What follows belongs to an exercise in optimizing a design on an open flow for small area, a short achievable clock period and few clock cycles; a production flow would make more cautious choices. The RTL was checked by simulation tests, not by an equivalence proof against the original design. Some runs may be left out. An edit can pass the tests and still lose a function that they never use.

**design/flow/run.sh**
```bash
#!/bin/bash
# synth_recipe.tcl (not shown) runs the flow's synth.tcl, then flattens the netlist and writes it again
# the make line also repeats each setting of config.mk as NAME=value (left out here)
make -C /OpenROAD-flow-scripts/flow DESIGN_CONFIG=/design/flow/config.mk WORK_HOME=/design/flow/orfs CLKGATE_MAP_FILE= SYNTH_SCRIPT=/design/flow/synth_recipe.tcl finish
```
**design/flow/config.mk**
```make
export PLATFORM = sky130hd
export DESIGN_NAME = top_module
export DESIGN_NICKNAME = top_module
export VERILOG_FILES = /design/flow/design.v
export SDC_FILE = /design/flow/constraint.sdc
export NUM_CORES = 8
export LEC_CHECK = 0
export CAP_MARGIN = 30
export CORE_MARGIN = 2
export CORE_UTILIZATION = 40
export SLEW_MARGIN = 30
```
**design/flow/constraint.sdc**
```tcl
create_clock -name core_clock -period 150.0 [get_ports {clk}]
set_input_delay 30.0000 -clock core_clock [delete_from_list [all_inputs] [get_ports {clk}]]
set_output_delay 30.0000 -clock core_clock [all_outputs]
set_load 0.01 [all_outputs]
```
**design/flow/design.v**
```verilog
module mux2x1(x,z,sel,rst,y );
input [31:0]x,z;
input sel,rst;
output [31:0]y;
assign y = ( rst )? 0 : 
            (sel == 0)? x : z;  
endmodule
module mux2x1_4bit(x,z,sel,rst,y );
input [3:0]x,z;
input sel,rst;
output [3:0]y;
assign y = ( rst )? 0 : 
            (sel == 0)? x : z;  
endmodule
module mux3x1 (in0,in1,in2,sel, out );   
 input  [31:0] in0;    
    input  [31:0] in1;    
    input  [31:0] in2;    
    input  [1:0]  sel;    
    output [31:0] out;
assign out = (sel == 2'b00) ? in0 :
             (sel == 2'b01) ? in1 :
             (sel == 2'b10) ? in2 :
             32'b0;  
endmodule
module mux3x1_2sel(x,y,z,sel,out);
input [31:0]x,y,z;
input [1:0]sel;
output [31:0]out;
assign out = (sel == 2'b00) ? x : (sel == 2'b01) ? y : (sel == 2'b10) ? z : 32'b0 ; 
endmodule
module pc_plus4(pc,pcplus4);
input [31:0] pc;
output reg [31:0] pcplus4;
always @(*)
begin
    pcplus4 = pc + 1;  
end
endmodule
module program_counter(clk,add_stall,rst,pcnext,pc);
input [31:0]pcnext;
input clk,rst,add_stall;
output reg [31:0]pc;
always@(posedge clk)
begin
    if(rst)
        begin
            pc <= 32'd0; 
        end
    else if(add_stall)
        begin
            pc <= pc   ;
        end
    else
        begin
            pc <= pcnext;   
        end
end
endmodule
module branch_unit(EQ_flag,GT_flag,isBgt,isBeq,isUbranch,isBranchtaken);
input EQ_flag,GT_flag,isBgt,isBeq,isUbranch;
output isBranchtaken;
wire w1,w2;
and a1(w1,EQ_flag,isBeq);
and a2(w2,GT_flag,isBgt);
or o1(isBranchtaken,w1,w2,isUbranch);
endmodule
module immediate_generator(pc,instruction,immx,branch_target);
input [31:0]pc,instruction;
output reg [31:0]immx,branch_target;
always @(*)
begin
    branch_target = pc + {{5{instruction[26]}}, instruction[26:0]};
    case(instruction[17:16])
    2'b01   : immx = {16'b0, instruction[15:0]};
    2'b10   : immx = {instruction[15:0], 16'b0};
    default : immx = {{16{instruction[15]}},instruction[15:0]}; 
    endcase
end
endmodule
module control_unit(instruction ,isRet,isSt,isWb,isImmediate,alusignals,isBeq,isBgt,isUbranch,isLd,isCall,isHlt);
input [31:0]instruction;
output reg isRet,isSt,isWb,isImmediate,isBeq,isBgt,isUbranch,isLd,isCall,isHlt;
output [4:0]alusignals;
assign alusignals = instruction[31:27];
always @(*)
begin
    case(instruction[31:27])
    5'b00000,5'b00001,5'b00010,5'b00011,5'b00100,5'b00110,5'b00111,5'b01000,5'b01010,5'b01011,5'b01100,5'b01001:{isRet,isSt,isWb,isBeq,isBgt,isUbranch,isLd,isCall,isHlt}=9'b001000000;
    5'b01110 : {isRet,isSt,isWb,isBeq,isBgt,isUbranch,isLd,isCall,isHlt}=9'b001000100;
    5'b01111 : {isRet,isSt,isWb,isBeq,isBgt,isUbranch,isLd,isCall,isHlt}=9'b010000000;
    5'b10000 : {isRet,isSt,isWb,isBeq,isBgt,isUbranch,isLd,isCall,isHlt}=9'b000100000;
    5'b10001 : {isRet,isSt,isWb,isBeq,isBgt,isUbranch,isLd,isCall,isHlt}=9'b000010000;
    5'b10010 : {isRet,isSt,isWb,isBeq,isBgt,isUbranch,isLd,isCall,isHlt}=9'b000001000;
    5'b10011 : {isRet,isSt,isWb,isBeq,isBgt,isUbranch,isLd,isCall,isHlt}=9'b001001010;
    5'b10100 : {isRet,isSt,isWb,isBeq,isBgt,isUbranch,isLd,isCall,isHlt}=9'b100001000;
    5'b00101 : {isRet,isSt,isWb,isBeq,isBgt,isUbranch,isLd,isCall,isHlt}=9'b000000000;
    5'b11111 : {isRet,isSt,isWb,isBeq,isBgt,isUbranch,isLd,isCall,isHlt}=9'b000000001;  
    default  : {isRet,isSt,isWb,isBeq,isBgt,isUbranch,isLd,isCall,isHlt}=9'b000000000;
    endcase
    if(instruction[26]==1)
        isImmediate = 1'b1;
    else
        isImmediate = 1'b0;
end    
endmodule
module instruction_decode(clk,rst,instruction,RS1,RS2,RD,ra,useRS1,useRS2);
input [31:0]instruction;
input clk,rst;
output reg [3:0]RS1,RS2,RD,ra;
output reg useRS1,useRS2;
always @(*)
begin
        RS1 = instruction[21:18];
        RS2 = instruction[17:14];
        RD  = instruction[25:22];
        ra  = 4'd15;
        useRS1 = 1'b0;
        useRS2 = 1'b0;
        case(instruction[31:27])
        5'b00000,5'b00001,5'b00010,5'b00011,5'b00100,5'b00110,5'b00111,5'b01010,5'b01011,5'b01100 : begin
          useRS1 = 1'b1;
                                                            useRS2 = ~instruction[26];
                                                            end
        5'b01000,5'b01001 : begin
                         useRS2 = ~instruction[26];
                                   end
        5'b00101 : begin
                             useRS1 = 1'b1;
                                   useRS2 = ~instruction[26];
                                   end
        5'b01110 : begin
                              useRS1 = 1'b1;
                                   end
        5'b01111 : begin
                              useRS1 = 1'b1;
                                   RS2 = instruction[25:22];
                                   end
        5'b10011 : begin
                            RD = 4'd15;
                                   end
        5'b10100 : begin
                             RS1 = 4'd15;
                                   useRS1 = 1'b1;
                                   end
        default : begin
                                   end
        endcase
end
endmodule
module register__file(clk,rs1,rs2,rd_ra,isWb,data,rd1,rd2);
input clk,isWb;
input [3:0]rs1,rs2,rd_ra;
input [31:0]data;
output  [31:0]rd1,rd2;
reg [31:0]register[15:0];  
assign rd1 = (isWb && (rd_ra == rs1)) ? data : register[rs1];
assign rd2 = (isWb && (rd_ra == rs2)) ? data : register[rs2];
always @(posedge clk)
begin
     if(isWb)
        begin
            register[rd_ra] <= data;  
        end
end
endmodule
module ALU(a,b,alusignals,result,flags );
input [31:0]a,b;
input [4:0]alusignals;
output reg [31:0]result;
output reg [1:0]flags; 
always @(*)
begin
    flags = 2'b0;
    case(alusignals)
    5'b00000 , 5'b01111,5'b01110: begin result = a+b; end   
    5'b00001: begin result = a-b; end  
    5'b00010: begin result = a * b; end  
    5'b00011: begin result = (b == 32'd0) ? 32'hFFFFFFFF : a/b; end  
    5'b00100: begin result = (b == 32'd0) ? a : a % b; end  
    5'b00101: begin if(a==b)flags = 2'b01; else if(a>b) flags = 2'b10; result = 32'b0; end
    5'b00110 : begin result = a & b ; end  
    5'b00111 : begin result =  a| b ; end   
    5'b01000 : begin result = ~b ; end  
    5'b01001: begin result = b; end  
    5'b01010: begin result = a << b; end  
    5'b01011: begin result = a>> b; end   
    5'b01100: begin result = $signed(a) >>> b; end  
    default : begin result = 32'b0; end
    endcase
end
endmodule
module flag(clk,rst,isCMP,flags_in,GT_flag,EQ_flag);
input clk,rst;
input [1:0]flags_in;
input [4:0]isCMP;
output reg GT_flag;
output reg EQ_flag;
always @(posedge clk)
begin
    if(rst)
    begin
         GT_flag <= 1'b0;
         EQ_flag <= 1'b0;
    end
    else if(isCMP == 5'b00101)
    begin
         GT_flag <= flags_in[1] ;
         EQ_flag <= flags_in[0];
    end
end
 endmodule
module data_hazard_stall(clk,isLd_E,RD_E,RS1_D,RS2_D,useRS1_D,useRS2_D,add_stall);
input clk;
input isLd_E;
input [3:0]RD_E,RS1_D,RS2_D;
input useRS1_D,useRS2_D;
output add_stall;
  assign add_stall = (isLd_E & ((useRS1_D & (RD_E == RS1_D)) | (useRS2_D & (RD_E == RS2_D)))) ? 1'b1 : 1'b0 ; 
endmodule
module data_hazard_unit(rst,isWb_M,isLd_M,isWb_RW,isLd_RW,isSt_E,isSt_M,RD_M,RD_RW,RS1_E,RS2_E,RS2_M,useRS1_E,useRS2_E,forwardA_E,forwardB_E,forwardA_M_E,forward_RW_M);
    input  rst;         
    input  isWb_M;       
    input  isWb_RW;      
    input  isLd_M,isLd_RW,isSt_E,isSt_M;
    input  [3:0] RD_M;   
    input  [3:0] RD_RW;  
    input  [3:0] RS1_E;  
    input  [3:0] RS2_E;  
    input  [3:0] RS2_M;  
    input  useRS1_E,useRS2_E;
    output [1:0] forwardA_E;  
    output [1:0] forwardB_E ;  
    output [1:0]forwardA_M_E;  
    output forward_RW_M ;      
assign forwardA_E = (rst == 1'b1) ? 2'b00 :
    (useRS1_E & isWb_M & (RD_M == RS1_E)) ? 2'b10 :    
    (useRS1_E & isWb_RW & (RD_RW == RS1_E)) ? 2'b01 :  
                        2'b00;
assign forwardB_E = (rst == 1'b1) ? 2'b00 : 
    (useRS2_E & isWb_M & (RD_M == RS2_E)) ? 2'b10 :    
    (useRS2_E & isWb_RW & (RD_RW == RS2_E)) ? 2'b01 :  
                        2'b00;
assign forwardA_M_E = (rst == 1'b1) ? 2'b00 : 
    (isSt_E & isWb_M & ~isLd_M & (RD_M == RS2_E)) ? 2'b10 : 
    (isSt_E & isWb_RW & (RD_RW == RS2_E)) ?  2'b01 : 2'b00;
assign forward_RW_M = (rst == 1'b1) ? 1'b0 :
    (isSt_M & isWb_RW & isLd_RW & (RD_RW == RS2_M)) ? 1'b1: 1'b0;
endmodule
module decode_cycle(clk,rst,add_stall,isbranch_taken_E,pc_D,instruction_D,reg_RW,data_RW,iswb_RW,pc_E,
branch_target_E,b_E,a_E,rd2_E,isRet_E,isSt_E,isWb_E,isImmediate_E,isBeq_E,isBgt_E,isUbranch_E,isLd_E,isCall_E,isHlt_E,alusignals_E,RS1_E,RS2_E,RD_E,useRS1_E,useRS2_E,
RS1_D,RS2_D,useRS1_D,useRS2_D);
input clk,rst;
input add_stall;
input isbranch_taken_E;
input [31:0]pc_D,instruction_D;
input [3:0]reg_RW;
input [31:0]data_RW;
input iswb_RW;
output  [31:0]pc_E,branch_target_E,b_E,a_E,rd2_E;
output  isRet_E,isSt_E,isWb_E,isImmediate_E,isBeq_E,isBgt_E,isUbranch_E,isLd_E,isCall_E,isHlt_E;
output  [4:0]alusignals_E;
output [3:0]RS1_E,RS2_E,RD_E;
output useRS1_E,useRS2_E;
output [3:0]RS1_D,RS2_D;
output useRS1_D,useRS2_D;
wire [3:0]RS1_top,RS2_top,RD_top,ra_top;
wire useRS1_top,useRS2_top;
wire isRet_top,isSt_top,isWb_top,isImmediate_top,isBeq_top,isBgt_top,isUbranch_top,isLd_top,isCall_top,isHlt_top;
wire [31:0]rd1_top,rd2_top,immx_top,branch_target_top,b_top;
wire [4:0]alusignals_top;
reg [31:0]pc_d,branch_target_d,b_d,a_d,rd2_d;
reg  isRet_d,isSt_d,isWb_d,isImmediate_d,isBeq_d,isBgt_d,isUbranch_d,isLd_d,isCall_d,isHlt_d;
reg  [4:0]alusignals_d;
reg [3:0]RS1_d,RS2_d,RD_d;
reg useRS1_d,useRS2_d;
instruction_decode id(.clk(clk),.rst(rst),.instruction(instruction_D),.RS1(RS1_top),.RS2(RS2_top),.RD(RD_top),.ra(ra_top),.useRS1(useRS1_top),.useRS2(useRS2_top));
register__file rf(.clk(clk),.rs1(RS1_top),.rs2(RS2_top),.rd_ra(reg_RW),.isWb(iswb_RW),.data(data_RW),.rd1(rd1_top),.rd2(rd2_top));
mux2x1 m4(.x(rd2_top),.z(immx_top),.sel(isImmediate_top),.rst(rst),.y(b_top));
immediate_generator img(.pc(pc_D),.instruction(instruction_D),.immx(immx_top),.branch_target(branch_target_top));
control_unit cu(.instruction(instruction_D),.isRet(isRet_top),.isSt(isSt_top),.isWb(isWb_top),.isImmediate(isImmediate_top),.alusignals(alusignals_top),.isBeq(isBeq_top),.isBgt(isBgt_top),.isUbranch(isUbranch_top),.isLd(isLd_top),.isCall(isCall_top),.isHlt(isHlt_top));
assign RS1_D = RS1_top;
assign RS2_D = RS2_top;
assign useRS1_D = useRS1_top;
assign useRS2_D = useRS2_top;
always @(posedge clk )
begin
    if(rst | isbranch_taken_E | add_stall)
    begin
    pc_d <= 32'b0;
    branch_target_d <= 32'b0;
    b_d <= 32'b0;
    a_d <= 32'b0;
    rd2_d <= 32'b0;
    isRet_d <= 1'b0;
    isSt_d <= 1'b0;
    isWb_d <= 1'b0;
    isImmediate_d <= 1'b0;
    isBeq_d <= 1'b0;
    isBgt_d <= 1'b0;
    isUbranch_d <=1'b0;
    isLd_d <= 1'b0;
    isCall_d <= 1'b0;
    isHlt_d <= 1'b0;
    alusignals_d <=5'b01101;
    RS1_d <= 4'b0;
    RS2_d <= 4'b0;
    RD_d  <= 4'b0;
    useRS1_d <= 1'b0;
    useRS2_d <= 1'b0;
    end
    else
    begin
    pc_d <= pc_D;
    branch_target_d <= branch_target_top ;
    b_d <= b_top;
    a_d <= rd1_top;
    rd2_d <= rd2_top;
    isRet_d <= isRet_top;
    isSt_d <=isSt_top;
    isWb_d <= isWb_top;
    isImmediate_d <= isImmediate_top;
    isBeq_d <= isBeq_top;
    isBgt_d <= isBgt_top;
    isUbranch_d <=isUbranch_top;
    isLd_d <= isLd_top;
    isCall_d <= isCall_top;
    isHlt_d <= isHlt_top;
    alusignals_d <=alusignals_top;
    RS1_d <= RS1_top;
    RS2_d <= RS2_top;
    RD_d  <=RD_top;
    useRS1_d <= useRS1_top;
    useRS2_d <= useRS2_top;
    end
end
 assign   pc_E = pc_d;
 assign    branch_target_E = branch_target_d ;
  assign   b_E = b_d;
  assign   a_E = a_d;
 assign    rd2_E = rd2_d;
 assign    isRet_E = isRet_d;
 assign    isSt_E =isSt_d;
 assign    isWb_E = isWb_d;
 assign    isImmediate_E = isImmediate_d;
 assign    isBeq_E = isBeq_d;
  assign   isBgt_E = isBgt_d;
 assign    isUbranch_E =isUbranch_d;
  assign   isLd_E = isLd_d;
 assign    isCall_E = isCall_d;
 assign    isHlt_E = isHlt_d;
  assign   alusignals_E =alusignals_d;
  assign    RS1_E = RS1_d;
  assign RS2_E = RS2_d;
  assign RD_E = RD_d;
  assign useRS1_E = useRS1_d;
  assign useRS2_E = useRS2_d;
endmodule
module execute_cycle(clk,rst,data_RW_E,data_M_E,forwardA_E,forwardB_E,forwardA,RS2_E,RD_E,pc_E,branch_target_E,b_E,a_E,rd2_E,isRet_E,isSt_E,isWb_E,isBeq_E,isBgt_E,isUbranch_E,isLd_E,isCall_E,isHlt_E,alusignals_E,isbranchtaken_E,pc_branch_E,pc_M,alu_result_M,rd2_M,isSt_M,isWb_M,isLd_M,isCall_M,isHlt_M,RS2_M,RD_M);
input clk,rst;
input [31:0]data_RW_E,data_M_E;
input [1:0]forwardA_E,forwardB_E;
input [1:0]forwardA;
input [3:0]RS2_E,RD_E;
input  [31:0]pc_E,branch_target_E,b_E,a_E,rd2_E;
input  isRet_E,isSt_E,isWb_E,isBeq_E,isBgt_E,isUbranch_E,isLd_E,isCall_E,isHlt_E;
input  [4:0]alusignals_E;
output isbranchtaken_E;
output [31:0]pc_branch_E;
output  [31:0]pc_M,alu_result_M,rd2_M;
output  isSt_M,isWb_M,isLd_M,isCall_M,isHlt_M;
output [3:0]RS2_M,RD_M;
reg  [31:0]pc_e,alu_result_e,rd2_e;
reg  isSt_e,isWb_e,isLd_e,isCall_e,isHlt_e;
reg [3:0]RS2_e,RD_e;
wire [31:0]rd2_mux;
wire [31:0]aluresult_top;
wire [1:0]flags_top;
wire GT_flag_top,EQ_flag_top;
wire [31:0]a_alu_top,b_alu_top;
wire [31:0]target_top;
wire branch_top;
mux3x1_2sel m22(.x(a_E),.y(data_RW_E),.z(data_M_E),.sel(forwardA_E),.out(a_alu_top));  
mux3x1_2sel m23(.x(b_E),.y(data_RW_E),.z(data_M_E),.sel(forwardB_E),.out(b_alu_top));   
mux3x1_2sel m57(.x(rd2_E),.y(data_RW_E),.z(data_M_E),.sel(forwardA),.out(rd2_mux));
mux2x1 m8(.x(branch_target_E),.z(pc_E),.sel(isHlt_E),.rst(rst),.y(target_top));
mux2x1 m7(.x(target_top),.z(a_alu_top),.sel(isRet_E),.rst(rst),.y(pc_branch_E));
ALU alu(.a(a_alu_top),.b(b_alu_top),.alusignals(alusignals_E),.result(aluresult_top),.flags(flags_top));
flag f(.clk(clk),.rst(rst),.isCMP(alusignals_E),.flags_in(flags_top),.GT_flag(GT_flag_top),.EQ_flag(EQ_flag_top));
branch_unit bu(.EQ_flag(EQ_flag_top),.GT_flag(GT_flag_top),.isBgt(isBgt_E),.isBeq(isBeq_E),.isUbranch(isUbranch_E),.isBranchtaken(branch_top));
assign isbranchtaken_E = branch_top | isHlt_E;
always @(posedge clk)
begin
    if(rst)
    begin
    pc_e <=32'b0;
    alu_result_e <= 32'b0;
    rd2_e <= 32'b0; 
    isSt_e <= 1'b0;
    isWb_e <= 1'b0;
    isLd_e <= 1'b0;
    isCall_e <= 1'b0;
    isHlt_e <= 1'b0;
    RS2_e <= 4'b0;
    RD_e <= 4'b0;
    end
    else
    begin
    pc_e <=pc_E;
    alu_result_e <= aluresult_top ;
    rd2_e <= rd2_mux; 
    isSt_e <= isSt_E;
    isWb_e <= isWb_E;
    isLd_e <= isLd_E;
    isCall_e <= isCall_E;
    isHlt_e <= isHlt_E;
    RS2_e <= RS2_E;
    RD_e <= RD_E;
    end
end
assign   pc_M = pc_e;
assign   alu_result_M = alu_result_e;
assign    rd2_M = rd2_e;
assign    isSt_M=isSt_e;
assign    isWb_M = isWb_e;
assign   isLd_M = isLd_e;
assign    isCall_M = isCall_e;
assign    isHlt_M = isHlt_e;
assign  RS2_M = RS2_e;
assign  RD_M = RD_e;
endmodule
module memory_cycle(clk,rst,forward_RW_M,pc_M,alu_result_M,rd2_M,isSt_M,isWb_M,isLd_M,isCall_M,isHlt_M,RD_M,pc_RW,alu_result_RW,ldresult_RW,isWb_RW,isLd_RW,isCall_RW,isHlt_RW,RD_RW,
dmem_addr,dmem_wdata,dmem_we,dmem_re,dmem_rdata);
input clk,rst;
input forward_RW_M;
input [31:0]pc_M,alu_result_M,rd2_M;
input  isSt_M,isWb_M,isLd_M,isCall_M,isHlt_M;
input [3:0]RD_M;
output  [31:0]pc_RW,alu_result_RW,ldresult_RW;
output  isWb_RW,isLd_RW,isCall_RW,isHlt_RW;
output [3:0]RD_RW;
output [31:0]dmem_addr,dmem_wdata;
output dmem_we,dmem_re;
input [31:0]dmem_rdata;
wire [31:0]data_out_top;
wire [31:0]data_in_top;
reg  [31:0]pc_m,alu_result_m,ldresult_m;
reg  isWb_m,isLd_m,isCall_m,isHlt_m;
reg  [3:0]RD_m;
mux2x1 m60(.x(rd2_M),.z(ldresult_RW),.sel(forward_RW_M),.rst(rst),.y(data_in_top));
assign dmem_addr = alu_result_M;
assign dmem_wdata = data_in_top;
assign dmem_we = isSt_M;
assign dmem_re = isLd_M;
assign data_out_top = (isLd_M)? dmem_rdata : 32'h00000000;
always @(posedge clk)
begin
    if(rst)
    begin
    pc_m <=32'b0;
    alu_result_m <= 32'b0;
    ldresult_m <= 32'b0; 
    isWb_m <= 1'b0;
    isLd_m <= 1'b0;
    isCall_m <= 1'b0;
    isHlt_m <= 1'b0;
    RD_m <= 4'b0;
    end
    else
    begin
    pc_m <=pc_M;
    alu_result_m <= alu_result_M ;
    ldresult_m <= data_out_top;
    isWb_m <= isWb_M;
    isLd_m <= isLd_M;
    isCall_m <= isCall_M;
    isHlt_m <= isHlt_M;
    RD_m <= RD_M;
    end
end
assign   pc_RW = pc_m;
assign   alu_result_RW = alu_result_m;
assign    ldresult_RW = ldresult_m;
assign    isWb_RW = isWb_m;
assign   isLd_RW = isLd_m;
assign    isCall_RW = isCall_m;
assign    isHlt_RW = isHlt_m;
assign RD_RW = RD_m;
endmodule
module writeback_cycle(clk,rst,RD_RW,pc_RW,alu_result_RW,ldresult_RW,isWb_RW,isLd_RW,isCall_RW,isHlt_RW,data_RW,iswb_RW_D,reg_RW,halted );
input clk,rst;
input [3:0]RD_RW;
input  [31:0]pc_RW,alu_result_RW,ldresult_RW;
input  isWb_RW,isLd_RW,isCall_RW,isHlt_RW;
output [31:0]data_RW;
output iswb_RW_D;
output [3:0]reg_RW;
output halted;
wire [31:0]pcplus4_top1;
reg halted_r;   
pc_plus4 p4(.pc(pc_RW),.pcplus4(pcplus4_top1));
mux3x1 m10(.in0(alu_result_RW),.in1(ldresult_RW),.in2(pcplus4_top1),.sel({isCall_RW,isLd_RW}), .out(data_RW) );
assign reg_RW = RD_RW;
always @(posedge clk)
begin
    if(rst)
        halted_r <= 1'b0;
    else if(isHlt_RW)
        halted_r <= 1'b1;
end
assign iswb_RW_D = isWb_RW;
assign halted = halted_r | isHlt_RW;
endmodule
module fetch_cycle(clk,rst,add_stall,isbranchtaken_E,pc_branch_E,imem_addr,imem_rdata,instruction_D,pc_D);
input clk,rst;
input isbranchtaken_E;
input add_stall;
input [31:0]pc_branch_E;
output [31:0]imem_addr;
input [31:0]imem_rdata;
output  [31:0]instruction_D,pc_D;
wire [31:0]pcnext_top,pc_top,pc_plus4_top;
reg [31:0]instruction_f,pc_f;
mux2x1 m1(.x(pc_plus4_top),.z(pc_branch_E),.sel(isbranchtaken_E ),.rst(rst),.y(pcnext_top) );
program_counter pc(.clk(clk),.rst(rst),.add_stall(add_stall),.pcnext(pcnext_top),.pc(pc_top));
pc_plus4 pcplus4(.pc(pc_top),.pcplus4(pc_plus4_top));
assign imem_addr = pc_top;
always @(posedge clk)
begin
    if(rst | isbranchtaken_E)
    begin
    pc_f <= 32'd0;
    instruction_f <= 32'b01101000000000000000000000000000;
    end
    else if(!add_stall)
    begin
    pc_f <= pc_top;
    instruction_f <= imem_rdata;  
    end
end
assign instruction_D = (rst == 1'b1) ? 32'b01101000000000000000000000000000 : instruction_f;
assign pc_D = (rst == 1'b1) ? 32'h00000000 : pc_f;
endmodule
module top_module(clk, rst, imem_addr, imem_rdata, dmem_addr, dmem_wdata, dmem_we, dmem_re, dmem_rdata, halted);
    input clk, rst;
    output [31:0] imem_addr;
    input  [31:0] imem_rdata;
    output [31:0] dmem_addr, dmem_wdata;
    output dmem_we, dmem_re;
    input  [31:0] dmem_rdata;
    output halted;
    wire isbranchtaken_E_top;
    wire [31:0] pc_branch_E_top, instruction_D_top, pc_D_top;
    wire [31:0] data_RW_top, pc_E_top, branch_target_E_top, b_E_top, a_E_top, rd2_E_top;
    wire [3:0] reg_RW_top;
    wire isRet_E_top, isSt_E_top, isWb_E_top, isImmediate_E_top, isBeq_E_top, isBgt_E_top, isUbranch_E_top, isLd_E_top, isCall_E_top, isHlt_E_top;
    wire [4:0] alusignals_E_top;
    wire [3:0]RS1_E_top,RS2_E_top,RD_E_top;
    wire useRS1_E_top,useRS2_E_top;
    wire [3:0]RS1_D_top,RS2_D_top;
    wire useRS1_D_top,useRS2_D_top;
    wire [31:0] pc_M_top, alu_result_M_top, rd2_M_top;
    wire isSt_M_top, isWb_M_top, isLd_M_top, isCall_M_top, isHlt_M_top;
    wire [3:0]RS2_M_top,RD_M_top;
    wire [31:0] pc_RW_top, alu_result_RW_top, ldresult_RW_top;
    wire isWb_RW_top, isLd_RW_top, isCall_RW_top, isHlt_RW_top;
    wire [3:0]RD_RW_top;
    wire iswb_RW_top;
    wire [1:0]forwardA_E_top,forwardB_E_top,forwardA_top;
    wire forward_RW_M_top;
    wire add_stall_top;
    fetch_cycle fc(
        .clk(clk),
        .rst(rst),
        .add_stall(add_stall_top),
        .isbranchtaken_E(isbranchtaken_E_top),
        .pc_branch_E(pc_branch_E_top),
        .imem_addr(imem_addr),
        .imem_rdata(imem_rdata),
        .instruction_D(instruction_D_top),
        .pc_D(pc_D_top)
    );
    decode_cycle dc(
        .clk(clk),
        .rst(rst),
        .add_stall(add_stall_top),
        .isbranch_taken_E(isbranchtaken_E_top),
        .pc_D(pc_D_top),
        .instruction_D(instruction_D_top),
        .reg_RW(reg_RW_top),
        .data_RW(data_RW_top),
        .iswb_RW(iswb_RW_top),
        .pc_E(pc_E_top),
        .branch_target_E(branch_target_E_top),
        .b_E(b_E_top),
        .a_E(a_E_top),
        .rd2_E(rd2_E_top),
        .isRet_E(isRet_E_top),
        .isSt_E(isSt_E_top),
        .isWb_E(isWb_E_top),
        .isImmediate_E(isImmediate_E_top),
        .isBeq_E(isBeq_E_top),
        .isBgt_E(isBgt_E_top),
        .isUbranch_E(isUbranch_E_top),
        .isLd_E(isLd_E_top),
        .isCall_E(isCall_E_top),
        .isHlt_E(isHlt_E_top),
        .alusignals_E(alusignals_E_top),
        .RS1_E(RS1_E_top),
        .RS2_E(RS2_E_top),
        .RD_E(RD_E_top),
        .useRS1_E(useRS1_E_top),
        .useRS2_E(useRS2_E_top),
        .RS1_D(RS1_D_top),
        .RS2_D(RS2_D_top),
        .useRS1_D(useRS1_D_top),
        .useRS2_D(useRS2_D_top)
    );
    execute_cycle ec(
        .clk(clk),
        .rst(rst),
        .data_RW_E(data_RW_top),
        .data_M_E(alu_result_M_top),
        .forwardA_E(forwardA_E_top),
        .forwardB_E(forwardB_E_top),
        .forwardA(forwardA_top),
        .RS2_E(RS2_E_top),
        .RD_E(RD_E_top),
        .pc_E(pc_E_top),
        .branch_target_E(branch_target_E_top),
        .b_E(b_E_top),
        .a_E(a_E_top),
        .rd2_E(rd2_E_top),
        .isRet_E(isRet_E_top),
        .isSt_E(isSt_E_top),
        .isWb_E(isWb_E_top),
        .isBeq_E(isBeq_E_top),
        .isBgt_E(isBgt_E_top),
        .isUbranch_E(isUbranch_E_top),
        .isLd_E(isLd_E_top),
        .isCall_E(isCall_E_top),
        .isHlt_E(isHlt_E_top),
        .alusignals_E(alusignals_E_top),
        .isbranchtaken_E(isbranchtaken_E_top),
        .pc_branch_E(pc_branch_E_top),
        .pc_M(pc_M_top),
        .alu_result_M(alu_result_M_top),
        .rd2_M(rd2_M_top),
        .isSt_M(isSt_M_top),
        .isWb_M(isWb_M_top),
        .isLd_M(isLd_M_top),
        .isCall_M(isCall_M_top),
        .isHlt_M(isHlt_M_top),
        .RS2_M(RS2_M_top),
        .RD_M(RD_M_top)
    );
    memory_cycle mc(
        .clk(clk),
        .rst(rst),
        .forward_RW_M(forward_RW_M_top),
        .pc_M(pc_M_top),
        .alu_result_M(alu_result_M_top),
        .rd2_M(rd2_M_top),
        .isSt_M(isSt_M_top),
        .isWb_M(isWb_M_top),
        .isLd_M(isLd_M_top),
        .isCall_M(isCall_M_top),
        .isHlt_M(isHlt_M_top),
        .RD_M(RD_M_top),
        .pc_RW(pc_RW_top),
        .alu_result_RW(alu_result_RW_top),
        .ldresult_RW(ldresult_RW_top),
        .isWb_RW(isWb_RW_top),
        .isLd_RW(isLd_RW_top),
        .isCall_RW(isCall_RW_top),
        .isHlt_RW(isHlt_RW_top),
        .RD_RW(RD_RW_top),
        .dmem_addr(dmem_addr),
        .dmem_wdata(dmem_wdata),
        .dmem_we(dmem_we),
        .dmem_re(dmem_re),
        .dmem_rdata(dmem_rdata)
    );
    writeback_cycle wc(
        .clk(clk),
        .rst(rst),
        .RD_RW(RD_RW_top),
        .pc_RW(pc_RW_top),
        .alu_result_RW(alu_result_RW_top),
        .ldresult_RW(ldresult_RW_top),
        .isWb_RW(isWb_RW_top),
        .isLd_RW(isLd_RW_top),
        .isCall_RW(isCall_RW_top),
        .isHlt_RW(isHlt_RW_top),
        .data_RW(data_RW_top),
        .iswb_RW_D(iswb_RW_top),
        .reg_RW(reg_RW_top),
        .halted(halted)
    );
 data_hazard_unit dhu(
         .rst(rst),
         .isWb_M(isWb_M_top),
         .isLd_M(isLd_M_top),
         .isWb_RW(isWb_RW_top),
         .isLd_RW(isLd_RW_top),
         .isSt_E(isSt_E_top),
         .isSt_M(isSt_M_top),
         .RD_M(RD_M_top),
         .RD_RW(RD_RW_top),
         .RS1_E(RS1_E_top),
         .RS2_E(RS2_E_top),
         .RS2_M(RS2_M_top),
         .useRS1_E(useRS1_E_top),
         .useRS2_E(useRS2_E_top),
         .forwardA_E(forwardA_E_top),
         .forwardB_E(forwardB_E_top),
         .forwardA_M_E(forwardA_top),
         .forward_RW_M(forward_RW_M_top)
         );
  data_hazard_stall dhs(
                .clk(clk),
                .isLd_E(isLd_E_top),
                .RD_E(RD_E_top),
                .RS1_D(RS1_D_top),
                .RS2_D(RS2_D_top),
                .useRS1_D(useRS1_D_top),
                .useRS2_D(useRS2_D_top),
                .add_stall(add_stall_top)
                );
endmodule
```
==> summary.txt, run 1 <==
The final estimated routing congestion in global placement is 1.10. The number of different library cells used by synthesis comes to 115.

The flow inserted 3348 tap cells. The reg-to-reg critical path endpoint is ec.alu_result_e[24]. Multi-input logic gates represent a cell area share of 0.633.

Along the worst hold path, the cell count comes to 1. The global routing met1 resource utilization came out at 0.588. Of the total synthesized cell area, the portion taken by full adders, half adders and majority gates is 0.179. The sequential-to-total area share from yosys stat came out at 0.252. The number of buffers between clock root and the deepest sink came out at 3. Synthesis produced a netlist whose cell count is 12600. The required time of the worst setup path came out at 150.69 ns. In the layout the commonest cells are sky130_fd_sc_hd__nand2_1, sky130_fd_sc_hd__nor2_1, sky130_fd_sc_hd__a21oi_1, sky130_fd_sc_hd__ha_1, sky130_fd_sc_hd__inv_1.

The routed length on met3 came out at 75400 um. The path with the worst hold slack has its endpoint at mc.isCall_m. The post-synthesis instance area is 101000 sq um. Setup repair after global routing left no endpoint under its margin. The tree built by TritonCTS fans out to 1012 sinks. The non-clock buffer contribution to total cell area came out at 0.0435.

The mean post-synth cell area came out at 8.01 sq um. For met2 alone, demand over resource in global routing was 0.643.

The synthesized-area fraction occupied by and/or/nand/nor cells is 0.216. The startpoint of the most critical register-to-register path is mc.RD_m[2]. The post-place instance area came out at 108000 sq um.

In this run, post-CTS hold repair placed 0 buffers. The total placed cells including tap cells is 15800. The multiplexer fraction of the synthesized cell area is 0.0248.

Hold is met by 0.409 ns. The net total in the final layout is 13800. The flow ran to the end and the layout has no timing, DRC or antenna violations.

The library cell with the largest summed area after synthesis is sky130_fd_sc_hd__edfxtp_1. The die covers 256000 sq um. The floorplan step defined a core boundary enclosing 251000 sq um. Tracing the worst setup path back leads to its startpoint at rst. Across the routed clock network, the largest skew measured is 0.134 ns. Relative to the synthesized area, the layout overhead comes to 10.9%. The via count of the first global-routing pass is 101000. The number of hold violations in the final report came out at 0.

The top routing layer in use is met5. By instance count, the leading cell after synthesis is sky130_fd_sc_hd__nand2_1. The number of antenna violations at the first check in global routing is 78. The worst stage delay on the critical path is 1.01 ns. The number of enable flip-flop cells after synthesis is 512. The library cell contributing the largest single delay on the critical path is sky130_fd_sc_hd__a311oi_1. The cell family contributing the most delay on the critical path is compound AO/OA/AOI/OAI gates.
Testbench counts for the RTL of run 1, summed over its fixed seeds: cycles 181,665.
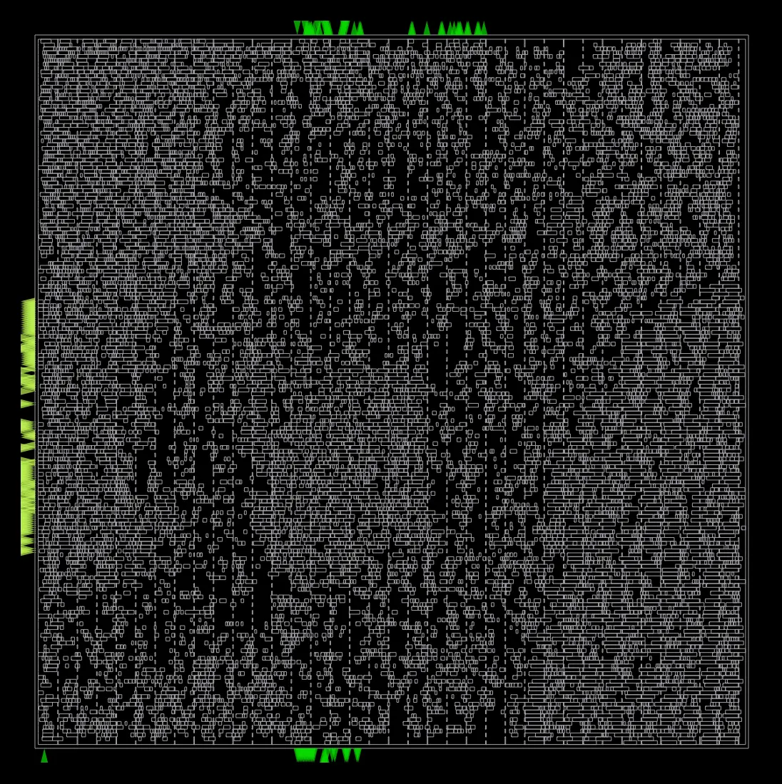
(run_1/final_placement.png)
sequential cell count: 1012
final core utilization: 0.446
non-filler instance count after layout: 16000

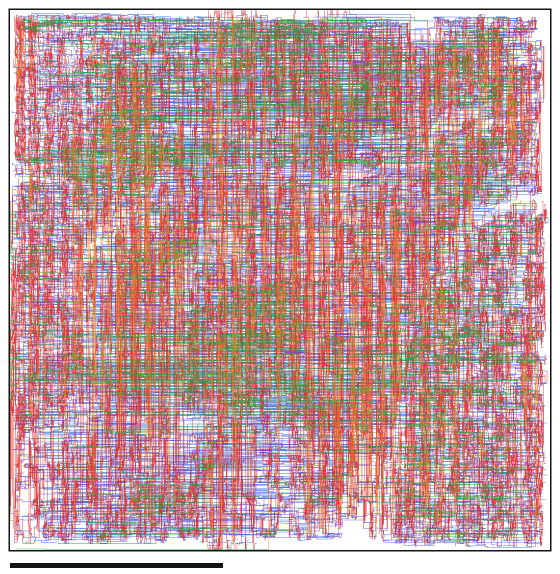
(run_1/metal_stack.png)
Bar = 200 um.
met2: in red, wire length 244 mm. met5: in purple, wire length 226 um. met1: in blue, wire length 233 mm. met3: in green, wire length 75.4 mm. met4: in orange, wire length 46.3 mm.
Routed Wire Length: 598000 um
overall track demand over capacity in global routing: 0.451
average detailed-routed wire length per instance: 37.4 um
via count of the routed design: 107000

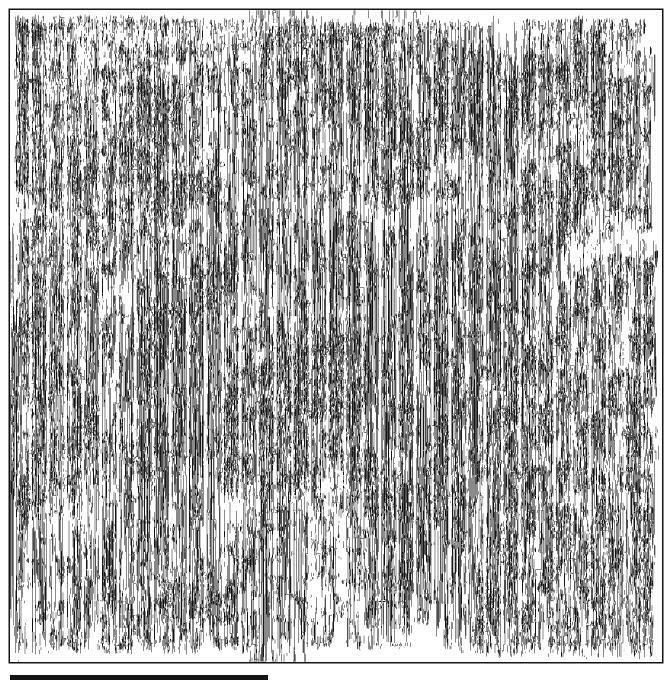
(run_1/met2.png)
Bar = 200 um.
The longest straight run is 154 um. The wires run mostly vertical. 11633 nets have wire on it.

## Run 2: files that changed since run 1, shown whole
==> design/flow/design.v <==
module top_module(clk, rst, imem_addr, imem_rdata, dmem_addr, dmem_wdata, dmem_we, dmem_re, dmem_rdata, halted);
    input clk, rst;
    output [31:0] imem_addr;
    input  [31:0] imem_rdata;
    output [31:0] dmem_addr, dmem_wdata;
    output dmem_we, dmem_re;
    input  [31:0] dmem_rdata;
    output halted;
    reg [31:0] pc;         
    reg [31:0] ir;         
    reg        iv;         
    reg [31:0] mar;        
    reg [31:0] mdr;        
    reg        m_we, m_re, m_wen;
    reg [3:0]  m_rd;
    reg        f_eq, f_gt;
    reg        halted_r;
    reg        busy;       
    reg [3:0]  cnt;        
    reg        mswap;      
    reg [31:0] rf [0:15];
    assign imem_addr  = pc;
    assign dmem_addr  = mar;
    assign dmem_wdata = mdr;
    assign dmem_we    = m_we;
    assign dmem_re    = m_re;
    assign halted     = halted_r;
    wire [4:0] op    = ir[31:27];
    wire       imm_i = ir[26];
    wire [3:0] f_rd  = ir[25:22];
    wire [3:0] f_rs1 = ir[21:18];
    wire [3:0] f_rs2 = ir[17:14];
    wire o_add = op == 5'd0,  o_sub = op == 5'd1,  o_mul = op == 5'd2,  o_div = op == 5'd3;
    wire o_mod = op == 5'd4,  o_cmp = op == 5'd5,  o_and = op == 5'd6,  o_or  = op == 5'd7;
    wire o_not = op == 5'd8,  o_mov = op == 5'd9,  o_lsl = op == 5'd10, o_lsr = op == 5'd11;
    wire o_asr = op == 5'd12, o_ld  = op == 5'd14, o_st  = op == 5'd15;
    wire o_beq = op == 5'd16, o_bgt = op == 5'd17, o_b   = op == 5'd18, o_call = op == 5'd19;
    wire o_ret = op == 5'd20, o_hlt = op == 5'd31;
    wire o_dm    = o_div | o_mod;
    wire o_md    = o_mul | o_dm;
    wire o_shift = o_lsl | o_lsr | o_asr;
    wire o_logic = o_and | o_or | o_not | o_mov;
    wire o_sum   = o_add | o_sub | o_ld | o_st;
    wire use1 = o_sum | o_md | o_cmp | o_and | o_or | o_shift | o_ret;
    wire use2 = ((o_add | o_sub | o_md | o_cmp | o_logic | o_shift) & ~imm_i) | o_st;
    wire wen  = o_add | o_sub | o_md | o_logic | o_shift | o_ld | o_call;
    wire [3:0] ra1 = o_ret ? 4'd15 : f_rs1;
    wire [3:0] ra2 = o_st ? f_rd : f_rs2;
    wire [3:0] wd  = o_call ? 4'd15 : f_rd;
    wire [31:0] wdata = m_re ? dmem_rdata : mar;
    always @(posedge clk) if (m_wen) rf[m_rd] <= wdata;
    wire [511:0] rf_all;
    genvar gj;
    generate for (gj = 0; gj < 16; gj = gj + 1) begin : rfa
        assign rf_all[32*gj +: 32] = rf[gj];
    end endgenerate
    wire [15:0] sel1, sel2;
    dec4 u_dec1(.a(ra1), .y(sel1));
    dec4 u_dec2(.a(ra2), .y(sel2));
    wire [31:0] rf1, rf2;
    rdport u_rd1(.sel(sel1), .d(rf_all), .y(rf1));
    rdport u_rd2(.sel(sel2), .d(rf_all), .y(rf2));
    wire byp1 = m_wen & (m_rd == ra1);
    wire byp2 = m_wen & (m_rd == ra2);
    wire [31:0] A  = byp1 ? mar : rf1;
    wire [31:0] rb = byp2 ? mar : rf2;
    reg [31:0] immx;
    always @(*) begin
        case (ir[17:16])
            2'b01:   immx = {16'd0, ir[15:0]};
            2'b10:   immx = {ir[15:0], 16'd0};
            default: immx = {{16{ir[15]}}, ir[15:0]};
        endcase
    end
    wire [31:0] B = imm_i ? immx : rb;
    wire        do_sub = o_sub | o_cmp | o_dm;
    wire [31:0] sum;
    wire        a_ge_b;                       
    rca #(32) u_add(.a(A), .b(B ^ {32{do_sub}}), .ci(do_sub), .s(sum), .co(a_ge_b));
    wire        a_eq_b = ~|sum;               
    reg [3:0] lut;
    always @(*) begin
        case (1'b1)
            o_and:   lut = 4'b1000;
            o_or:    lut = 4'b1110;
            o_not:   lut = 4'b0101;
            default: lut = 4'b1010;           
        endcase
    end
    reg [31:0] lres;
    integer li;
    always @(*) for (li = 0; li < 32; li = li + 1) lres[li] = lut[{A[li], B[li]}];
    reg [5:0] sba, sbb;
    integer si;
    always @(*) begin
        sba = 6'd0; sbb = 6'd0;
        for (si = 0; si < 32; si = si + 1) begin
            if (A[si]) sba = si + 1;
            if (B[si]) sbb = si + 1;
        end
    end
    wire [5:0] dsb = sba - sbb;               
    wire [4:0] dn  = {1'b0, dsb[4:1]} + 5'd1;  
    function [31:0] rev32(input [31:0] v);
        integer k;
        for (k = 0; k < 32; k = k + 1) rev32[k] = v[31-k];
    endfunction
    wire [4:0]  sh_amt  = o_dm ? {dn[3:0], 1'b0} : B[4:0];
    wire        sh_big  = o_dm ? dn[4] : |B[31:5];
    wire        sh_fill = o_asr & A[31];
    wire [31:0] sh0 = o_lsl ? rev32(A) : A;
    wire [31:0] sh1 = sh_amt[0] ? {sh_fill, sh0[31:1]} : sh0;
    wire [31:0] sh2 = sh_amt[1] ? {{2{sh_fill}}, sh1[31:2]} : sh1;
    wire [31:0] sh3 = sh_amt[2] ? {{4{sh_fill}}, sh2[31:4]} : sh2;
    wire [31:0] sh4 = sh_amt[3] ? {{8{sh_fill}}, sh3[31:8]} : sh3;
    wire [31:0] sh5 = sh_amt[4] ? {{16{sh_fill}}, sh4[31:16]} : sh4;
    wire [31:0] sh_r   = sh_big ? {32{sh_fill}} : sh5;
    wire [31:0] sh_out = o_lsl ? rev32(sh_r) : sh_r;
    wire first = ~busy;
    wire swap_now = sba < sbb;
    wire [5:0] msb = swap_now ? sba : sbb;             
    wire [2:0] mg0 = (msb == 6'd0) ? 3'd0 : msb[5:2] - {2'b0, ~|msb[1:0]};
    wire swp  = first ? swap_now : mswap;              
    wire [2:0] g  = first ? mg0 : cnt[2:0];
    wire [31:0] mcand  = swp ? B : A;
    wire [31:0] mplier = swp ? A : B;
    wire [3:0]  mdig = mplier[4*g +: 4];
    wire [1:0]  ddig = A[2*cnt +: 2];
    wire        dv   = o_dm;
    wire [31:0] acc = first ? 32'd0 : mar;    
    wire [31:0] nb  = ~B;
    wire [32:0] x1  = {acc, dv & ddig[1]};
    wire [32:0] s1, s2, s3;
    wire [31:0] s4;
    wire        co1, co2, co3, unused_co4;
    rca #(33) u_r1(.a(x1), .b(dv ? {1'b1, nb} : {1'b0, mcand & {32{mdig[3]}}}), .ci(dv), .s(s1), .co(co1));
    rca #(33) u_r2(.a({s1[31:0], dv & ddig[0]}), .b(dv ? {1'b1, nb} : {1'b0, mcand & {32{mdig[2]}}}), .ci(dv), .s(s2), .co(co2));
    rca #(33) u_r3(.a(dv ? {x1[31:0], ddig[0]} : {s2[31:0], 1'b0}), .b(dv ? {1'b1, nb} : {1'b0, mcand & {32{mdig[1]}}}), .ci(dv), .s(s3), .co(co3));
    rca #(32) u_r4(.a({s3[30:0], 1'b0}), .b(mcand & {32{mdig[0]}}), .ci(1'b0), .s(s4), .co(unused_co4));
    wire [31:0] rem_a = co2 ? s2[31:0] : {s1[30:0], ddig[0]};
    wire [31:0] rem_b = co3 ? s3[31:0] : {x1[30:0], ddig[0]};
    wire [31:0] rem   = co1 ? rem_a : rem_b;
    wire        q2    = co1 ? co2 : co3;
    wire [31:0] q_out = {mdr[29:0], co1, q2};
    wire b_zero  = ~|B;
    wire d_fast  = ~a_ge_b | b_zero;                     
    wire md_done = o_mul ? (g == 3'd0) : (first ? d_fast : (cnt == 4'd0));
    wire s_sum   = o_sum;
    wire s_logic = o_logic;
    wire s_shift = o_shift | (o_dm & first & ~d_fast);
    wire s_pc    = o_call;
    wire s_prod  = o_mul;
    wire s_rem   = o_dm & busy & ~(o_div & md_done);
    wire s_quo   = o_div & busy & md_done;
    wire s_a     = o_mod & first & d_fast;
    wire s_ones  = o_div & first & d_fast & b_zero;
    wire [31:0] res = ({32{s_sum}} & sum) | ({32{s_logic}} & lres) | ({32{s_shift}} & sh_out) |
                      ({32{s_pc}} & pc) | ({32{s_prod}} & s4) | ({32{s_rem}} & rem) |
                      ({32{s_quo}} & q_out) | ({32{s_a}} & A) | {32{s_ones}};
    wire [26:0] off_m1;
    dec27 u_dec(.a(ir[26:0]), .y(off_m1));
    wire [31:0] btarget;
    wire        unused_cb;
    rca #(32) u_bt(.a(pc), .b({{5{ir[26] | ~|ir[26:0]}}, off_m1}), .ci(1'b0), .s(btarget), .co(unused_cb));
    wire [31:0] pc_inc;
    inc32 u_inc(.a(pc), .y(pc_inc));
    wire act     = iv & ~halted_r;
    wire lu      = m_re & ((use1 & (m_rd == ra1)) | (use2 & (m_rd == ra2)));
    wire md_wait = o_md & ~md_done;
    wire stall   = act & (lu | md_wait);
    wire go      = act & ~lu & ~md_wait;                 
    wire taken   = go & (o_b | o_call | o_ret | (o_beq & f_eq) | (o_bgt & f_gt));
    always @(posedge clk) begin
        if (rst) begin
            pc <= 32'd0;
            iv <= 1'b0;
            m_we <= 1'b0; m_re <= 1'b0; m_wen <= 1'b0;
            f_eq <= 1'b0; f_gt <= 1'b0;
            halted_r <= 1'b0;
            busy <= 1'b0;
        end else if (!halted_r) begin
            if (!stall) begin
                pc <= taken ? (o_ret ? A : btarget) : pc_inc;
                ir <= imem_rdata;
                iv <= ~taken & ~(go & o_hlt);
            end
            m_we  <= go & o_st;
            m_re  <= go & o_ld;
            m_wen <= go & wen;
            m_rd  <= wd;
            if (go & o_cmp) begin f_eq <= a_eq_b; f_gt <= a_ge_b & ~a_eq_b; end
            if (go & o_hlt) halted_r <= 1'b1;
            busy  <= act & ~lu & md_wait;
            cnt   <= o_mul ? {1'b0, g - 3'd1} : (first ? {1'b0, dsb[4:1]} : cnt - 4'd1);
            mswap <= swp;
        end
    end
    always @(posedge clk) begin
        mar <= res;
        mdr <= (act & o_dm) ? ({32{busy}} & q_out) : rb;
    end
endmodule
module dec4(a, y);
    input  [3:0]  a;
    output [15:0] y;
    assign y = 16'd1 << a;
endmodule
module rdport(sel, d, y);
    input  [15:0]  sel;
    input  [511:0] d;
    output [31:0]  y;
    genvar b;
    generate for (b = 0; b < 32; b = b + 1) begin : bt
        wire [5:0] n;
        aoi222 u0(.a1(sel[0]),  .a2(d[32*0+b]),  .b1(sel[1]),  .b2(d[32*1+b]),  .c1(sel[2]),  .c2(d[32*2+b]),  .y(n[0]));
        aoi222 u1(.a1(sel[3]),  .a2(d[32*3+b]),  .b1(sel[4]),  .b2(d[32*4+b]),  .c1(sel[5]),  .c2(d[32*5+b]),  .y(n[1]));
        aoi222 u2(.a1(sel[6]),  .a2(d[32*6+b]),  .b1(sel[7]),  .b2(d[32*7+b]),  .c1(sel[8]),  .c2(d[32*8+b]),  .y(n[2]));
        aoi222 u3(.a1(sel[9]),  .a2(d[32*9+b]),  .b1(sel[10]), .b2(d[32*10+b]), .c1(sel[11]), .c2(d[32*11+b]), .y(n[3]));
        aoi222 u4(.a1(sel[12]), .a2(d[32*12+b]), .b1(sel[13]), .b2(d[32*13+b]), .c1(sel[14]), .c2(d[32*14+b]), .y(n[4]));
        nand2c u5(.a(sel[15]), .b(d[32*15+b]), .y(n[5]));
        nand6c u6(.a(n), .y(y[b]));
    end endgenerate
endmodule
module aoi222(a1, a2, b1, b2, c1, c2, y);
    input a1, a2, b1, b2, c1, c2;
    output y;
    assign y = ~((a1 & a2) | (b1 & b2) | (c1 & c2));
endmodule
module nand2c(a, b, y);
    input a, b;
    output y;
    assign y = ~(a & b);
endmodule
module nand6c(a, y);
    input [5:0] a;
    output y;
    assign y = ~&a;
endmodule
module rca #(parameter W = 32) (a, b, ci, s, co);
    input  [W-1:0] a, b;
    input          ci;
    output [W-1:0] s;
    output         co;
    wire [W:0] c;
    assign c[0] = ci;
    genvar i;
    generate for (i = 0; i < W; i = i + 1) begin : g
        assign s[i]   = a[i] ^ b[i] ^ c[i];
        assign c[i+1] = (a[i] & b[i]) | (c[i] & (a[i] ^ b[i]));
    end endgenerate
    assign co = c[W];
endmodule
module inc32(a, y);
    input  [31:0] a;
    output [31:0] y;
    wire [32:0] c;
    assign c[0] = 1'b1;
    genvar i;
    generate for (i = 0; i < 32; i = i + 1) begin : g
        assign y[i]   = a[i] ^ c[i];
        assign c[i+1] = a[i] & c[i];
    end endgenerate
endmodule
module dec27(a, y);
    input  [26:0] a;
    output [26:0] y;
    wire [27:0] b;
    assign b[0] = 1'b1;
    genvar i;
    generate for (i = 0; i < 27; i = i + 1) begin : g
        assign y[i]   = a[i] ^ b[i];
        assign b[i+1] = ~a[i] & b[i];
    end endgenerate
endmodule
==> design/flow/config.mk <==
export PLATFORM = sky130hd
export DESIGN_NAME = top_module
export DESIGN_NICKNAME = top_module
export VERILOG_FILES = /design/flow/design.v
export SDC_FILE = /design/flow/constraint.sdc
export NUM_CORES = 8
export LEC_CHECK = 0
export CAP_MARGIN = 30
export CORE_MARGIN = 2
export CORE_UTILIZATION = 40
export SLEW_MARGIN = 30
export SYNTH_HIERARCHICAL = 1
export SYNTH_MINIMUM_KEEP_SIZE = 0
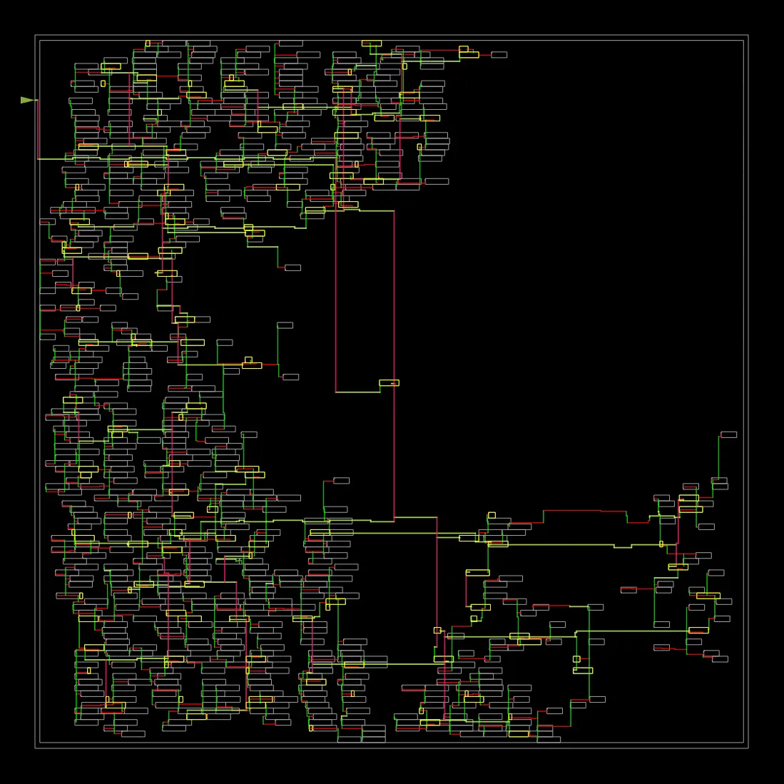
(run_2/final_clocks.png)
clock sink count: 657
sequential cell count: 657
Num CTS Buffers: 73

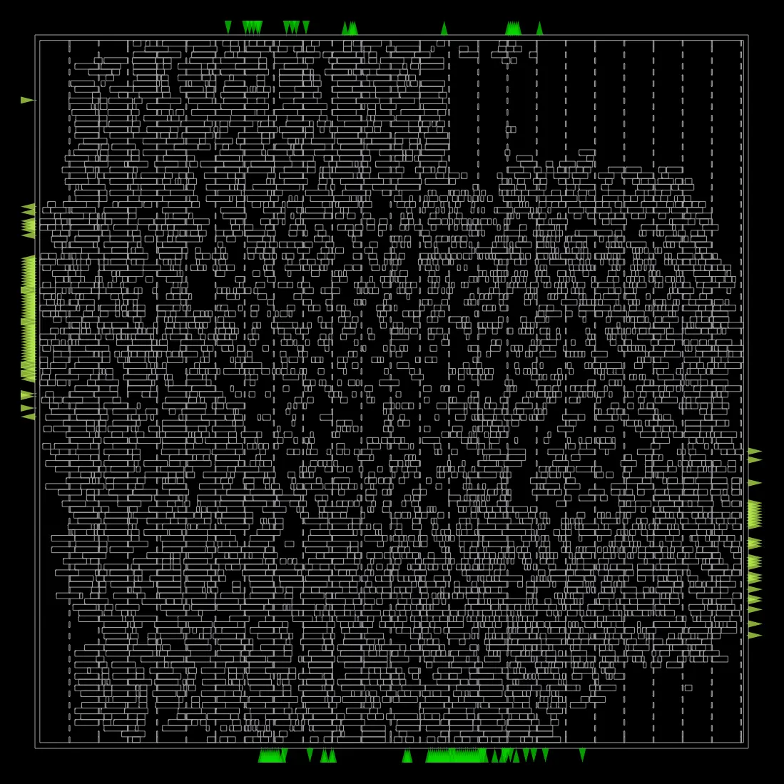
(run_2/final_placement.png)
layout filler cell count: 10200
number of tapcells: 1488
final core utilization: 0.465
fraction of area in registers: 0.364

==> run 2 against run 1 <==
  * Critical path depth fell by 347
  * Critical endpoint is now dmem_re
  * Final cell count fell by 64%
  * Final area fell by 54%
  * Die area fell by 56%
  * Still clean on timing, DRC and antenna
  * Worst setup slack improved by 99 ns
  * Clock skew fell by 0.082 ns
==> summary.txt, run 2 <==
Broken down by cell family, the worst path's largest delay share belongs to buffers and inverters. In the finished design, the share of the clock period the worst path needs comes to 0.215. The final estimated routing congestion in global placement came out at 1.09 (-1.1%). The detailed-route wire length came out at 246000 um (-59%). The number of hold violations in the final report came to 0 (unchanged).

The post-synthesis instance area is 44400 sq um (-56%). The number of buffers between clock root and the deepest sink came out at 3 (unchanged). The routing usage on met2 came out at 0.571 (-0.0719). The average wire per cell in the routed design came out at 42.6 um (+14%).

The library cells used most frequently in the layout, excluding fill and tap cells, are sky130_fd_sc_hd__edfxtp_1, sky130_fd_sc_hd__a222oi_1, sky130_fd_sc_hd__nand2_1, sky130_fd_sc_hd__a21oi_1, sky130_fd_sc_hd__buf_4. The die outline area is 114000 sq um (-56%). The net total in the final layout is 4545 (-67%). The global routing met1 resource utilization was 0.546 (-0.0425). The detailed router used layers up to and including met5. The post-place instance area came out at 48700 sq um (-55%). The gate count of the mapped netlist is 4031 (-68%).

The layout-stage area growth over the synthesis result is 15.6%. The number of hold buffers added after CTS was 0 (unchanged). The via count of the routed design came to 43300 (-60%). The number of detailed-route iterations in the first pass is 14. The path with the worst hold slack has its endpoint at f_gt. The placeable core area was 110000 sq um (-56%). The routed metal-1 wirelength is 88700 um. The run finished with no timing, DRC or antenna violations. The worst hold slack after final layout is 0.500 ns (+0.0909 ns). The worst stage delay on the critical path came out at 0.69 ns (-0.32 ns). During I/O placement, the number of pins put on the boundary was 165.

The non-clock buffer contribution to total cell area is 0.0632 (+0.0197). Dividing the detail-routed via count by the number of cells gives 7.51. The via count of the first global-routing pass was 39500 (-61%). The fraction of area in multi-input gates came to 0.474 (-0.159).

Setup repair after global routing left no endpoint under its margin. The required time of the worst setup path came out at 120.00 ns (-30.69 ns). The total track usage was 0.420 (-0.0307). The number of stages on the worst hold path came to 2 (+1). The most critical setup path has its startpoint at m_re. The routed length on met3 came out at 41700 um (-45%).

The startpoint of the most critical register-to-register path is ir[30]. The endpoint identified for the worst register-to-register timing path is mar[29]. The total placed cells including tap cells is 5620 (-64%).
Testbench counts for the RTL of run 2, summed over its fixed seeds: cycles 183,699.
## Run 3: files that changed since run 2, shown whole
==> design/flow/design.v <==
module top_module(clk, rst, imem_addr, imem_rdata, dmem_addr, dmem_wdata, dmem_we, dmem_re, dmem_rdata, halted);
    input clk, rst;
    output [31:0] imem_addr;
    input  [31:0] imem_rdata;
    output [31:0] dmem_addr, dmem_wdata;
    output dmem_we, dmem_re;
    input  [31:0] dmem_rdata;
    output halted;
    reg [31:0] pc;         
    reg [31:0] ir;         
    reg        iv;         
    reg [31:0] mar;        
    reg [31:0] mdr;        
    reg        m_we, m_re, m_wen;
    reg [3:0]  m_rd;
    reg        f_eq, f_gt;
    reg        halted_r;
    reg        re_o, halt_o;   
    reg        busy;       
    reg [3:0]  cnt;        
    reg        mswap;      
    reg [31:0] rf [0:15];
    assign imem_addr  = pc;
    assign dmem_addr  = mar;
    assign dmem_wdata = mdr;
    assign dmem_we    = m_we;
    assign dmem_re    = re_o;
    assign halted     = halt_o;
    wire [4:0] op    = ir[31:27];
    wire       imm_i = ir[26];
    wire [3:0] f_rd  = ir[25:22];
    wire [3:0] f_rs1 = ir[21:18];
    wire [3:0] f_rs2 = ir[17:14];
    wire o_add = op == 5'd0,  o_sub = op == 5'd1,  o_mul = op == 5'd2,  o_div = op == 5'd3;
    wire o_mod = op == 5'd4,  o_cmp = op == 5'd5,  o_and = op == 5'd6,  o_or  = op == 5'd7;
    wire o_not = op == 5'd8,  o_mov = op == 5'd9,  o_lsl = op == 5'd10, o_lsr = op == 5'd11;
    wire o_asr = op == 5'd12, o_ld  = op == 5'd14, o_st  = op == 5'd15;
    wire o_beq = op == 5'd16, o_bgt = op == 5'd17, o_b   = op == 5'd18, o_call = op == 5'd19;
    wire o_ret = op == 5'd20, o_hlt = op == 5'd31;
    wire o_dm    = o_div | o_mod;
    wire o_md    = o_mul | o_dm;
    wire o_shift = o_lsl | o_lsr | o_asr;
    wire o_logic = o_and | o_or | o_not | o_mov;
    wire o_sum   = o_add | o_sub | o_ld | o_st;
    wire use1 = o_sum | o_md | o_cmp | o_and | o_or | o_shift | o_ret;
    wire use2 = ((o_add | o_sub | o_md | o_cmp | o_logic | o_shift) & ~imm_i) | o_st;
    wire wen  = o_add | o_sub | o_md | o_logic | o_shift | o_ld | o_call;
    wire [3:0] ra1 = o_ret ? 4'd15 : f_rs1;
    wire [3:0] ra2 = o_st ? f_rd : f_rs2;
    wire [3:0] wd  = o_call ? 4'd15 : f_rd;
    wire [31:0] wdata;
    wire m_re_n = ~m_re;
    c_a22o u_wd[31:0] (.a1(mar), .a2(m_re_n), .b1(dmem_rdata), .b2(m_re), .y(wdata));
    always @(posedge clk) if (m_wen) rf[m_rd] <= wdata;
    wire [511:0] rf_all;
    genvar gj;
    generate for (gj = 0; gj < 16; gj = gj + 1) begin : rfa
        assign rf_all[32*gj +: 32] = rf[gj];
    end endgenerate
    wire byp1 = m_wen & (m_rd == ra1);
    wire byp2 = m_wen & (m_rd == ra2);
    wire [15:0] sel1, sel2;
    dec4 u_dec1(.a(ra1), .en(~byp1), .y(sel1));
    dec4 u_dec2(.a(ra2), .en(~byp2), .y(sel2));
    wire [31:0] A, rb;
    rdport u_rd1(.sel(sel1), .byp(byp1), .m(mar), .d(rf_all), .y(A));
    rdport u_rd2(.sel(sel2), .byp(byp2), .m(mar), .d(rf_all), .y(rb));
    wire md01 = ~ir[17] & ir[16];
    wire md10 = ir[17] & ~ir[16];
    wire nimm = ~imm_i;
    wire en_lo = imm_i & ~md10;
    wire en_hi = imm_i & md10;
    wire sgn   = imm_i & ~md01 & ~md10 & ir[15];
    wire [31:0] B;
    c_a22o  u_blo[15:0] (.a1(ir[15:0]), .a2(en_lo), .b1(rb[15:0]), .b2(nimm), .y(B[15:0]));
    c_a221o u_bhi[15:0] (.a1(ir[15:0]), .a2(en_hi), .b1(rb[31:16]), .b2(nimm), .c1(sgn), .y(B[31:16]));
    wire        do_sub = o_sub | o_cmp | o_dm;
    wire [31:0] bx;                           
    c_xor2 u_bx[31:0] (.a(B), .b(do_sub), .y(bx));
    wire [31:0] sum;
    wire        a_ge_b;                       
    rca #(32) u_add(.a(A), .b(bx), .ci(do_sub), .s(sum), .co(a_ge_b));
    wire        a_eq_b = ~|sum;               
    reg [5:0] sba, sbb;
    integer si;
    always @(*) begin
        sba = 6'd0; sbb = 6'd0;
        for (si = 0; si < 32; si = si + 1) begin
            if (A[si]) sba = si + 1;
            if (B[si]) sbb = si + 1;
        end
    end
    wire [5:0] dsb = sba - sbb;               
    wire [4:0] dn  = {1'b0, dsb[4:1]} + 5'd1;  
    wire first  = ~busy;
    wire b_zero = ~|B;
    wire d_fast = ~a_ge_b | b_zero;           
    reg [3:0] lut;
    always @(*) begin
        lut = 4'b0000;
        if (o_and) lut = 4'b1000;
        if (o_or)  lut = 4'b1110;
        if (o_not) lut = 4'b0101;
        if (o_mov) lut = 4'b1010;
        if (o_mod & first & d_fast) lut = 4'b1100;            
        if (o_div & first & b_zero) lut = 4'b1111;            
    end
    wire [31:0] lres;
    c_mux4 u_lut[31:0] (.a0(lut[0]), .a1(lut[1]), .a2(lut[2]), .a3(lut[3]), .s0(B), .s1(A), .y(lres));
    wire [4:0] sh_amt = o_dm ? {dn[3:0], 1'b0} : B[4:0];
    wire       sh_big = o_dm ? dn[4] : |B[31:5];
    wire       fill   = o_asr & A[31];
    wire       fill_n = ~fill;
    wire [31:0] arev;
    genvar gr;
    generate for (gr = 0; gr < 32; gr = gr + 1) begin : rv
        assign arev[gr] = A[31-gr];
    end endgenerate
    wire [31:0] t1_n, u1, u2_n, u3, u4_n, u5;
    wire s_fwd = ~o_lsl & ~sh_big;
    wire s_rev = o_lsl & ~sh_big;
    c_a222oi u_s0[31:0] (.a1(A), .a2(s_fwd), .b1(arev), .b2(s_rev), .c1(sh_big), .c2(fill), .y(t1_n));
    c_mux2i  u_s1[31:0] (.a0(t1_n), .a1({fill_n, t1_n[31:1]}), .s(sh_amt[0]), .y(u1));
    c_mux2i  u_s2[31:0] (.a0(u1), .a1({{2{fill}}, u1[31:2]}), .s(sh_amt[1]), .y(u2_n));
    c_mux2i  u_s3[31:0] (.a0(u2_n), .a1({{4{fill_n}}, u2_n[31:4]}), .s(sh_amt[2]), .y(u3));
    c_mux2i  u_s4[31:0] (.a0(u3), .a1({{8{fill}}, u3[31:8]}), .s(sh_amt[3]), .y(u4_n));
    c_mux2i  u_s5[31:0] (.a0(u4_n), .a1({{16{fill_n}}, u4_n[31:16]}), .s(sh_amt[4]), .y(u5));
    wire [31:0] u5rev;
    generate for (gr = 0; gr < 32; gr = gr + 1) begin : rv2
        assign u5rev[gr] = u5[31-gr];
    end endgenerate
    wire swap_now = sba < sbb;
    wire [5:0] msb = swap_now ? sba : sbb;             
    wire [2:0] mg0 = (msb == 6'd0) ? 3'd0 : msb[5:2] - {2'b0, ~|msb[1:0]};
    wire swp  = first ? swap_now : mswap;              
    wire [2:0] g  = first ? mg0 : cnt[2:0];
    wire [3:0] mdig = swp ? A[4*g +: 4] : B[4*g +: 4];
    wire [1:0] ddig = A[2*cnt +: 2];
    wire       dv   = o_dm;
    wire       dv_n = ~dv;
    wire [3:0] bm_n = ~(mdig & {4{dv_n}});              
    wire [31:0] mcand_n;
    c_mux2i u_mc[31:0] (.a0(A), .a1(B), .s(swp), .y(mcand_n));
    wire [31:0] y1, y2, y3, y4;
    c_o22ai u_y1[31:0] (.a1(mcand_n), .a2(bm_n[3]), .b1(B), .b2(dv_n), .y(y1));
    c_o22ai u_y2[31:0] (.a1(mcand_n), .a2(bm_n[2]), .b1(B), .b2(dv_n), .y(y2));
    c_o22ai u_y3[31:0] (.a1(mcand_n), .a2(bm_n[1]), .b1(B), .b2(dv_n), .y(y3));
    c_nor2  u_y4[31:0] (.a(mcand_n), .b(bm_n[0]), .y(y4));
    wire [31:0] acc;                                   
    c_and2 u_acc[31:0] (.a(mar), .b(busy), .y(acc));
    wire d1 = dv & ddig[1];
    wire d0 = dv & ddig[0];
    wire [32:0] x1 = {acc, d1};
    wire [32:0] s1, s2, s3;
    wire [31:0] s4;
    wire        co1, co2, co3, unused_co4;
    rca #(33) u_r1(.a(x1), .b({dv, y1}), .ci(dv), .s(s1), .co(co1));
    rca #(33) u_r2(.a({s1[31:0], d0}), .b({dv, y2}), .ci(dv), .s(s2), .co(co2));
    wire [31:0] x3hi;
    c_a22o u_x3[31:0] (.a1(s2[31:0]), .a2(dv_n), .b1(x1[31:0]), .b2(dv), .y(x3hi));
    rca #(33) u_r3(.a({x3hi, d0}), .b({dv, y3}), .ci(dv), .s(s3), .co(co3));
    rca #(32) u_r4(.a({s3[30:0], 1'b0}), .b(y4), .ci(1'b0), .s(s4), .co(unused_co4));
    wire        q2 = co1 ? co2 : co3;
    wire [31:0] rem;
    c_mux4 u_rem[31:0] (.a0({x1[30:0], d0}), .a1(s3[31:0]), .a2({s1[30:0], d0}), .a3(s2[31:0]),
                        .s0(q2), .s1(co1), .y(rem));
    wire [31:0] q_out = {mdr[29:0], co1, q2};
    wire md_done = o_mul ? (g == 3'd0) : (first ? d_fast : (cnt == 4'd0));
    wire s_sum  = o_sum;
    wire s_srl  = o_lsr | o_asr | (o_dm & first & ~d_fast);
    wire s_lsl  = o_lsl;
    wire s_pc   = o_call;
    wire s_prod = o_mul;
    wire s_rem  = o_dm & busy & ~(o_div & md_done);
    wire s_quo  = o_div & busy & md_done;
    wire [31:0] res, rn1, rn2, rn3;
    c_a222oi u_rs1[31:0] (.a1(sum), .a2(s_sum), .b1(u5), .b2(s_srl), .c1(u5rev), .c2(s_lsl), .y(rn1));
    c_a222oi u_rs2[31:0] (.a1(pc), .a2(s_pc), .b1(s4), .b2(s_prod), .c1(rem), .c2(s_rem), .y(rn2));
    c_a21oi  u_rs3[31:0] (.a1(q_out), .a2(s_quo), .b1(lres), .y(rn3));
    c_nand3  u_rs4[31:0] (.a(rn1), .b(rn2), .c(rn3), .y(res));
    wire [26:0] off_m1;
    dec27 u_dec(.a(ir[26:0]), .y(off_m1));
    wire [31:0] btarget;
    wire        unused_cb;
    rca #(32) u_bt(.a(pc), .b({{5{ir[26] | ~|ir[26:0]}}, off_m1}), .ci(1'b0), .s(btarget), .co(unused_cb));
    wire [31:0] pc_inc;
    inc32 u_inc(.a(pc), .y(pc_inc));
    wire act     = iv & ~halted_r;
    wire lu      = m_re & ((use1 & (m_rd == ra1)) | (use2 & (m_rd == ra2)));
    wire md_wait = o_md & ~md_done;
    wire stall   = act & (lu | md_wait);
    wire go      = act & ~lu & ~md_wait;                 
    wire taken   = go & (o_b | o_call | o_ret | (o_beq & f_eq) | (o_bgt & f_gt));
    wire p_ret = ~rst & taken & o_ret;
    wire p_bt  = ~rst & taken & ~o_ret;
    wire p_inc = ~rst & ~taken;
    wire [31:0] pc_n, pc_d;
    c_a222oi u_pc[31:0] (.a1(A), .a2(p_ret), .b1(btarget), .b2(p_bt), .c1(pc_inc), .c2(p_inc), .y(pc_n));
    c_inv    u_pci[31:0] (.a(pc_n), .y(pc_d));
    wire pc_en = rst | (~halted_r & ~stall);
    always @(posedge clk) begin
        if (pc_en) pc <= pc_d;
        if (rst) begin
            iv <= 1'b0;
            m_we <= 1'b0; m_re <= 1'b0; m_wen <= 1'b0;
            f_eq <= 1'b0; f_gt <= 1'b0;
            halted_r <= 1'b0; halt_o <= 1'b0;
            busy <= 1'b0;
        end else if (!halted_r) begin
            if (!stall) begin
                ir <= imem_rdata;
                iv <= ~taken & ~(go & o_hlt);
            end
            m_we  <= go & o_st;
            m_re  <= go & o_ld;
            m_wen <= go & wen;
            m_rd  <= wd;
            if (go & o_cmp) begin f_eq <= a_eq_b; f_gt <= a_ge_b & ~a_eq_b; end
            if (go & o_hlt) begin halted_r <= 1'b1; halt_o <= 1'b1; end
            busy  <= act & ~lu & md_wait;
            cnt   <= o_mul ? {1'b0, g - 3'd1} : (first ? {1'b0, dsb[4:1]} : cnt - 4'd1);
            mswap <= swp;
        end
    end
    wire q_sel  = act & o_dm & busy;
    wire rb_sel = ~(act & o_dm);
    wire [31:0] mdr_d;
    c_a22o u_mdr[31:0] (.a1(q_out), .a2(q_sel), .b1(rb), .b2(rb_sel), .y(mdr_d));
    always @(posedge clk) re_o <= go & o_ld;
    always @(posedge clk) begin
        mar <= res;
        mdr <= mdr_d;
    end
endmodule
module dec4(a, en, y);
    input  [3:0]  a;
    input         en;
    output [15:0] y;
    assign y = {16{en}} & (16'd1 << a);
endmodule
module rdport(sel, byp, m, d, y);
    input  [15:0]  sel;
    input          byp;
    input  [31:0]  m;
    input  [511:0] d;
    output [31:0]  y;
    genvar b;
    generate for (b = 0; b < 32; b = b + 1) begin : bt
        wire [5:0] n;
        c_a222oi u0(.a1(sel[0]),  .a2(d[32*0+b]),  .b1(sel[1]),  .b2(d[32*1+b]),  .c1(sel[2]),  .c2(d[32*2+b]),  .y(n[0]));
        c_a222oi u1(.a1(sel[3]),  .a2(d[32*3+b]),  .b1(sel[4]),  .b2(d[32*4+b]),  .c1(sel[5]),  .c2(d[32*5+b]),  .y(n[1]));
        c_a222oi u2(.a1(sel[6]),  .a2(d[32*6+b]),  .b1(sel[7]),  .b2(d[32*7+b]),  .c1(sel[8]),  .c2(d[32*8+b]),  .y(n[2]));
        c_a222oi u3(.a1(sel[9]),  .a2(d[32*9+b]),  .b1(sel[10]), .b2(d[32*10+b]), .c1(sel[11]), .c2(d[32*11+b]), .y(n[3]));
        c_a222oi u4(.a1(sel[12]), .a2(d[32*12+b]), .b1(sel[13]), .b2(d[32*13+b]), .c1(sel[14]), .c2(d[32*14+b]), .y(n[4]));
        c_a222oi u5(.a1(sel[15]), .a2(d[32*15+b]), .b1(byp), .b2(m[b]), .c1(1'b0), .c2(1'b0), .y(n[5]));
        c_nand6  u6(.a(n), .y(y[b]));
    end endgenerate
endmodule
module rca #(parameter W = 32) (a, b, ci, s, co);
    input  [W-1:0] a, b;
    input          ci;
    output [W-1:0] s;
    output         co;
    wire [W:0] c;
    assign c[0] = ci;
    genvar i;
    generate for (i = 0; i < W; i = i + 1) begin : g
        assign s[i]   = a[i] ^ b[i] ^ c[i];
        assign c[i+1] = (a[i] & b[i]) | (c[i] & (a[i] ^ b[i]));
    end endgenerate
    assign co = c[W];
endmodule
module inc32(a, y);
    input  [31:0] a;
    output [31:0] y;
    wire [32:0] c;
    assign c[0] = 1'b1;
    genvar i;
    generate for (i = 0; i < 32; i = i + 1) begin : g
        assign y[i]   = a[i] ^ c[i];
        assign c[i+1] = a[i] & c[i];
    end endgenerate
endmodule
module dec27(a, y);
    input  [26:0] a;
    output [26:0] y;
    wire [27:0] bn;                   
    assign bn[0] = 1'b0;
    genvar i;
    generate for (i = 0; i < 27; i = i + 1) begin : g
        c_xnor2 ux(.a(a[i]), .b(bn[i]), .y(y[i]));
        if (i < 26) begin : o
            c_or2 uo(.a(a[i]), .b(bn[i]), .y(bn[i+1]));
        end
    end endgenerate
endmodule
module c_inv(a, y);
    input a; output y;
    assign y = ~a;
endmodule
module c_and2(a, b, y);
    input a, b; output y;
    assign y = a & b;
endmodule
module c_nor2(a, b, y);
    input a, b; output y;
    assign y = ~(a | b);
endmodule
module c_nand3(a, b, c, y);
    input a, b, c; output y;
    assign y = ~(a & b & c);
endmodule
module c_nand6(a, y);
    input [5:0] a; output y;
    assign y = ~&a;
endmodule
module c_xnor2(a, b, y);
    input a, b; output y;
    assign y = ~(a ^ b);
endmodule
module c_or2(a, b, y);
    input a, b; output y;
    assign y = a | b;
endmodule
module c_xor2(a, b, y);
    input a, b; output y;
    assign y = a ^ b;
endmodule
module c_mux2(a0, a1, s, y);
    input a0, a1, s; output y;
    assign y = s ? a1 : a0;
endmodule
module c_mux2i(a0, a1, s, y);
    input a0, a1, s; output y;
    assign y = ~(s ? a1 : a0);
endmodule
module c_mux4(a0, a1, a2, a3, s0, s1, y);
    input a0, a1, a2, a3, s0, s1; output y;
    assign y = s1 ? (s0 ? a3 : a2) : (s0 ? a1 : a0);
endmodule
module c_a21oi(a1, a2, b1, y);
    input a1, a2, b1; output y;
    assign y = ~((a1 & a2) | b1);
endmodule
module c_a22o(a1, a2, b1, b2, y);
    input a1, a2, b1, b2; output y;
    assign y = (a1 & a2) | (b1 & b2);
endmodule
module c_a22oi(a1, a2, b1, b2, y);
    input a1, a2, b1, b2; output y;
    assign y = ~((a1 & a2) | (b1 & b2));
endmodule
module c_a221o(a1, a2, b1, b2, c1, y);
    input a1, a2, b1, b2, c1; output y;
    assign y = (a1 & a2) | (b1 & b2) | c1;
endmodule
module c_a222oi(a1, a2, b1, b2, c1, c2, y);
    input a1, a2, b1, b2, c1, c2; output y;
    assign y = ~((a1 & a2) | (b1 & b2) | (c1 & c2));
endmodule
module c_a2bb2oi(a1_n, a2_n, b1, b2, y);
    input a1_n, a2_n, b1, b2; output y;
    assign y = ~((~a1_n & ~a2_n) | (b1 & b2));
endmodule
module c_o22ai(a1, a2, b1, b2, y);
    input a1, a2, b1, b2; output y;
    assign y = ~((a1 | a2) & (b1 | b2));
endmodule
==> design/flow/config.mk <==
export PLATFORM = sky130hd
export DESIGN_NAME = top_module
export DESIGN_NICKNAME = top_module
export VERILOG_FILES = /design/flow/design.v
export SDC_FILE = /design/flow/constraint.sdc
export NUM_CORES = 8
export LEC_CHECK = 0
export CAP_MARGIN = 30
export CORE_MARGIN = 2
export CORE_UTILIZATION = 40
export CTS_BUF_LIST = sky130_fd_sc_hd__clkbuf_4 sky130_fd_sc_hd__clkbuf_8
export CTS_CLUSTER_SIZE = 20
export SLEW_MARGIN = 30
export SYNTH_HIERARCHICAL = 1
export SYNTH_MINIMUM_KEEP_SIZE = 0
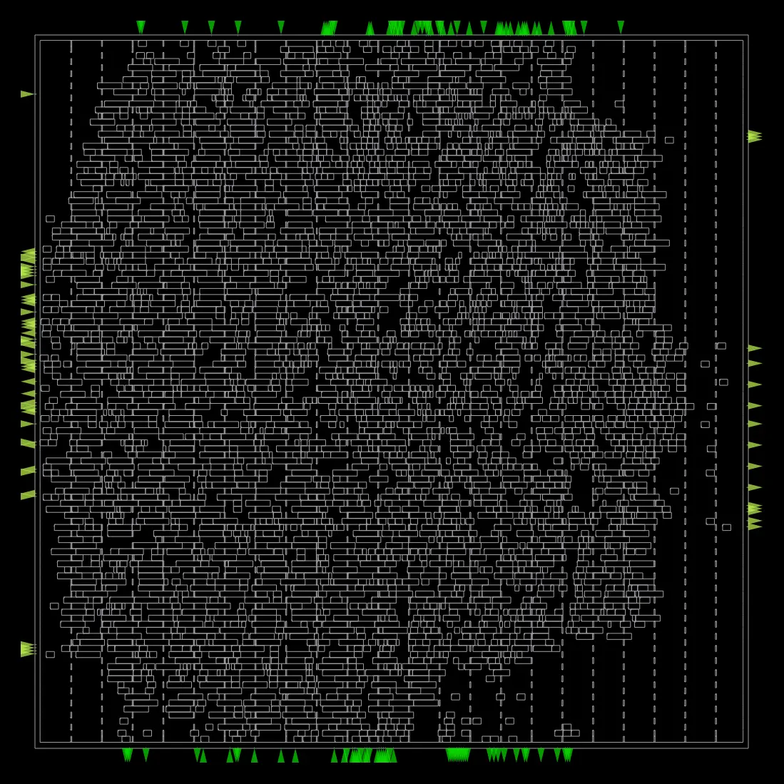
(run_3/final_placement.png)
number of tapcells: 1298
Floorplan Core Area: 99700 sq um
final core utilization: 0.475
number of standard-cell rows in the floorplan: 116

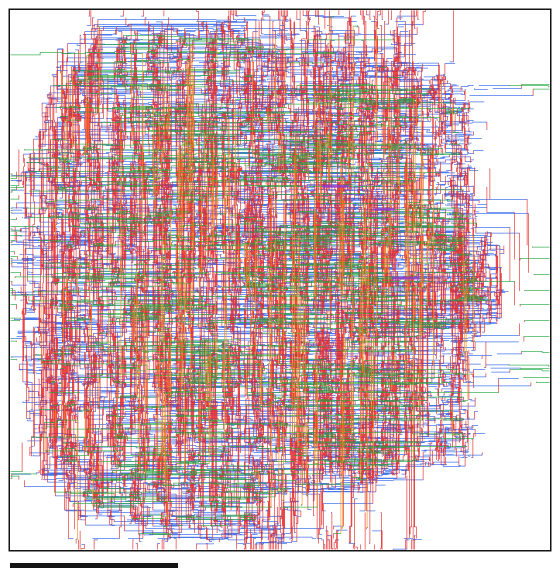
(run_3/metal_stack.png)
Bar = 100 um.
via count of the routed design: 34600
average detailed-routed wire length per instance: 35.4 um
overall track demand over capacity in global routing: 0.321

==> run 3 against run 2 <==
  * Still clean on timing, DRC and antenna
  * Register-to-register slack better by 0.14 ns
  * Final cell count down 17%
  * Global-route usage down 10 points
  * Routed wire length down 31%
  * Die area down 9.5%
  * Critical path type unchanged
==> summary.txt, run 3 <==
Measured along the y axis, the die boundary spans 321 um. After routing the design area is 47300 sq um. The number of resized instances in the post-cts repair step is 0.

The final estimated routing congestion in global placement is 1.00 (-8.3%). The pin count of the biggest net entering global routing is 77. The count of final setup violators came out at 0. The depth of the CTS H-tree is 3. Among cell families on the critical path, the largest total delay comes from flip-flops. The run finished with no timing, DRC or antenna violations.

The number of buffers between clock root and the deepest sink is 3 (unchanged). The signal on the critical path passes through clkdlybuf4s50_1. The via density per instance is 7.21 (-3.9%). The post-synthesis instance area was 40100 sq um (-9.6%). The least setup slack across all paths after layout came out at 117.91 ns.

The number of hold buffers added after CTS is 0 (unchanged). The clock insertion delay at the later pin of the skew report is 0.79 ns. A synthesized cell averages 13.8 sq um. The routing layer with the top usage in global route is met2. The area used by multi-input combinational logic is 21300 sq um.

The required time of the worst setup path came to 120.00 ns (about the same). The top routing layer in use is met5. The top fanout value on the critical path came out at 5.

The routed length on met3 came out at 23500 um (-44%). The setup skew after layout is 0.0500 ns. The width of the chip is 321 um. The number of buffers inserted during clock tree synthesis came out at 105 (+44%).

The routing usage on met2 came out at 0.486 (-0.0859). The clock tree from TritonCTS is yes.

The total number of sequential cells is 659 (+0.30%). The critical path ends at dmem_addr[3].

The share of final layout cell area taken by clock buffers and inverters came out at 0.0463. The filler cell count is 8908 (-13%). The via count of the first global-routing pass is 33800 (-14%). The non-clock buffer contribution to total cell area is 0.0559 (-0.00732). The count of clock tree sinks came out at 659 (+0.30%).

The library cells used most frequently in the layout, excluding fill and tap cells, are sky130_fd_sc_hd__edfxtp_1, sky130_fd_sc_hd__a222oi_1, sky130_fd_sc_hd__mux2i_1, sky130_fd_sc_hd__fa_1, sky130_fd_sc_hd__clkdlybuf4s50_1. The number of warnings printed during yosys synthesis is 7. The sum of negative setup slack is 0 ns.

The global routing met1 resource utilization came out at 0.407 (-0.139). The die outline area is 103000 sq um (-9.5%). The post-CTS setup buffer count is 0. The layout cell share with drive strength beyond 1 came out at 0.152.

The launch point of the worst path is mar[3]. The startpoint of the most critical register-to-register path is ir[28]. The layout-stage area growth over the synthesis result came out at 17.9%. The worst path in the final design needs a cycle of 32.09 ns, including I/O delays and setup. The post-place instance area came to 45100 sq um (-7.4%). The gate count of the mapped netlist came out at 2899 (-28%). The library cell contributing the largest single delay on the critical path is sky130_fd_sc_hd__dfxtp_1. More flip-flops sit in one register than any other, and that register is rf. The data arrival time of the critical path is 2.09 ns. The max-capacitance violation count came out at 0. The worst stage delay on the critical path came to 0.66 ns (-0.03 ns).

The worst setup path is captured at an output pin. The global routing usage on met3 is 0.0999. The worst hold path terminates at f_gt. The library cell used most frequently in the layout, excluding fill and tap cells, is sky130_fd_sc_hd__edfxtp_1. The detailed-route wire length is 170000 um (-31%).

The period utilization was 0.214 (-0.00133). The worst-case reg-to-reg path depth is 75. The count of non-CTS inverters in the layout is 130. The fraction of area in multi-input gates came out at 0.450 (-0.0236). The net total in the final layout was 3708 (-18%). 5 antenna diodes ended up in the layout. The endpoint identified for the worst register-to-register timing path is mar[16]. After detailed routing, the number of remaining DRC violations is 0. The number of detailed-route iterations in the first pass was 17 (+3). The total stage count of the critical path is 1.

The register fraction of the total cell area is 0.403 (+0.0384). The number of stages on the worst hold path is 2 (unchanged). The worst hold path begins at f_gt. Setup repair after global routing left no endpoint under its margin. The count of pins on the block boundary is 165 (unchanged).

The number of antenna violations at the first check in global routing is 4. The worst setup path is of the reg2out kind. The worst hold slack after final layout is 0.460 ns (-0.0406 ns). The pre-CTS setup slack is 117.36 ns. The count of placed standard cells in the final layout, fillers left out is 4793. The total placed cells including tap cells came out at 4596 (-18%). The detailed router finished its first iteration with 7462 violations.

The number of hold violations in the final report is 0 (unchanged). The met2 wire length is 74300 um. The number of buffers other than clock buffers in the final layout came out at 297.

Once detail routing completed, the nets flagged for antenna violations numbered 0. The routed metal-1 wirelength was 61300 um (-31%). Input and output buffers added on the ports amount to 164.
Testbench counts for the RTL of run 3, summed over its fixed seeds: cycles 183,699.
## Run 4: what changed since run 3
--- a/design/flow/config.mk
+++ b/design/flow/config.mk
@@ -9,6 +9,4 @@
 export CORE_MARGIN = 2
 export CORE_UTILIZATION = 40
-export CTS_BUF_LIST = sky130_fd_sc_hd__clkbuf_4 sky130_fd_sc_hd__clkbuf_8
-export CTS_CLUSTER_SIZE = 20
 export SLEW_MARGIN = 30
 export SYNTH_HIERARCHICAL = 1
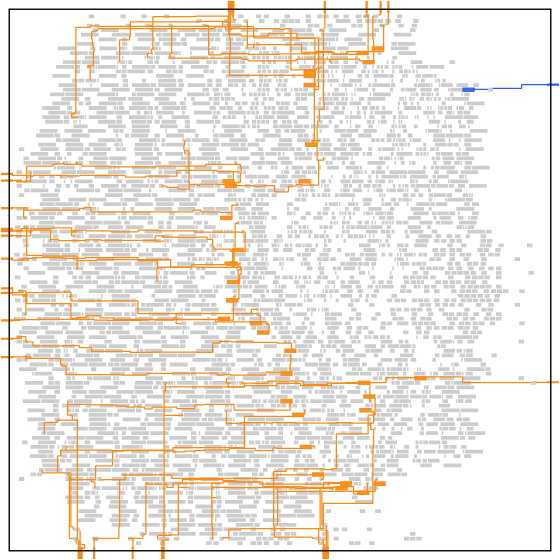
(run_4/port_nets.png)
`dmem_re`: in blue, bits 1, direction output, edge right, end cells 1, buffers 1, wire 44.2 um. `dmem_addr`: in orange, bits 32, direction output, edge 12 left, 11 bottom, 8 top, 1 right, end cells 32, buffers 33, wire 6350 um.

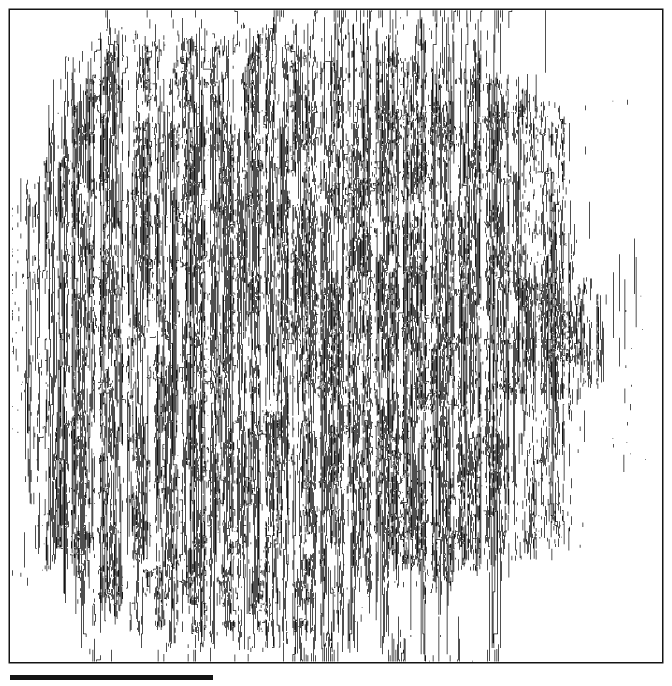
(run_4/met2.png)
Bar = 100 um.
3251 nets have wire on it. The layer carries 74.3 mm of wire. The layer holds 44% of the routed length. The longest straight run is 110 um.

==> run 4 against run 3 <==
  * Still clean
  * First-iteration DRC count is essentially flat
  * Worst setup slack better by 0.067 ns
  * Clock skew is 0.024 ns lower
  * Sequential cell count stayed put
  * Routed wire length decreased by 0.12%
  * Critical path type is now in2reg
  * Largest cell class unchanged
==> summary.txt, run 4 <==
The run finished with no timing, DRC or antenna violations. The number of stages on the worst hold path is 2 (unchanged). The number of antenna violations at the first check in global routing came out at 2 (-2).

The number of hold buffers added after CTS came out at 0 (unchanged). Grouping stages by cell kind, the critical path spends the most delay in buffers and inverters. The layout-stage area growth over the synthesis result came out at 18.5%. The global routing met1 resource utilization came out at 0.407 (about the same).

The worst-case reg-to-reg path depth is 75 (unchanged). The via count of the first global-routing pass is 33500 (-1.1%). The gate count of the mapped netlist came out at 2899 (unchanged). The register fraction of the total cell area came out at 0.401 (-0.00185). The clock tree from TritonCTS is yes. By startpoint and endpoint, the worst setup path is classified as in2reg. The top fanout value on the critical path came out at 32 (+27).

The placeable core area came out at 99700 sq um (unchanged). The number of tap cells added at floorplan was 1298 (unchanged). The post-place instance area was 45100 sq um (unchanged). The startpoint of the most critical register-to-register path is ir[29]. The global routing usage on met3 is 0.100 (+0.000379). The top cell types in the final layout, fill and taps aside, are sky130_fd_sc_hd__edfxtp_1, sky130_fd_sc_hd__a222oi_1, sky130_fd_sc_hd__mux2i_1, sky130_fd_sc_hd__fa_1, sky130_fd_sc_hd__clkdlybuf4s50_1. The number of warnings printed during yosys synthesis came out at 7 (unchanged). The detailed-route wire length is 169000 um (-0.12%). The net total in the final layout came out at 3676 (-0.86%).

The number of buffers other than clock buffers in the final layout came out at 297 (unchanged). The worst hold slack after final layout is 0.459 ns (-0.000811 ns). The total placed cells including tap cells came out at 4596 (unchanged). The critical path ends at ir[8]. The number of buffers inserted during clock tree synthesis is 73 (-30%).

The depth of the CTS H-tree was 3 (unchanged). The antenna violation net count after detailed routing was 0 (unchanged). The routed metal-1 wirelength came out at 61000 um (-0.44%). For hold timing, the worst endpoint is f_gt. The die outline area came out at 103000 sq um (unchanged).

Traced cell by cell, the critical path runs through clkdlybuf4s50_1, nor2_1, a21boi_4, buf_4. The startpoint identified for the worst hold timing path is f_gt. The required time of the worst setup path came out at 150.29 ns (+30.29 ns). The sum of negative setup slack came out at 0 ns (unchanged). The count of pins on the block boundary came to 165 (unchanged). The layout cell share with drive strength beyond 1 is 0.137 (-0.0149).

The average wire per cell in the routed design is 35.8 um (+1.2%). The max-capacitance violation count is 0 (unchanged). The library cell contributing the largest single delay on the critical path is sky130_fd_sc_hd__nor2_1.

The clock insertion delay at the later pin of the skew report came out at 0.65 ns (-0.14 ns). The number of resized instances in the post-cts repair step came out at 0 (unchanged). Leaving out fill and tap cells, the most frequent cell in the layout is sky130_fd_sc_hd__edfxtp_1. The non-clock buffer contribution to total cell area is 0.0556 (-0.000257).

Counting flops per register, the top entry is rf. The final estimated routing congestion in global placement was 1.00 (unchanged). The period utilization is 0.213 (-0.000447). The post-route core utilization came out at 0.477 (+0.00220). The site row count came out at 116 (unchanged).

The share of final layout cell area taken by clock buffers and inverters is 0.0508 (+0.00455). The total stage count of the critical path is 4 (+3). The remaining design rule violation count came out at 0 (unchanged). The pre-CTS setup slack is 117.36 ns (unchanged). The width of the chip is 321 um (unchanged). Setup repair after global routing left no endpoint under its margin. The number of buffers between clock root and the deepest sink came out at 3 (unchanged).

The count of final setup violators is 0 (unchanged). The data arrival time of the critical path is 32.31 ns (+30.22 ns).

The number of input and output port buffers inserted came out at 164 (unchanged). In this run the critical register-to-register path is captured at mar[16]. The height of the die is 321 um (unchanged). The total inserted antenna cells is 2 (-3). The via density per instance is 7.29 (+1.1%). The count of placed standard cells in the final layout, fillers left out came out at 4732 (-1.3%). The number of DRC markers in iteration 0 is 7457 (-0.067%). The number of detailed-route iterations in the first pass came out at 19 (+2).

The via count of the routed design is 34500 (-0.19%). The worst setup path is captured at a flip-flop. The number of hold violations in the final report came out at 0 (unchanged).
## Run 5: what changed since run 4
--- a/design/flow/design.v
+++ b/design/flow/design.v
@@ -18,7 +18,7 @@
     reg        re_o, halt_o;   
     reg        busy;       
+    reg        rst_q;      
     reg [3:0]  cnt;        
     reg        mswap;      
-    reg [31:0] rf [0:15];
     assign imem_addr  = pc;
     assign dmem_addr  = mar;
@@ -52,9 +52,14 @@
     wire m_re_n = ~m_re;
     c_a22o u_wd[31:0] (.a1(mar), .a2(m_re_n), .b1(dmem_rdata), .b2(m_re), .y(wdata));
-    always @(posedge clk) if (m_wen) rf[m_rd] <= wdata;
+    wire [15:0] we, we_n;                          
+    dec4w u_wdec(.a(m_rd), .en(m_wen), .y(we), .y_n(we_n));
     wire [511:0] rf_all;
     genvar gj;
-    generate for (gj = 0; gj < 16; gj = gj + 1) begin : rfa
-        assign rf_all[32*gj +: 32] = rf[gj];
+    generate for (gj = 0; gj < 16; gj = gj + 1) begin : rf
+        reg  [31:0] r;                             
+        wire [31:0] d;
+        c_a22o u_h[31:0] (.a1(wdata), .a2(we[gj]), .b1(r), .b2(we_n[gj]), .y(d));
+        always @(posedge clk) r <= d;
+        assign rf_all[32*gj +: 32] = r;
     end endgenerate
     wire byp1 = m_wen & (m_rd == ra1);
@@ -68,11 +73,20 @@
     wire md01 = ~ir[17] & ir[16];
     wire md10 = ir[17] & ~ir[16];
-    wire nimm = ~imm_i;
-    wire en_lo = imm_i & ~md10;
-    wire en_hi = imm_i & md10;
-    wire sgn   = imm_i & ~md01 & ~md10 & ir[15];
+    wire o_br  = o_beq | o_bgt | o_b | o_call;
+    wire [26:0] off_m1;
+    dec27 u_dec(.a(ir[26:0]), .y(off_m1));
+    wire nimm  = ~imm_i & ~o_br;
+    wire en_lo = imm_i & ~md10 & ~o_br;
+    wire en_hi = imm_i & md10 & ~o_br;
+    wire sgn_i = imm_i & ~md01 & ~md10 & ir[15] & ~o_br;      
+    wire sgn   = sgn_i | (o_br & (ir[26] | ~|ir[26:0]));      
+    wire sgn_n = ~sgn_i;
     wire [31:0] B;
-    c_a22o  u_blo[15:0] (.a1(ir[15:0]), .a2(en_lo), .b1(rb[15:0]), .b2(nimm), .y(B[15:0]));
-    c_a221o u_bhi[15:0] (.a1(ir[15:0]), .a2(en_hi), .b1(rb[31:16]), .b2(nimm), .c1(sgn), .y(B[31:16]));
+    wire [26:0] bn_;
+    c_a222oi u_blo[26:0] (.a1({ir[10:0], ir[15:0]}), .a2({{11{en_hi}}, {16{en_lo}}}), .b1(rb[26:0]), .b2(nimm),
+                          .c1(off_m1), .c2(o_br), .y(bn_));
+    c_inv    u_bl1[15:0] (.a(bn_[15:0]), .y(B[15:0]));
+    c_nand2  u_bl2[10:0] (.a(bn_[26:16]), .b(sgn_n), .y(B[26:16]));
+    c_a221o  u_bhi[4:0] (.a1(ir[15:11]), .a2(en_hi), .b1(rb[31:27]), .b2(nimm), .c1(sgn), .y(B[31:27]));
     wire        do_sub = o_sub | o_cmp | o_dm;
     wire [31:0] bx;                           
@@ -80,5 +94,10 @@
     wire [31:0] sum;
     wire        a_ge_b;                       
-    rca #(32) u_add(.a(A), .b(bx), .ci(do_sub), .s(sum), .co(a_ge_b));
+    wire [31:0] aa, aa_n, x2b;
+    wire s_x  = o_dm & busy;
+    wire s_aa = ~o_br & ~s_x;
+    c_a222oi u_aa[31:0] (.a1(A), .a2(s_aa), .b1(pc), .b2(o_br), .c1(x2b), .c2(s_x), .y(aa_n));
+    c_inv    u_aai[31:0] (.a(aa_n), .y(aa));
+    rca #(32) u_add(.a(aa), .b(bx), .ci(do_sub), .s(sum), .co(a_ge_b));
     wire        a_eq_b = ~|sum;               
     reg [5:0] sba, sbb;
@@ -145,5 +164,5 @@
     c_o22ai u_y1[31:0] (.a1(mcand_n), .a2(bm_n[3]), .b1(B), .b2(dv_n), .y(y1));
     c_o22ai u_y2[31:0] (.a1(mcand_n), .a2(bm_n[2]), .b1(B), .b2(dv_n), .y(y2));
-    c_o22ai u_y3[31:0] (.a1(mcand_n), .a2(bm_n[1]), .b1(B), .b2(dv_n), .y(y3));
+    c_nor2  u_y3[31:0] (.a(mcand_n), .b(bm_n[1]), .y(y3));
     c_nor2  u_y4[31:0] (.a(mcand_n), .b(bm_n[0]), .y(y4));
     wire [31:0] acc;                                   
@@ -152,16 +171,16 @@
     wire d0 = dv & ddig[0];
     wire [32:0] x1 = {acc, d1};
-    wire [32:0] s1, s2, s3;
-    wire [31:0] s4;
-    wire        co1, co2, co3, unused_co4;
+    wire [32:0] s1, s2;
+    wire [31:0] s3, s4;
+    wire        co1, co2, unused_co3, unused_co4;
     rca #(33) u_r1(.a(x1), .b({dv, y1}), .ci(dv), .s(s1), .co(co1));
     rca #(33) u_r2(.a({s1[31:0], d0}), .b({dv, y2}), .ci(dv), .s(s2), .co(co2));
-    wire [31:0] x3hi;
-    c_a22o u_x3[31:0] (.a1(s2[31:0]), .a2(dv_n), .b1(x1[31:0]), .b2(dv), .y(x3hi));
-    rca #(33) u_r3(.a({x3hi, d0}), .b({dv, y3}), .ci(dv), .s(s3), .co(co3));
+    rca #(32) u_r3(.a({s2[30:0], 1'b0}), .b(y3), .ci(1'b0), .s(s3), .co(unused_co3));
+    assign x2b = {x1[30:0], d0};
+    wire   co3 = acc[30] | a_ge_b;
     rca #(32) u_r4(.a({s3[30:0], 1'b0}), .b(y4), .ci(1'b0), .s(s4), .co(unused_co4));
     wire        q2 = co1 ? co2 : co3;
     wire [31:0] rem;
-    c_mux4 u_rem[31:0] (.a0({x1[30:0], d0}), .a1(s3[31:0]), .a2({s1[30:0], d0}), .a3(s2[31:0]),
+    c_mux4 u_rem[31:0] (.a0(x2b), .a1(sum), .a2({s1[30:0], d0}), .a3(s2[31:0]),
                         .s0(q2), .s1(co1), .y(rem));
     wire [31:0] q_out = {mdr[29:0], co1, q2};
@@ -179,9 +198,4 @@
     c_a21oi  u_rs3[31:0] (.a1(q_out), .a2(s_quo), .b1(lres), .y(rn3));
     c_nand3  u_rs4[31:0] (.a(rn1), .b(rn2), .c(rn3), .y(res));
-    wire [26:0] off_m1;
-    dec27 u_dec(.a(ir[26:0]), .y(off_m1));
-    wire [31:0] btarget;
-    wire        unused_cb;
-    rca #(32) u_bt(.a(pc), .b({{5{ir[26] | ~|ir[26:0]}}, off_m1}), .ci(1'b0), .s(btarget), .co(unused_cb));
     wire [31:0] pc_inc;
     inc32 u_inc(.a(pc), .y(pc_inc));
@@ -192,14 +206,16 @@
     wire go      = act & ~lu & ~md_wait;                 
     wire taken   = go & (o_b | o_call | o_ret | (o_beq & f_eq) | (o_bgt & f_gt));
-    wire p_ret = ~rst & taken & o_ret;
-    wire p_bt  = ~rst & taken & ~o_ret;
-    wire p_inc = ~rst & ~taken;
-    wire [31:0] pc_n, pc_d;
-    c_a222oi u_pc[31:0] (.a1(A), .a2(p_ret), .b1(btarget), .b2(p_bt), .c1(pc_inc), .c2(p_inc), .y(pc_n));
-    c_inv    u_pci[31:0] (.a(pc_n), .y(pc_d));
-    wire pc_en = rst | (~halted_r & ~stall);
+    wire hold  = ~rst_q & (halted_r | stall);
+    wire p_ret = ~rst_q & taken & o_ret;
+    wire p_bt  = ~rst_q & taken & ~o_ret;
+    wire p_inc = ~rst_q & ~hold & ~taken;
+    wire [31:0] pc_n, pc_h, pc_d;
+    c_a222oi u_pc[31:0] (.a1(A), .a2(p_ret), .b1(sum), .b2(p_bt), .c1(pc_inc), .c2(p_inc), .y(pc_n));
+    c_nand2  u_pch[31:0] (.a(pc), .b(hold), .y(pc_h));
+    c_nand2  u_pcd[31:0] (.a(pc_n), .b(pc_h), .y(pc_d));
     always @(posedge clk) begin
-        if (pc_en) pc <= pc_d;
-        if (rst) begin
+        pc <= pc_d;
+        rst_q <= rst;
+        if (rst_q) begin
             iv <= 1'b0;
             m_we <= 1'b0; m_re <= 1'b0; m_wen <= 1'b0;
@@ -208,8 +224,5 @@
             busy <= 1'b0;
         end else if (!halted_r) begin
-            if (!stall) begin
-                ir <= imem_rdata;
-                iv <= ~taken & ~(go & o_hlt);
-            end
+            if (!stall) iv <= ~taken & ~(go & o_hlt);
             m_we  <= go & o_st;
             m_re  <= go & o_ld;
@@ -227,5 +240,10 @@
     wire [31:0] mdr_d;
     c_a22o u_mdr[31:0] (.a1(q_out), .a2(q_sel), .b1(rb), .b2(rb_sel), .y(mdr_d));
-    always @(posedge clk) re_o <= go & o_ld;
+    wire ir_en   = ~halted_r & ~stall;
+    wire ir_en_n = ~ir_en;
+    wire [31:0] ir_d;
+    c_a22o u_ir[31:0] (.a1(imem_rdata), .a2(ir_en), .b1(ir), .b2(ir_en_n), .y(ir_d));
+    always @(posedge clk) ir <= ir_d;
+    always @(posedge clk) re_o <= ~rst_q & go & o_ld;
     always @(posedge clk) begin
         mar <= res;
@@ -233,4 +251,11 @@
     end
 endmodule
+module dec4w(a, en, y, y_n);
+    input  [3:0]  a;
+    input         en;
+    output [15:0] y, y_n;
+    assign y   = {16{en}} & (16'd1 << a);
+    assign y_n = ~y;
+endmodule
 module dec4(a, en, y);
     input  [3:0]  a;
@@ -285,13 +310,21 @@
     input  [26:0] a;
     output [26:0] y;
-    wire [27:0] bn;                   
-    assign bn[0] = 1'b0;
-    genvar i;
-    generate for (i = 0; i < 27; i = i + 1) begin : g
-        c_xnor2 ux(.a(a[i]), .b(bn[i]), .y(y[i]));
-        if (i < 26) begin : o
-            c_or2 uo(.a(a[i]), .b(bn[i]), .y(bn[i+1]));
+    wire [26:0] bn;                   
+    wire [6:0]  gp;                   
+    assign gp[0] = 1'b0;
+    genvar i, k;
+    generate
+        for (k = 0; k < 6; k = k + 1) begin : grp
+            c_or2 ug(.a(gp[k]), .b(|a[4*k +: 4]), .y(gp[k+1]));
         end
-    end endgenerate
+        for (i = 0; i < 27; i = i + 1) begin : g
+            if (i % 4 == 0) begin : b0
+                assign bn[i] = gp[i/4];
+            end else begin : bx
+                assign bn[i] = gp[i/4] | (|a[i-1:4*(i/4)]);
+            end
+            c_xnor2 ux(.a(a[i]), .b(bn[i]), .y(y[i]));
+        end
+    endgenerate
 endmodule
 module c_inv(a, y);
@@ -307,4 +340,8 @@
     assign y = ~(a | b);
 endmodule
+module c_nand2(a, b, y);
+    input a, b; output y;
+    assign y = ~(a & b);
+endmodule
 module c_nand3(a, b, c, y);
     input a, b, c; output y;
--- a/design/flow/config.mk
+++ b/design/flow/config.mk
@@ -8,5 +8,7 @@
 export CAP_MARGIN = 30
 export CORE_MARGIN = 2
-export CORE_UTILIZATION = 40
+export CORE_UTILIZATION = 60
+export CTS_BUF_LIST = sky130_fd_sc_hd__clkbuf_4 sky130_fd_sc_hd__clkbuf_8
+export CTS_CLUSTER_SIZE = 20
 export SLEW_MARGIN = 30
 export SYNTH_HIERARCHICAL = 1
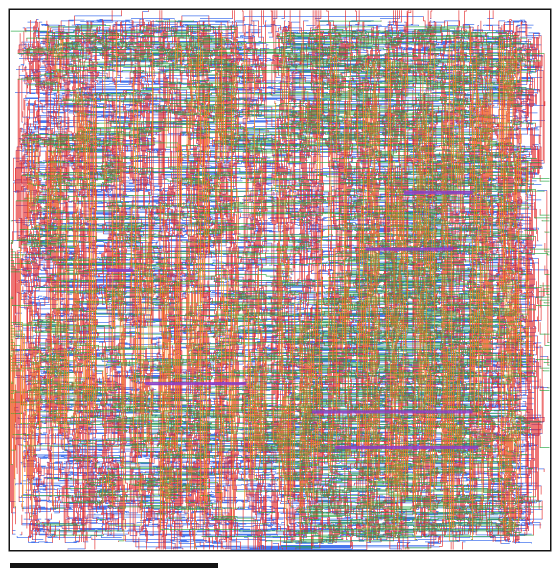
(run_5/metal_stack.png)
Bar = 100 um.
met4: in orange, wire length 19600 um. met5: in purple, wire length 272 um. met1: in blue, wire length 63.8 mm. met2: in red, wire length 76.3 mm. met3: in green, wire length 37.6 mm.

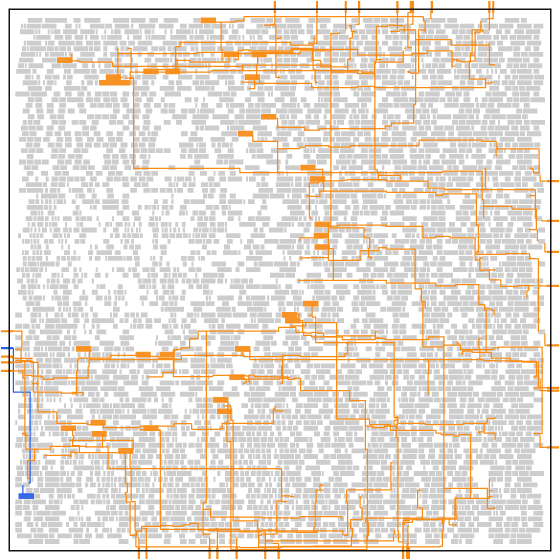
(run_5/port_nets.png)
port bufs: 164
Ports: 165

==> run 5 against run 4 <==
  * Still clean on timing, DRC and antenna
  * Sequential share of layout area down 11 points
  * Synthesized cell count rose by 24%
  * Area after synthesis fell by 2.5%
  * Clock skew grew 0.049 ns
  * Via count rose by 29%
  * Core utilization up 24 points
  * Register-to-register slack gained 0.77 ns
  * Global-route usage increased by 24 points
  * Non-clock buffer count up 10
  * Sequential cell count increased by 1
==> summary.txt, run 5 <==
The flow ran to the end and the layout has no timing, DRC or antenna violations. The worst-case reg-to-reg path depth came out at 78 (+4.0%). The depth of the CTS H-tree is 3 (unchanged). The kind of critical path is reg2out. The width of the chip came out at 259 um (-19%).

The number of stages on the worst hold path is 2 (unchanged). Setup repair after global routing left no endpoint under its margin. The register fraction of the total cell area came out at 0.288 (-0.113). The remaining design rule violation count is 0 (unchanged). The count of final setup violators is 0 (unchanged). The number of DRC markers in iteration 0 came out at 14200 (+91%). The layout-stage area growth over the synthesis result is 18.1%. The net total in the final layout is 4378 (+19%). The number of tap cells added at floorplan is 855 (-34%).

The top fanout value on the critical path is 5 (-84%). The worst hold path begins at f_gt.

The via count of the routed design is 44700 (+29%). The number of antenna violations at the first check in global routing came out at 16 (+14). The commonest non-fill, non-tap cell in the layout is sky130_fd_sc_hd__dfxtp_1. The global routing usage on met3 was 0.288 (+0.188). The total stage count of the critical path is 1 (-3). The max-capacitance violation count is 0 (unchanged). The dominant delay contributor by cell family on the critical path is flip-flops. The average wire per cell in the routed design came to 39.0 um (+8.9%).

The routed metal-1 wirelength came out at 63800 um (+4.6%). The site row count came out at 93 (-20%). The largest individual stage delay along the critical path comes from the cell sky130_fd_sc_hd__dfxtp_1.

The pre-CTS setup slack is 118.51 ns (+1.15 ns). The worst hold slack after final layout came out at 0.458 ns (-0.00137 ns). The total inserted antenna cells is 16 (+14). The via density per instance came out at 8.81 (+21%). The element type at the critical path end is an output pin. The required time of the worst setup path is 120.00 ns (-30.29 ns).

The antenna violation net count after detailed routing is 0 (unchanged). The most critical setup path has its endpoint at dmem_addr[1]. In the layout the commonest cells are sky130_fd_sc_hd__dfxtp_1, sky130_fd_sc_hd__a22o_1, sky130_fd_sc_hd__a222oi_1, sky130_fd_sc_hd__mux2i_1, sky130_fd_sc_hd__clkdlybuf4s50_1. The sum of negative setup slack came out at 0 ns (unchanged). The period utilization came out at 0.214 (+0.000780).

The number of warnings printed during yosys synthesis came out at 7 (unchanged). The share of final layout cell area taken by clock buffers and inverters is 0.0539 (+0.00305). The layout cell share with drive strength beyond 1 came to 0.138 (+0.000997). The number of detailed-route iterations in the first pass came out at 28 (+9). The clock insertion delay at the later pin of the skew report is 0.79 ns (+0.14 ns). The post-place instance area is 43600 sq um (-3.3%). The data arrival time of the critical path came out at 2.14 ns (-30.17 ns). The number of resized instances in the post-cts repair step came out at 0 (unchanged). The placeable core area is 64500 sq um (-35%).

The final estimated routing congestion in global placement came out at 1.05 (+4.8%). The non-clock buffer contribution to total cell area came to 0.0589 (+0.00327). The die outline area is 67200 sq um (-35%). The detailed-route wire length is 198000 um (+17%).

The clock tree from TritonCTS is yes.
Testbench counts for the RTL of run 5, summed over its fixed seeds: cycles 183,731.
## Run 6: what changed since run 5
--- a/design/flow/design.v
+++ b/design/flow/design.v
@@ -176,8 +176,10 @@
     rca #(33) u_r1(.a(x1), .b({dv, y1}), .ci(dv), .s(s1), .co(co1));
     rca #(33) u_r2(.a({s1[31:0], d0}), .b({dv, y2}), .ci(dv), .s(s2), .co(co2));
-    rca #(32) u_r3(.a({s2[30:0], 1'b0}), .b(y3), .ci(1'b0), .s(s3), .co(unused_co3));
+    assign s3[0] = y3[0];
+    rcanc #(31) u_r3(.a(s2[30:0]), .b(y3[31:1]), .s(s3[31:1]), .co(unused_co3));
     assign x2b = {x1[30:0], d0};
     wire   co3 = acc[30] | a_ge_b;
-    rca #(32) u_r4(.a({s3[30:0], 1'b0}), .b(y4), .ci(1'b0), .s(s4), .co(unused_co4));
+    assign s4[0] = y4[0];
+    rcanc #(31) u_r4(.a(s3[30:0]), .b(y4[31:1]), .s(s4[31:1]), .co(unused_co4));
     wire        q2 = co1 ? co2 : co3;
     wire [31:0] rem;
@@ -272,5 +274,5 @@
     genvar b;
     generate for (b = 0; b < 32; b = b + 1) begin : bt
-        wire [5:0] n;
+        wire [6:0] n;
         c_a222oi u0(.a1(sel[0]),  .a2(d[32*0+b]),  .b1(sel[1]),  .b2(d[32*1+b]),  .c1(sel[2]),  .c2(d[32*2+b]),  .y(n[0]));
         c_a222oi u1(.a1(sel[3]),  .a2(d[32*3+b]),  .b1(sel[4]),  .b2(d[32*4+b]),  .c1(sel[5]),  .c2(d[32*5+b]),  .y(n[1]));
@@ -278,6 +280,7 @@
         c_a222oi u3(.a1(sel[9]),  .a2(d[32*9+b]),  .b1(sel[10]), .b2(d[32*10+b]), .c1(sel[11]), .c2(d[32*11+b]), .y(n[3]));
         c_a222oi u4(.a1(sel[12]), .a2(d[32*12+b]), .b1(sel[13]), .b2(d[32*13+b]), .c1(sel[14]), .c2(d[32*14+b]), .y(n[4]));
-        c_a222oi u5(.a1(sel[15]), .a2(d[32*15+b]), .b1(byp), .b2(m[b]), .c1(1'b0), .c2(1'b0), .y(n[5]));
-        c_nand6  u6(.a(n), .y(y[b]));
+        c_nand2  u5(.a(sel[15]), .b(d[32*15+b]), .y(n[5]));
+        c_nand2  u6(.a(byp), .b(m[b]), .y(n[6]));
+        c_nand7  u7(.a(n), .y(y[b]));
     end endgenerate
 endmodule
@@ -296,4 +299,17 @@
     assign co = c[W];
 endmodule
+module rcanc #(parameter W = 32) (a, b, s, co);
+    input  [W-1:0] a, b;
+    output [W-1:0] s;
+    output         co;
+    wire [W:0] c;
+    assign c[0] = 1'b0;
+    genvar i;
+    generate for (i = 0; i < W; i = i + 1) begin : g
+        assign s[i]   = a[i] ^ b[i] ^ c[i];
+        assign c[i+1] = (a[i] & b[i]) | (c[i] & (a[i] ^ b[i]));
+    end endgenerate
+    assign co = c[W];
+endmodule
 module inc32(a, y);
     input  [31:0] a;
@@ -312,13 +328,15 @@
     wire [26:0] bn;                   
     wire [6:0]  gp;                   
-    assign gp[0] = 1'b0;
+    assign gp[1] = |a[3:0];
     genvar i, k;
     generate
-        for (k = 0; k < 6; k = k + 1) begin : grp
+        for (k = 1; k < 6; k = k + 1) begin : grp
             c_or2 ug(.a(gp[k]), .b(|a[4*k +: 4]), .y(gp[k+1]));
         end
-        for (i = 0; i < 27; i = i + 1) begin : g
+        for (i = 1; i < 27; i = i + 1) begin : g
             if (i % 4 == 0) begin : b0
                 assign bn[i] = gp[i/4];
+            end else if (i < 4) begin : bl
+                assign bn[i] = |a[i-1:0];
             end else begin : bx
                 assign bn[i] = gp[i/4] | (|a[i-1:4*(i/4)]);
@@ -327,4 +345,5 @@
         end
     endgenerate
+    c_inv u0(.a(a[0]), .y(y[0]));
 endmodule
 module c_inv(a, y);
@@ -348,6 +367,6 @@
     assign y = ~(a & b & c);
 endmodule
-module c_nand6(a, y);
-    input [5:0] a; output y;
+module c_nand7(a, y);
+    input [6:0] a; output y;
     assign y = ~&a;
 endmodule
==> design/flow/flow/run.sh (new file) <==
#!/bin/bash
# Own layout flow: the standard flow (standard.sh) unchanged, except
# that the port buffers that global placement inserts on every input and
# output port are plain sky130_fd_sc_hd__buf_1 cells instead of the
# default pick (a delay buffer). The full output of the standard flow goes
# to standard.log in this folder; ORFS writes each step's own log under
# orfs/logs/.
set -euo pipefail
export BUFFER_PORTS_ARGS="-buffer_cell sky130_fd_sc_hd__buf_1"
bash standard.sh > standard.log 2>&1
==> design/flow/standard.sh (new file) <==
#!/bin/bash
# synth_recipe.tcl (not shown) runs the flow's synth.tcl, then flattens the netlist and writes it again
# the make line also repeats each setting of config.mk as NAME=value (left out here)
make -C /OpenROAD-flow-scripts/flow DESIGN_CONFIG=/design/flow/config.mk WORK_HOME=/design/flow/orfs CLKGATE_MAP_FILE= SYNTH_SCRIPT=/design/flow/synth_recipe.tcl "${@:-finish}"
--- a/design/flow/config.mk
+++ b/design/flow/config.mk
@@ -9,6 +9,6 @@
 export CORE_MARGIN = 2
 export CORE_UTILIZATION = 60
-export CTS_BUF_LIST = sky130_fd_sc_hd__clkbuf_4 sky130_fd_sc_hd__clkbuf_8
-export CTS_CLUSTER_SIZE = 20
+export CTS_CLUSTER_DIAMETER = 60
+export CTS_CLUSTER_SIZE = 30
 export SLEW_MARGIN = 30
 export SYNTH_HIERARCHICAL = 1
removed: design/flow/run.sh
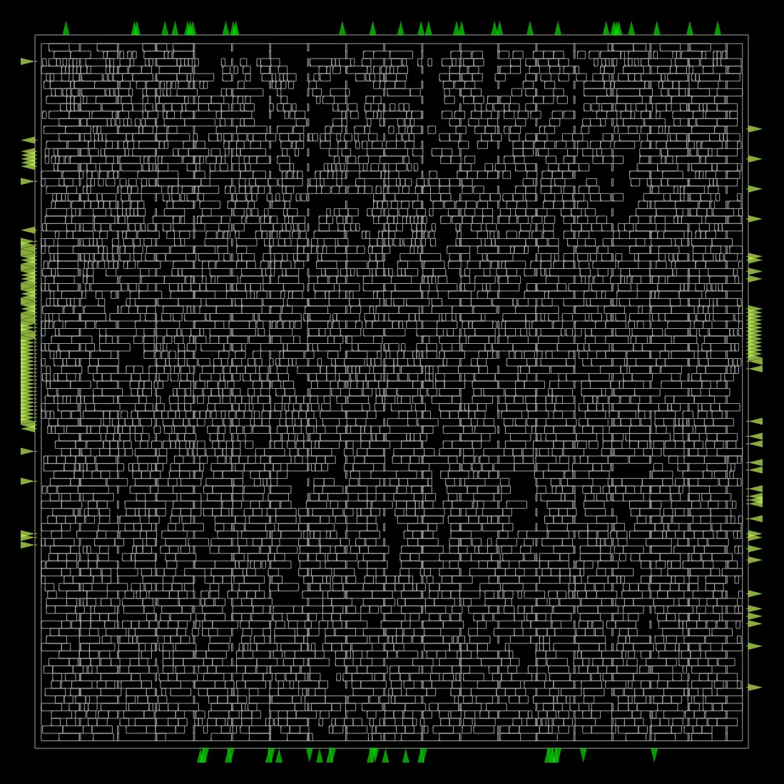
(run_6/final_placement.png)
sequential cell count: 660
Floorplan Core Area: 64300 sq um

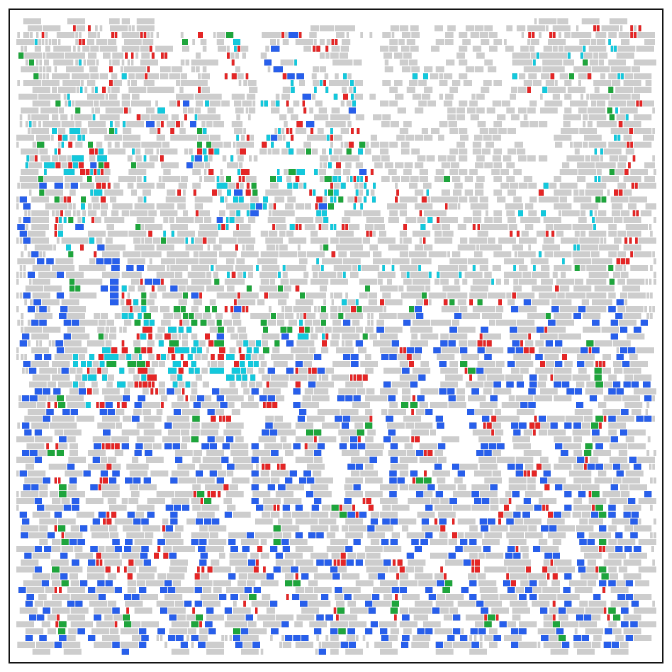
(run_6/gate_families.png)
NAND gates: in red, cells 436, most used nand2_1, where all over the die. NOR gates: in cyan, cells 254, most used nor2_1. AND-OR and OR-AND gates: in blue, cells 639, most used a22o_1. AND and OR gates: in green, cells 161, most used and4_1, where all over the die.

==> run 6 against run 5 <==
  * Still clean on timing, DRC and antenna
  * Critical path depth stayed put
  * Core utilization is 3.6 points lower
  * Via count is 3.1% lower
  * Fmax is 1.8% higher
  * Synthesized cell count is 1.7% higher
  * Final cell count is 3.8% lower
  * Register-to-register slack worse by 0.80 ns
  * Worst setup slack better by 0.56 ns
  * Final area is 5.2% lower
  * Clock skew is 0.016 ns lower
  * Critical path type unchanged
  * Largest cell class unchanged
==> summary.txt, run 6 <==
The post-synthesis instance area came out at 39000 sq um. Detailed placement finished with a half-perimeter wire length of 116000 um. The root buffer cell is sky130_fd_sc_hd__clkbuf_16. Setup repair after global routing left no endpoint under its margin. The library cells used most frequently in the layout, excluding fill and tap cells, are sky130_fd_sc_hd__dfxtp_1, sky130_fd_sc_hd__a22o_1, sky130_fd_sc_hd__a222oi_1, sky130_fd_sc_hd__nand2_1, sky130_fd_sc_hd__mux2i_1. In the final design, more cell area goes to multi-input combinational cells than to any other class. The number of detailed-route iterations in the first pass came to 23 (-18%).

STA classifies the critical path startpoint as a flip-flop. The number of hold buffers added after CTS is 0. The average wire per cell in the routed design came out at 39.3 um (+0.85%). Walking the worst path, the cells encountered are buf_1. The number of tap cells added at floorplan came to 855 (unchanged).

The maximum clock frequency is 0.0317 GHz. The layout cell share with drive strength beyond 1 is 0.115 (-0.0228). The number of hold violations in the final report came to 0. The final number of max-transition violations came out at 0. The number of buffers inserted during clock tree synthesis came out at 45.

The transition time at the pin with the least slew margin is 1.21 ns. The largest individual stage delay along the critical path comes from the cell sky130_fd_sc_hd__dfxtp_1. The net total in the final layout came out at 4246 (-3.0%). The depth of the CTS H-tree was 2 (-1).

The register fraction of the total cell area came out at 0.304 (+0.0157). The global routing usage on met3 came to 0.283 (-0.00546). The worst stage delay on the critical path is 0.71 ns. The required time of the worst setup path is 120.00 ns (about the same). Once layout is done, the placed cells without fillers occupy 43800 sq um. The data arrival time of the critical path is 1.58 ns (-0.56 ns). In this run the most critical hold path is launched from f_gt. The worst register-to-register path begins at ir[30]. The total stage count of the critical path is 1 (unchanged).

The share of final layout cell area taken by clock buffers and inverters is 0.0405 (-0.0134). The antenna violation net count after detailed routing came out at 0 (unchanged).

The number of antenna violations at the first check in global routing came out at 9 (-7). The destination of the worst hold path is f_gt. The sum of negative setup slack was 0 ns (unchanged).

The die outline area came to 67000 sq um (-0.39%). The post-place instance area was 41900 sq um (-3.8%). The count of clock tree sinks is 660. The number of flip-flops in the largest register is 512. The site row count is 93 (unchanged). Global routing finished with a remaining overflow of 0. In the post-route analysis, the smallest setup slack over all paths is 118.42 ns. The top fanout value on the critical path is 5 (unchanged). The width of the chip was 259 um (-0.19%). The routed length on met3 is 38200 um.

The number of resized instances in the post-cts repair step is 0 (unchanged). The critical path buffer and inverter count is 1. The worst path in the final design needs a cycle of 31.58 ns, including I/O delays and setup. Between clock sinks in the finished design, the worst skew comes to 0.0588 ns.

The detailed-route wire length was 192000 um (-3.0%). In this run the tightest slew margin relative to its limit is 0.191. The total inserted antenna cells came to 8 (-8).

The endpoint identified for the worst register-to-register timing path is mar[10]. The worst-case reg-to-reg path depth came to 78 (unchanged). The number of DRC markers in iteration 0 is 12900 (-9.1%). The remaining design rule violation count came out at 0 (unchanged). The routed metal-1 wirelength was 63200 um (-0.85%).

Tracing the worst setup path back leads to its startpoint at mar[24]. TritonCTS built the clock tree. Leaving out fill and tap cells, the most frequent cell in the layout is sky130_fd_sc_hd__dfxtp_1. The worst min-delay path category is reg2reg.

The worst hold slack after final layout came to 0.456 ns (-0.00129 ns). The number of stages on the worst hold path is 2 (unchanged). The post-route core utilization is 0.681. The layout-stage area growth over the synthesis result is 12.4%.

The count of pins on the block boundary is 165 (unchanged). The final estimated routing congestion in global placement is 1.03 (-2.0%). The sequential cell area came out at 13300 sq um.

The non-clock buffer contribution to total cell area came out at 0.0389 (-0.0200). The pre-CTS setup slack came to 118.99 ns (+0.486 ns). The via density per instance came out at 8.87 (+0.71%). The fraction of area in multi-input gates is 0.580. The via count of the first global-routing pass is 41300.

The critical path capture point is dmem_addr[24]. The clock insertion delay at the later pin of the skew report came out at 0.66 ns (-0.13 ns). The number of input and output port buffers inserted came to 164 (unchanged). The number of warnings printed during yosys synthesis is 7 (unchanged). STA classifies the critical path endpoint as an output pin. The period utilization came out at 0.211 (-0.00374).

The dominant delay contributor by cell family on the critical path is flip-flops. The max-capacitance violation count came out at 0 (unchanged). The total placed cells including tap cells came out at 4781. The initial utilization of the core area, before any placement, comes to 0.605.

The gate count of the mapped netlist came out at 3649. The post-CTS setup buffer count came out at 0. The count of final setup violators is 0 (unchanged). The routing usage on met2 is 0.721. The via count of the routed design is 43300 (-3.1%). The kind of critical path is reg2out.

The setup check on the worst reg-to-reg path leaves a slack of 121.80 ns. The pin count of the biggest net entering global routing is 43. In this run the top signal layer used is met5. The run finished with no timing, DRC or antenna violations.
Testbench counts for the RTL of run 6, summed over its fixed seeds: cycles 183,731.
## Run 7: what changed since run 6
--- a/design/flow/config.mk
+++ b/design/flow/config.mk
@@ -9,6 +9,7 @@
 export CORE_MARGIN = 2
 export CORE_UTILIZATION = 60
-export CTS_CLUSTER_DIAMETER = 60
-export CTS_CLUSTER_SIZE = 30
+export CTS_BUF_LIST = sky130_fd_sc_hd__clkbuf_4 sky130_fd_sc_hd__clkbuf_8
+export CTS_CLUSTER_DIAMETER = 50
+export CTS_CLUSTER_SIZE = 16
 export SLEW_MARGIN = 30
 export SYNTH_HIERARCHICAL = 1
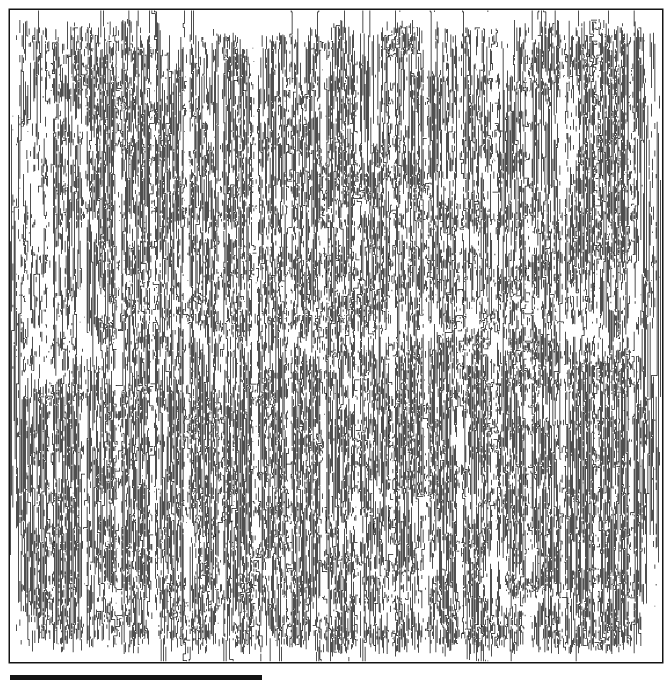
(run_7/met2.png)
Bar = 100 um.
The longest straight run is 170 um. The layer carries 73.3 mm of wire. 3781 nets have wire on it. The wires run mostly vertical.
Routed Wire Length: 192000 um
via count of the routed design: 43300

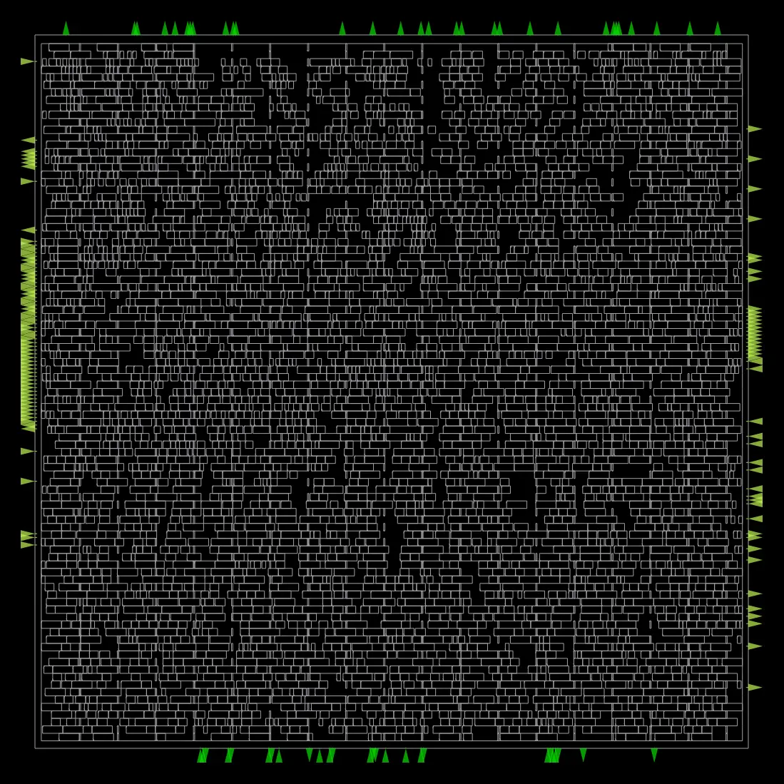
(run_7/final_placement.png)
number of standard-cell rows in the floorplan: 93
fraction of area in registers: 0.304

==> run 7 against run 6 <==
  * Still clean
  * Fmax down 0.36%
  * Clock skew up 0.028 ns
  * Critical path depth unchanged
  * Clock-buffer cell count increased by 37
  * Via count increased by 0.15%
  * Sequential share of layout area increased by 0.064 points
  * Worst hold slack better by 0.00059 ns
  * Register-to-register slack got worse by 0.04 ns
  * Final cell count increased by 0.96%
  * Critical path type unchanged
  * Critical endpoint is now dmem_addr[7]
==> summary.txt, run 7 <==
The number of warnings printed during yosys synthesis is 7 (unchanged). The count of final setup violators came to 0 (unchanged). The least setup slack across all paths after layout is 118.31 ns (-0.115 ns). The initial core utilization came out at 0.605 (unchanged). The sum of negative setup slack is 0 ns (unchanged).

The transition time at the pin with the least slew margin came out at 1.22 ns (+0.0131 ns). The total placed cells including tap cells is 4781 (unchanged). The depth of the CTS H-tree came to 3 (+1).

The count of clock tree sinks is 660 (unchanged). The critical path buffer and inverter count came out at 1 (unchanged). The die outline area is 67000 sq um (unchanged). Setup repair after global routing left no endpoint under its margin. The final estimated routing congestion in global placement came out at 1.03 (unchanged).

The top fanout value on the critical path came to 5 (unchanged). The fraction of area in multi-input gates came to 0.582 (+0.00133). The number of resized instances in the post-cts repair step came to 0 (unchanged). The post-route minimum period came out at 31.69 ns (+0.115 ns). Clock tree synthesis selected as its root buffer the cell sky130_fd_sc_hd__clkbuf_8. The max-capacitance violation count is 0 (unchanged).

The post-synthesis instance area came out at 39000 sq um (unchanged). The worst setup path is launched from a flip-flop.

The library cells used most frequently in the layout, excluding fill and tap cells, are sky130_fd_sc_hd__dfxtp_1, sky130_fd_sc_hd__a22o_1, sky130_fd_sc_hd__a222oi_1, sky130_fd_sc_hd__nand2_1, sky130_fd_sc_hd__mux2i_1. The pin count of the biggest net entering global routing came out at 43 (unchanged). The post-layout instance area was 43700 sq um (-0.21%). The worst setup slack for register-to-register paths is 121.76 ns (-0.04 ns).

The number of input and output port buffers inserted is 164 (unchanged). The share of final layout cell area taken by clock buffers and inverters came out at 0.0380 (-0.00241). The placeable core area is 64300 sq um (unchanged). The number of hold violations in the final report is 0 (unchanged). The cell type taking the most area is multi-input combinational cells.

The number of stages on the worst hold path came to 2 (unchanged). Walking the worst path, the cells encountered are buf_1. The estimated wirelength of the detail-placed design came out at 116000 um (unchanged). The post-route core utilization is 0.679 (-0.00142). The total number of sequential cells came out at 660 (unchanged).

The via count of the first global-routing pass is 41200 (-0.24%). The number of buffers inserted during clock tree synthesis came out at 72 (+60%). The flow ran to the end and the layout has no timing, DRC or antenna violations.

## port drivers added, routing unchanged
In the flow no input, the clock included, has a driving cell. The finished layouts below were timed again as built, in two steps. Step 1: set_driving_cell puts a clkbuf_16 on clk and a buf_2 on each other input, an assumption about the parent block. Step 2, shift: input delay + t, output delay - t, t = (earliest + latest rising clock arrival at the registers) / 2. This alone moves slack from input paths to output paths. Slacks: ideal ports / drivers / drivers and shift; pairs: ideal ports / drivers.
run	t, ns	slack for setup (ns)	worst setup path at the end
run 1	0.905	18.240 / 18.287 / 17.382	input to register
run 2	0.743	117.713 / 117.637 / 118.176	input to register
run 3	0.839	117.912 / 117.843 / 117.310	input to register
run 4	0.714	117.979 / 117.945 / 117.307	input to register
run 5	0.825	117.862 / 117.793 / 118.282	input to register
run 6	0.702	118.423 / 118.354 / 118.847	input to register
run 7	0.775	118.308 / 118.241 / 118.840	input to register
After both steps setup and hold are still met in every run listed. The setup slack of run 1, which loses most, moves by +0.047 ns with the drivers and by -0.858 ns with both steps.
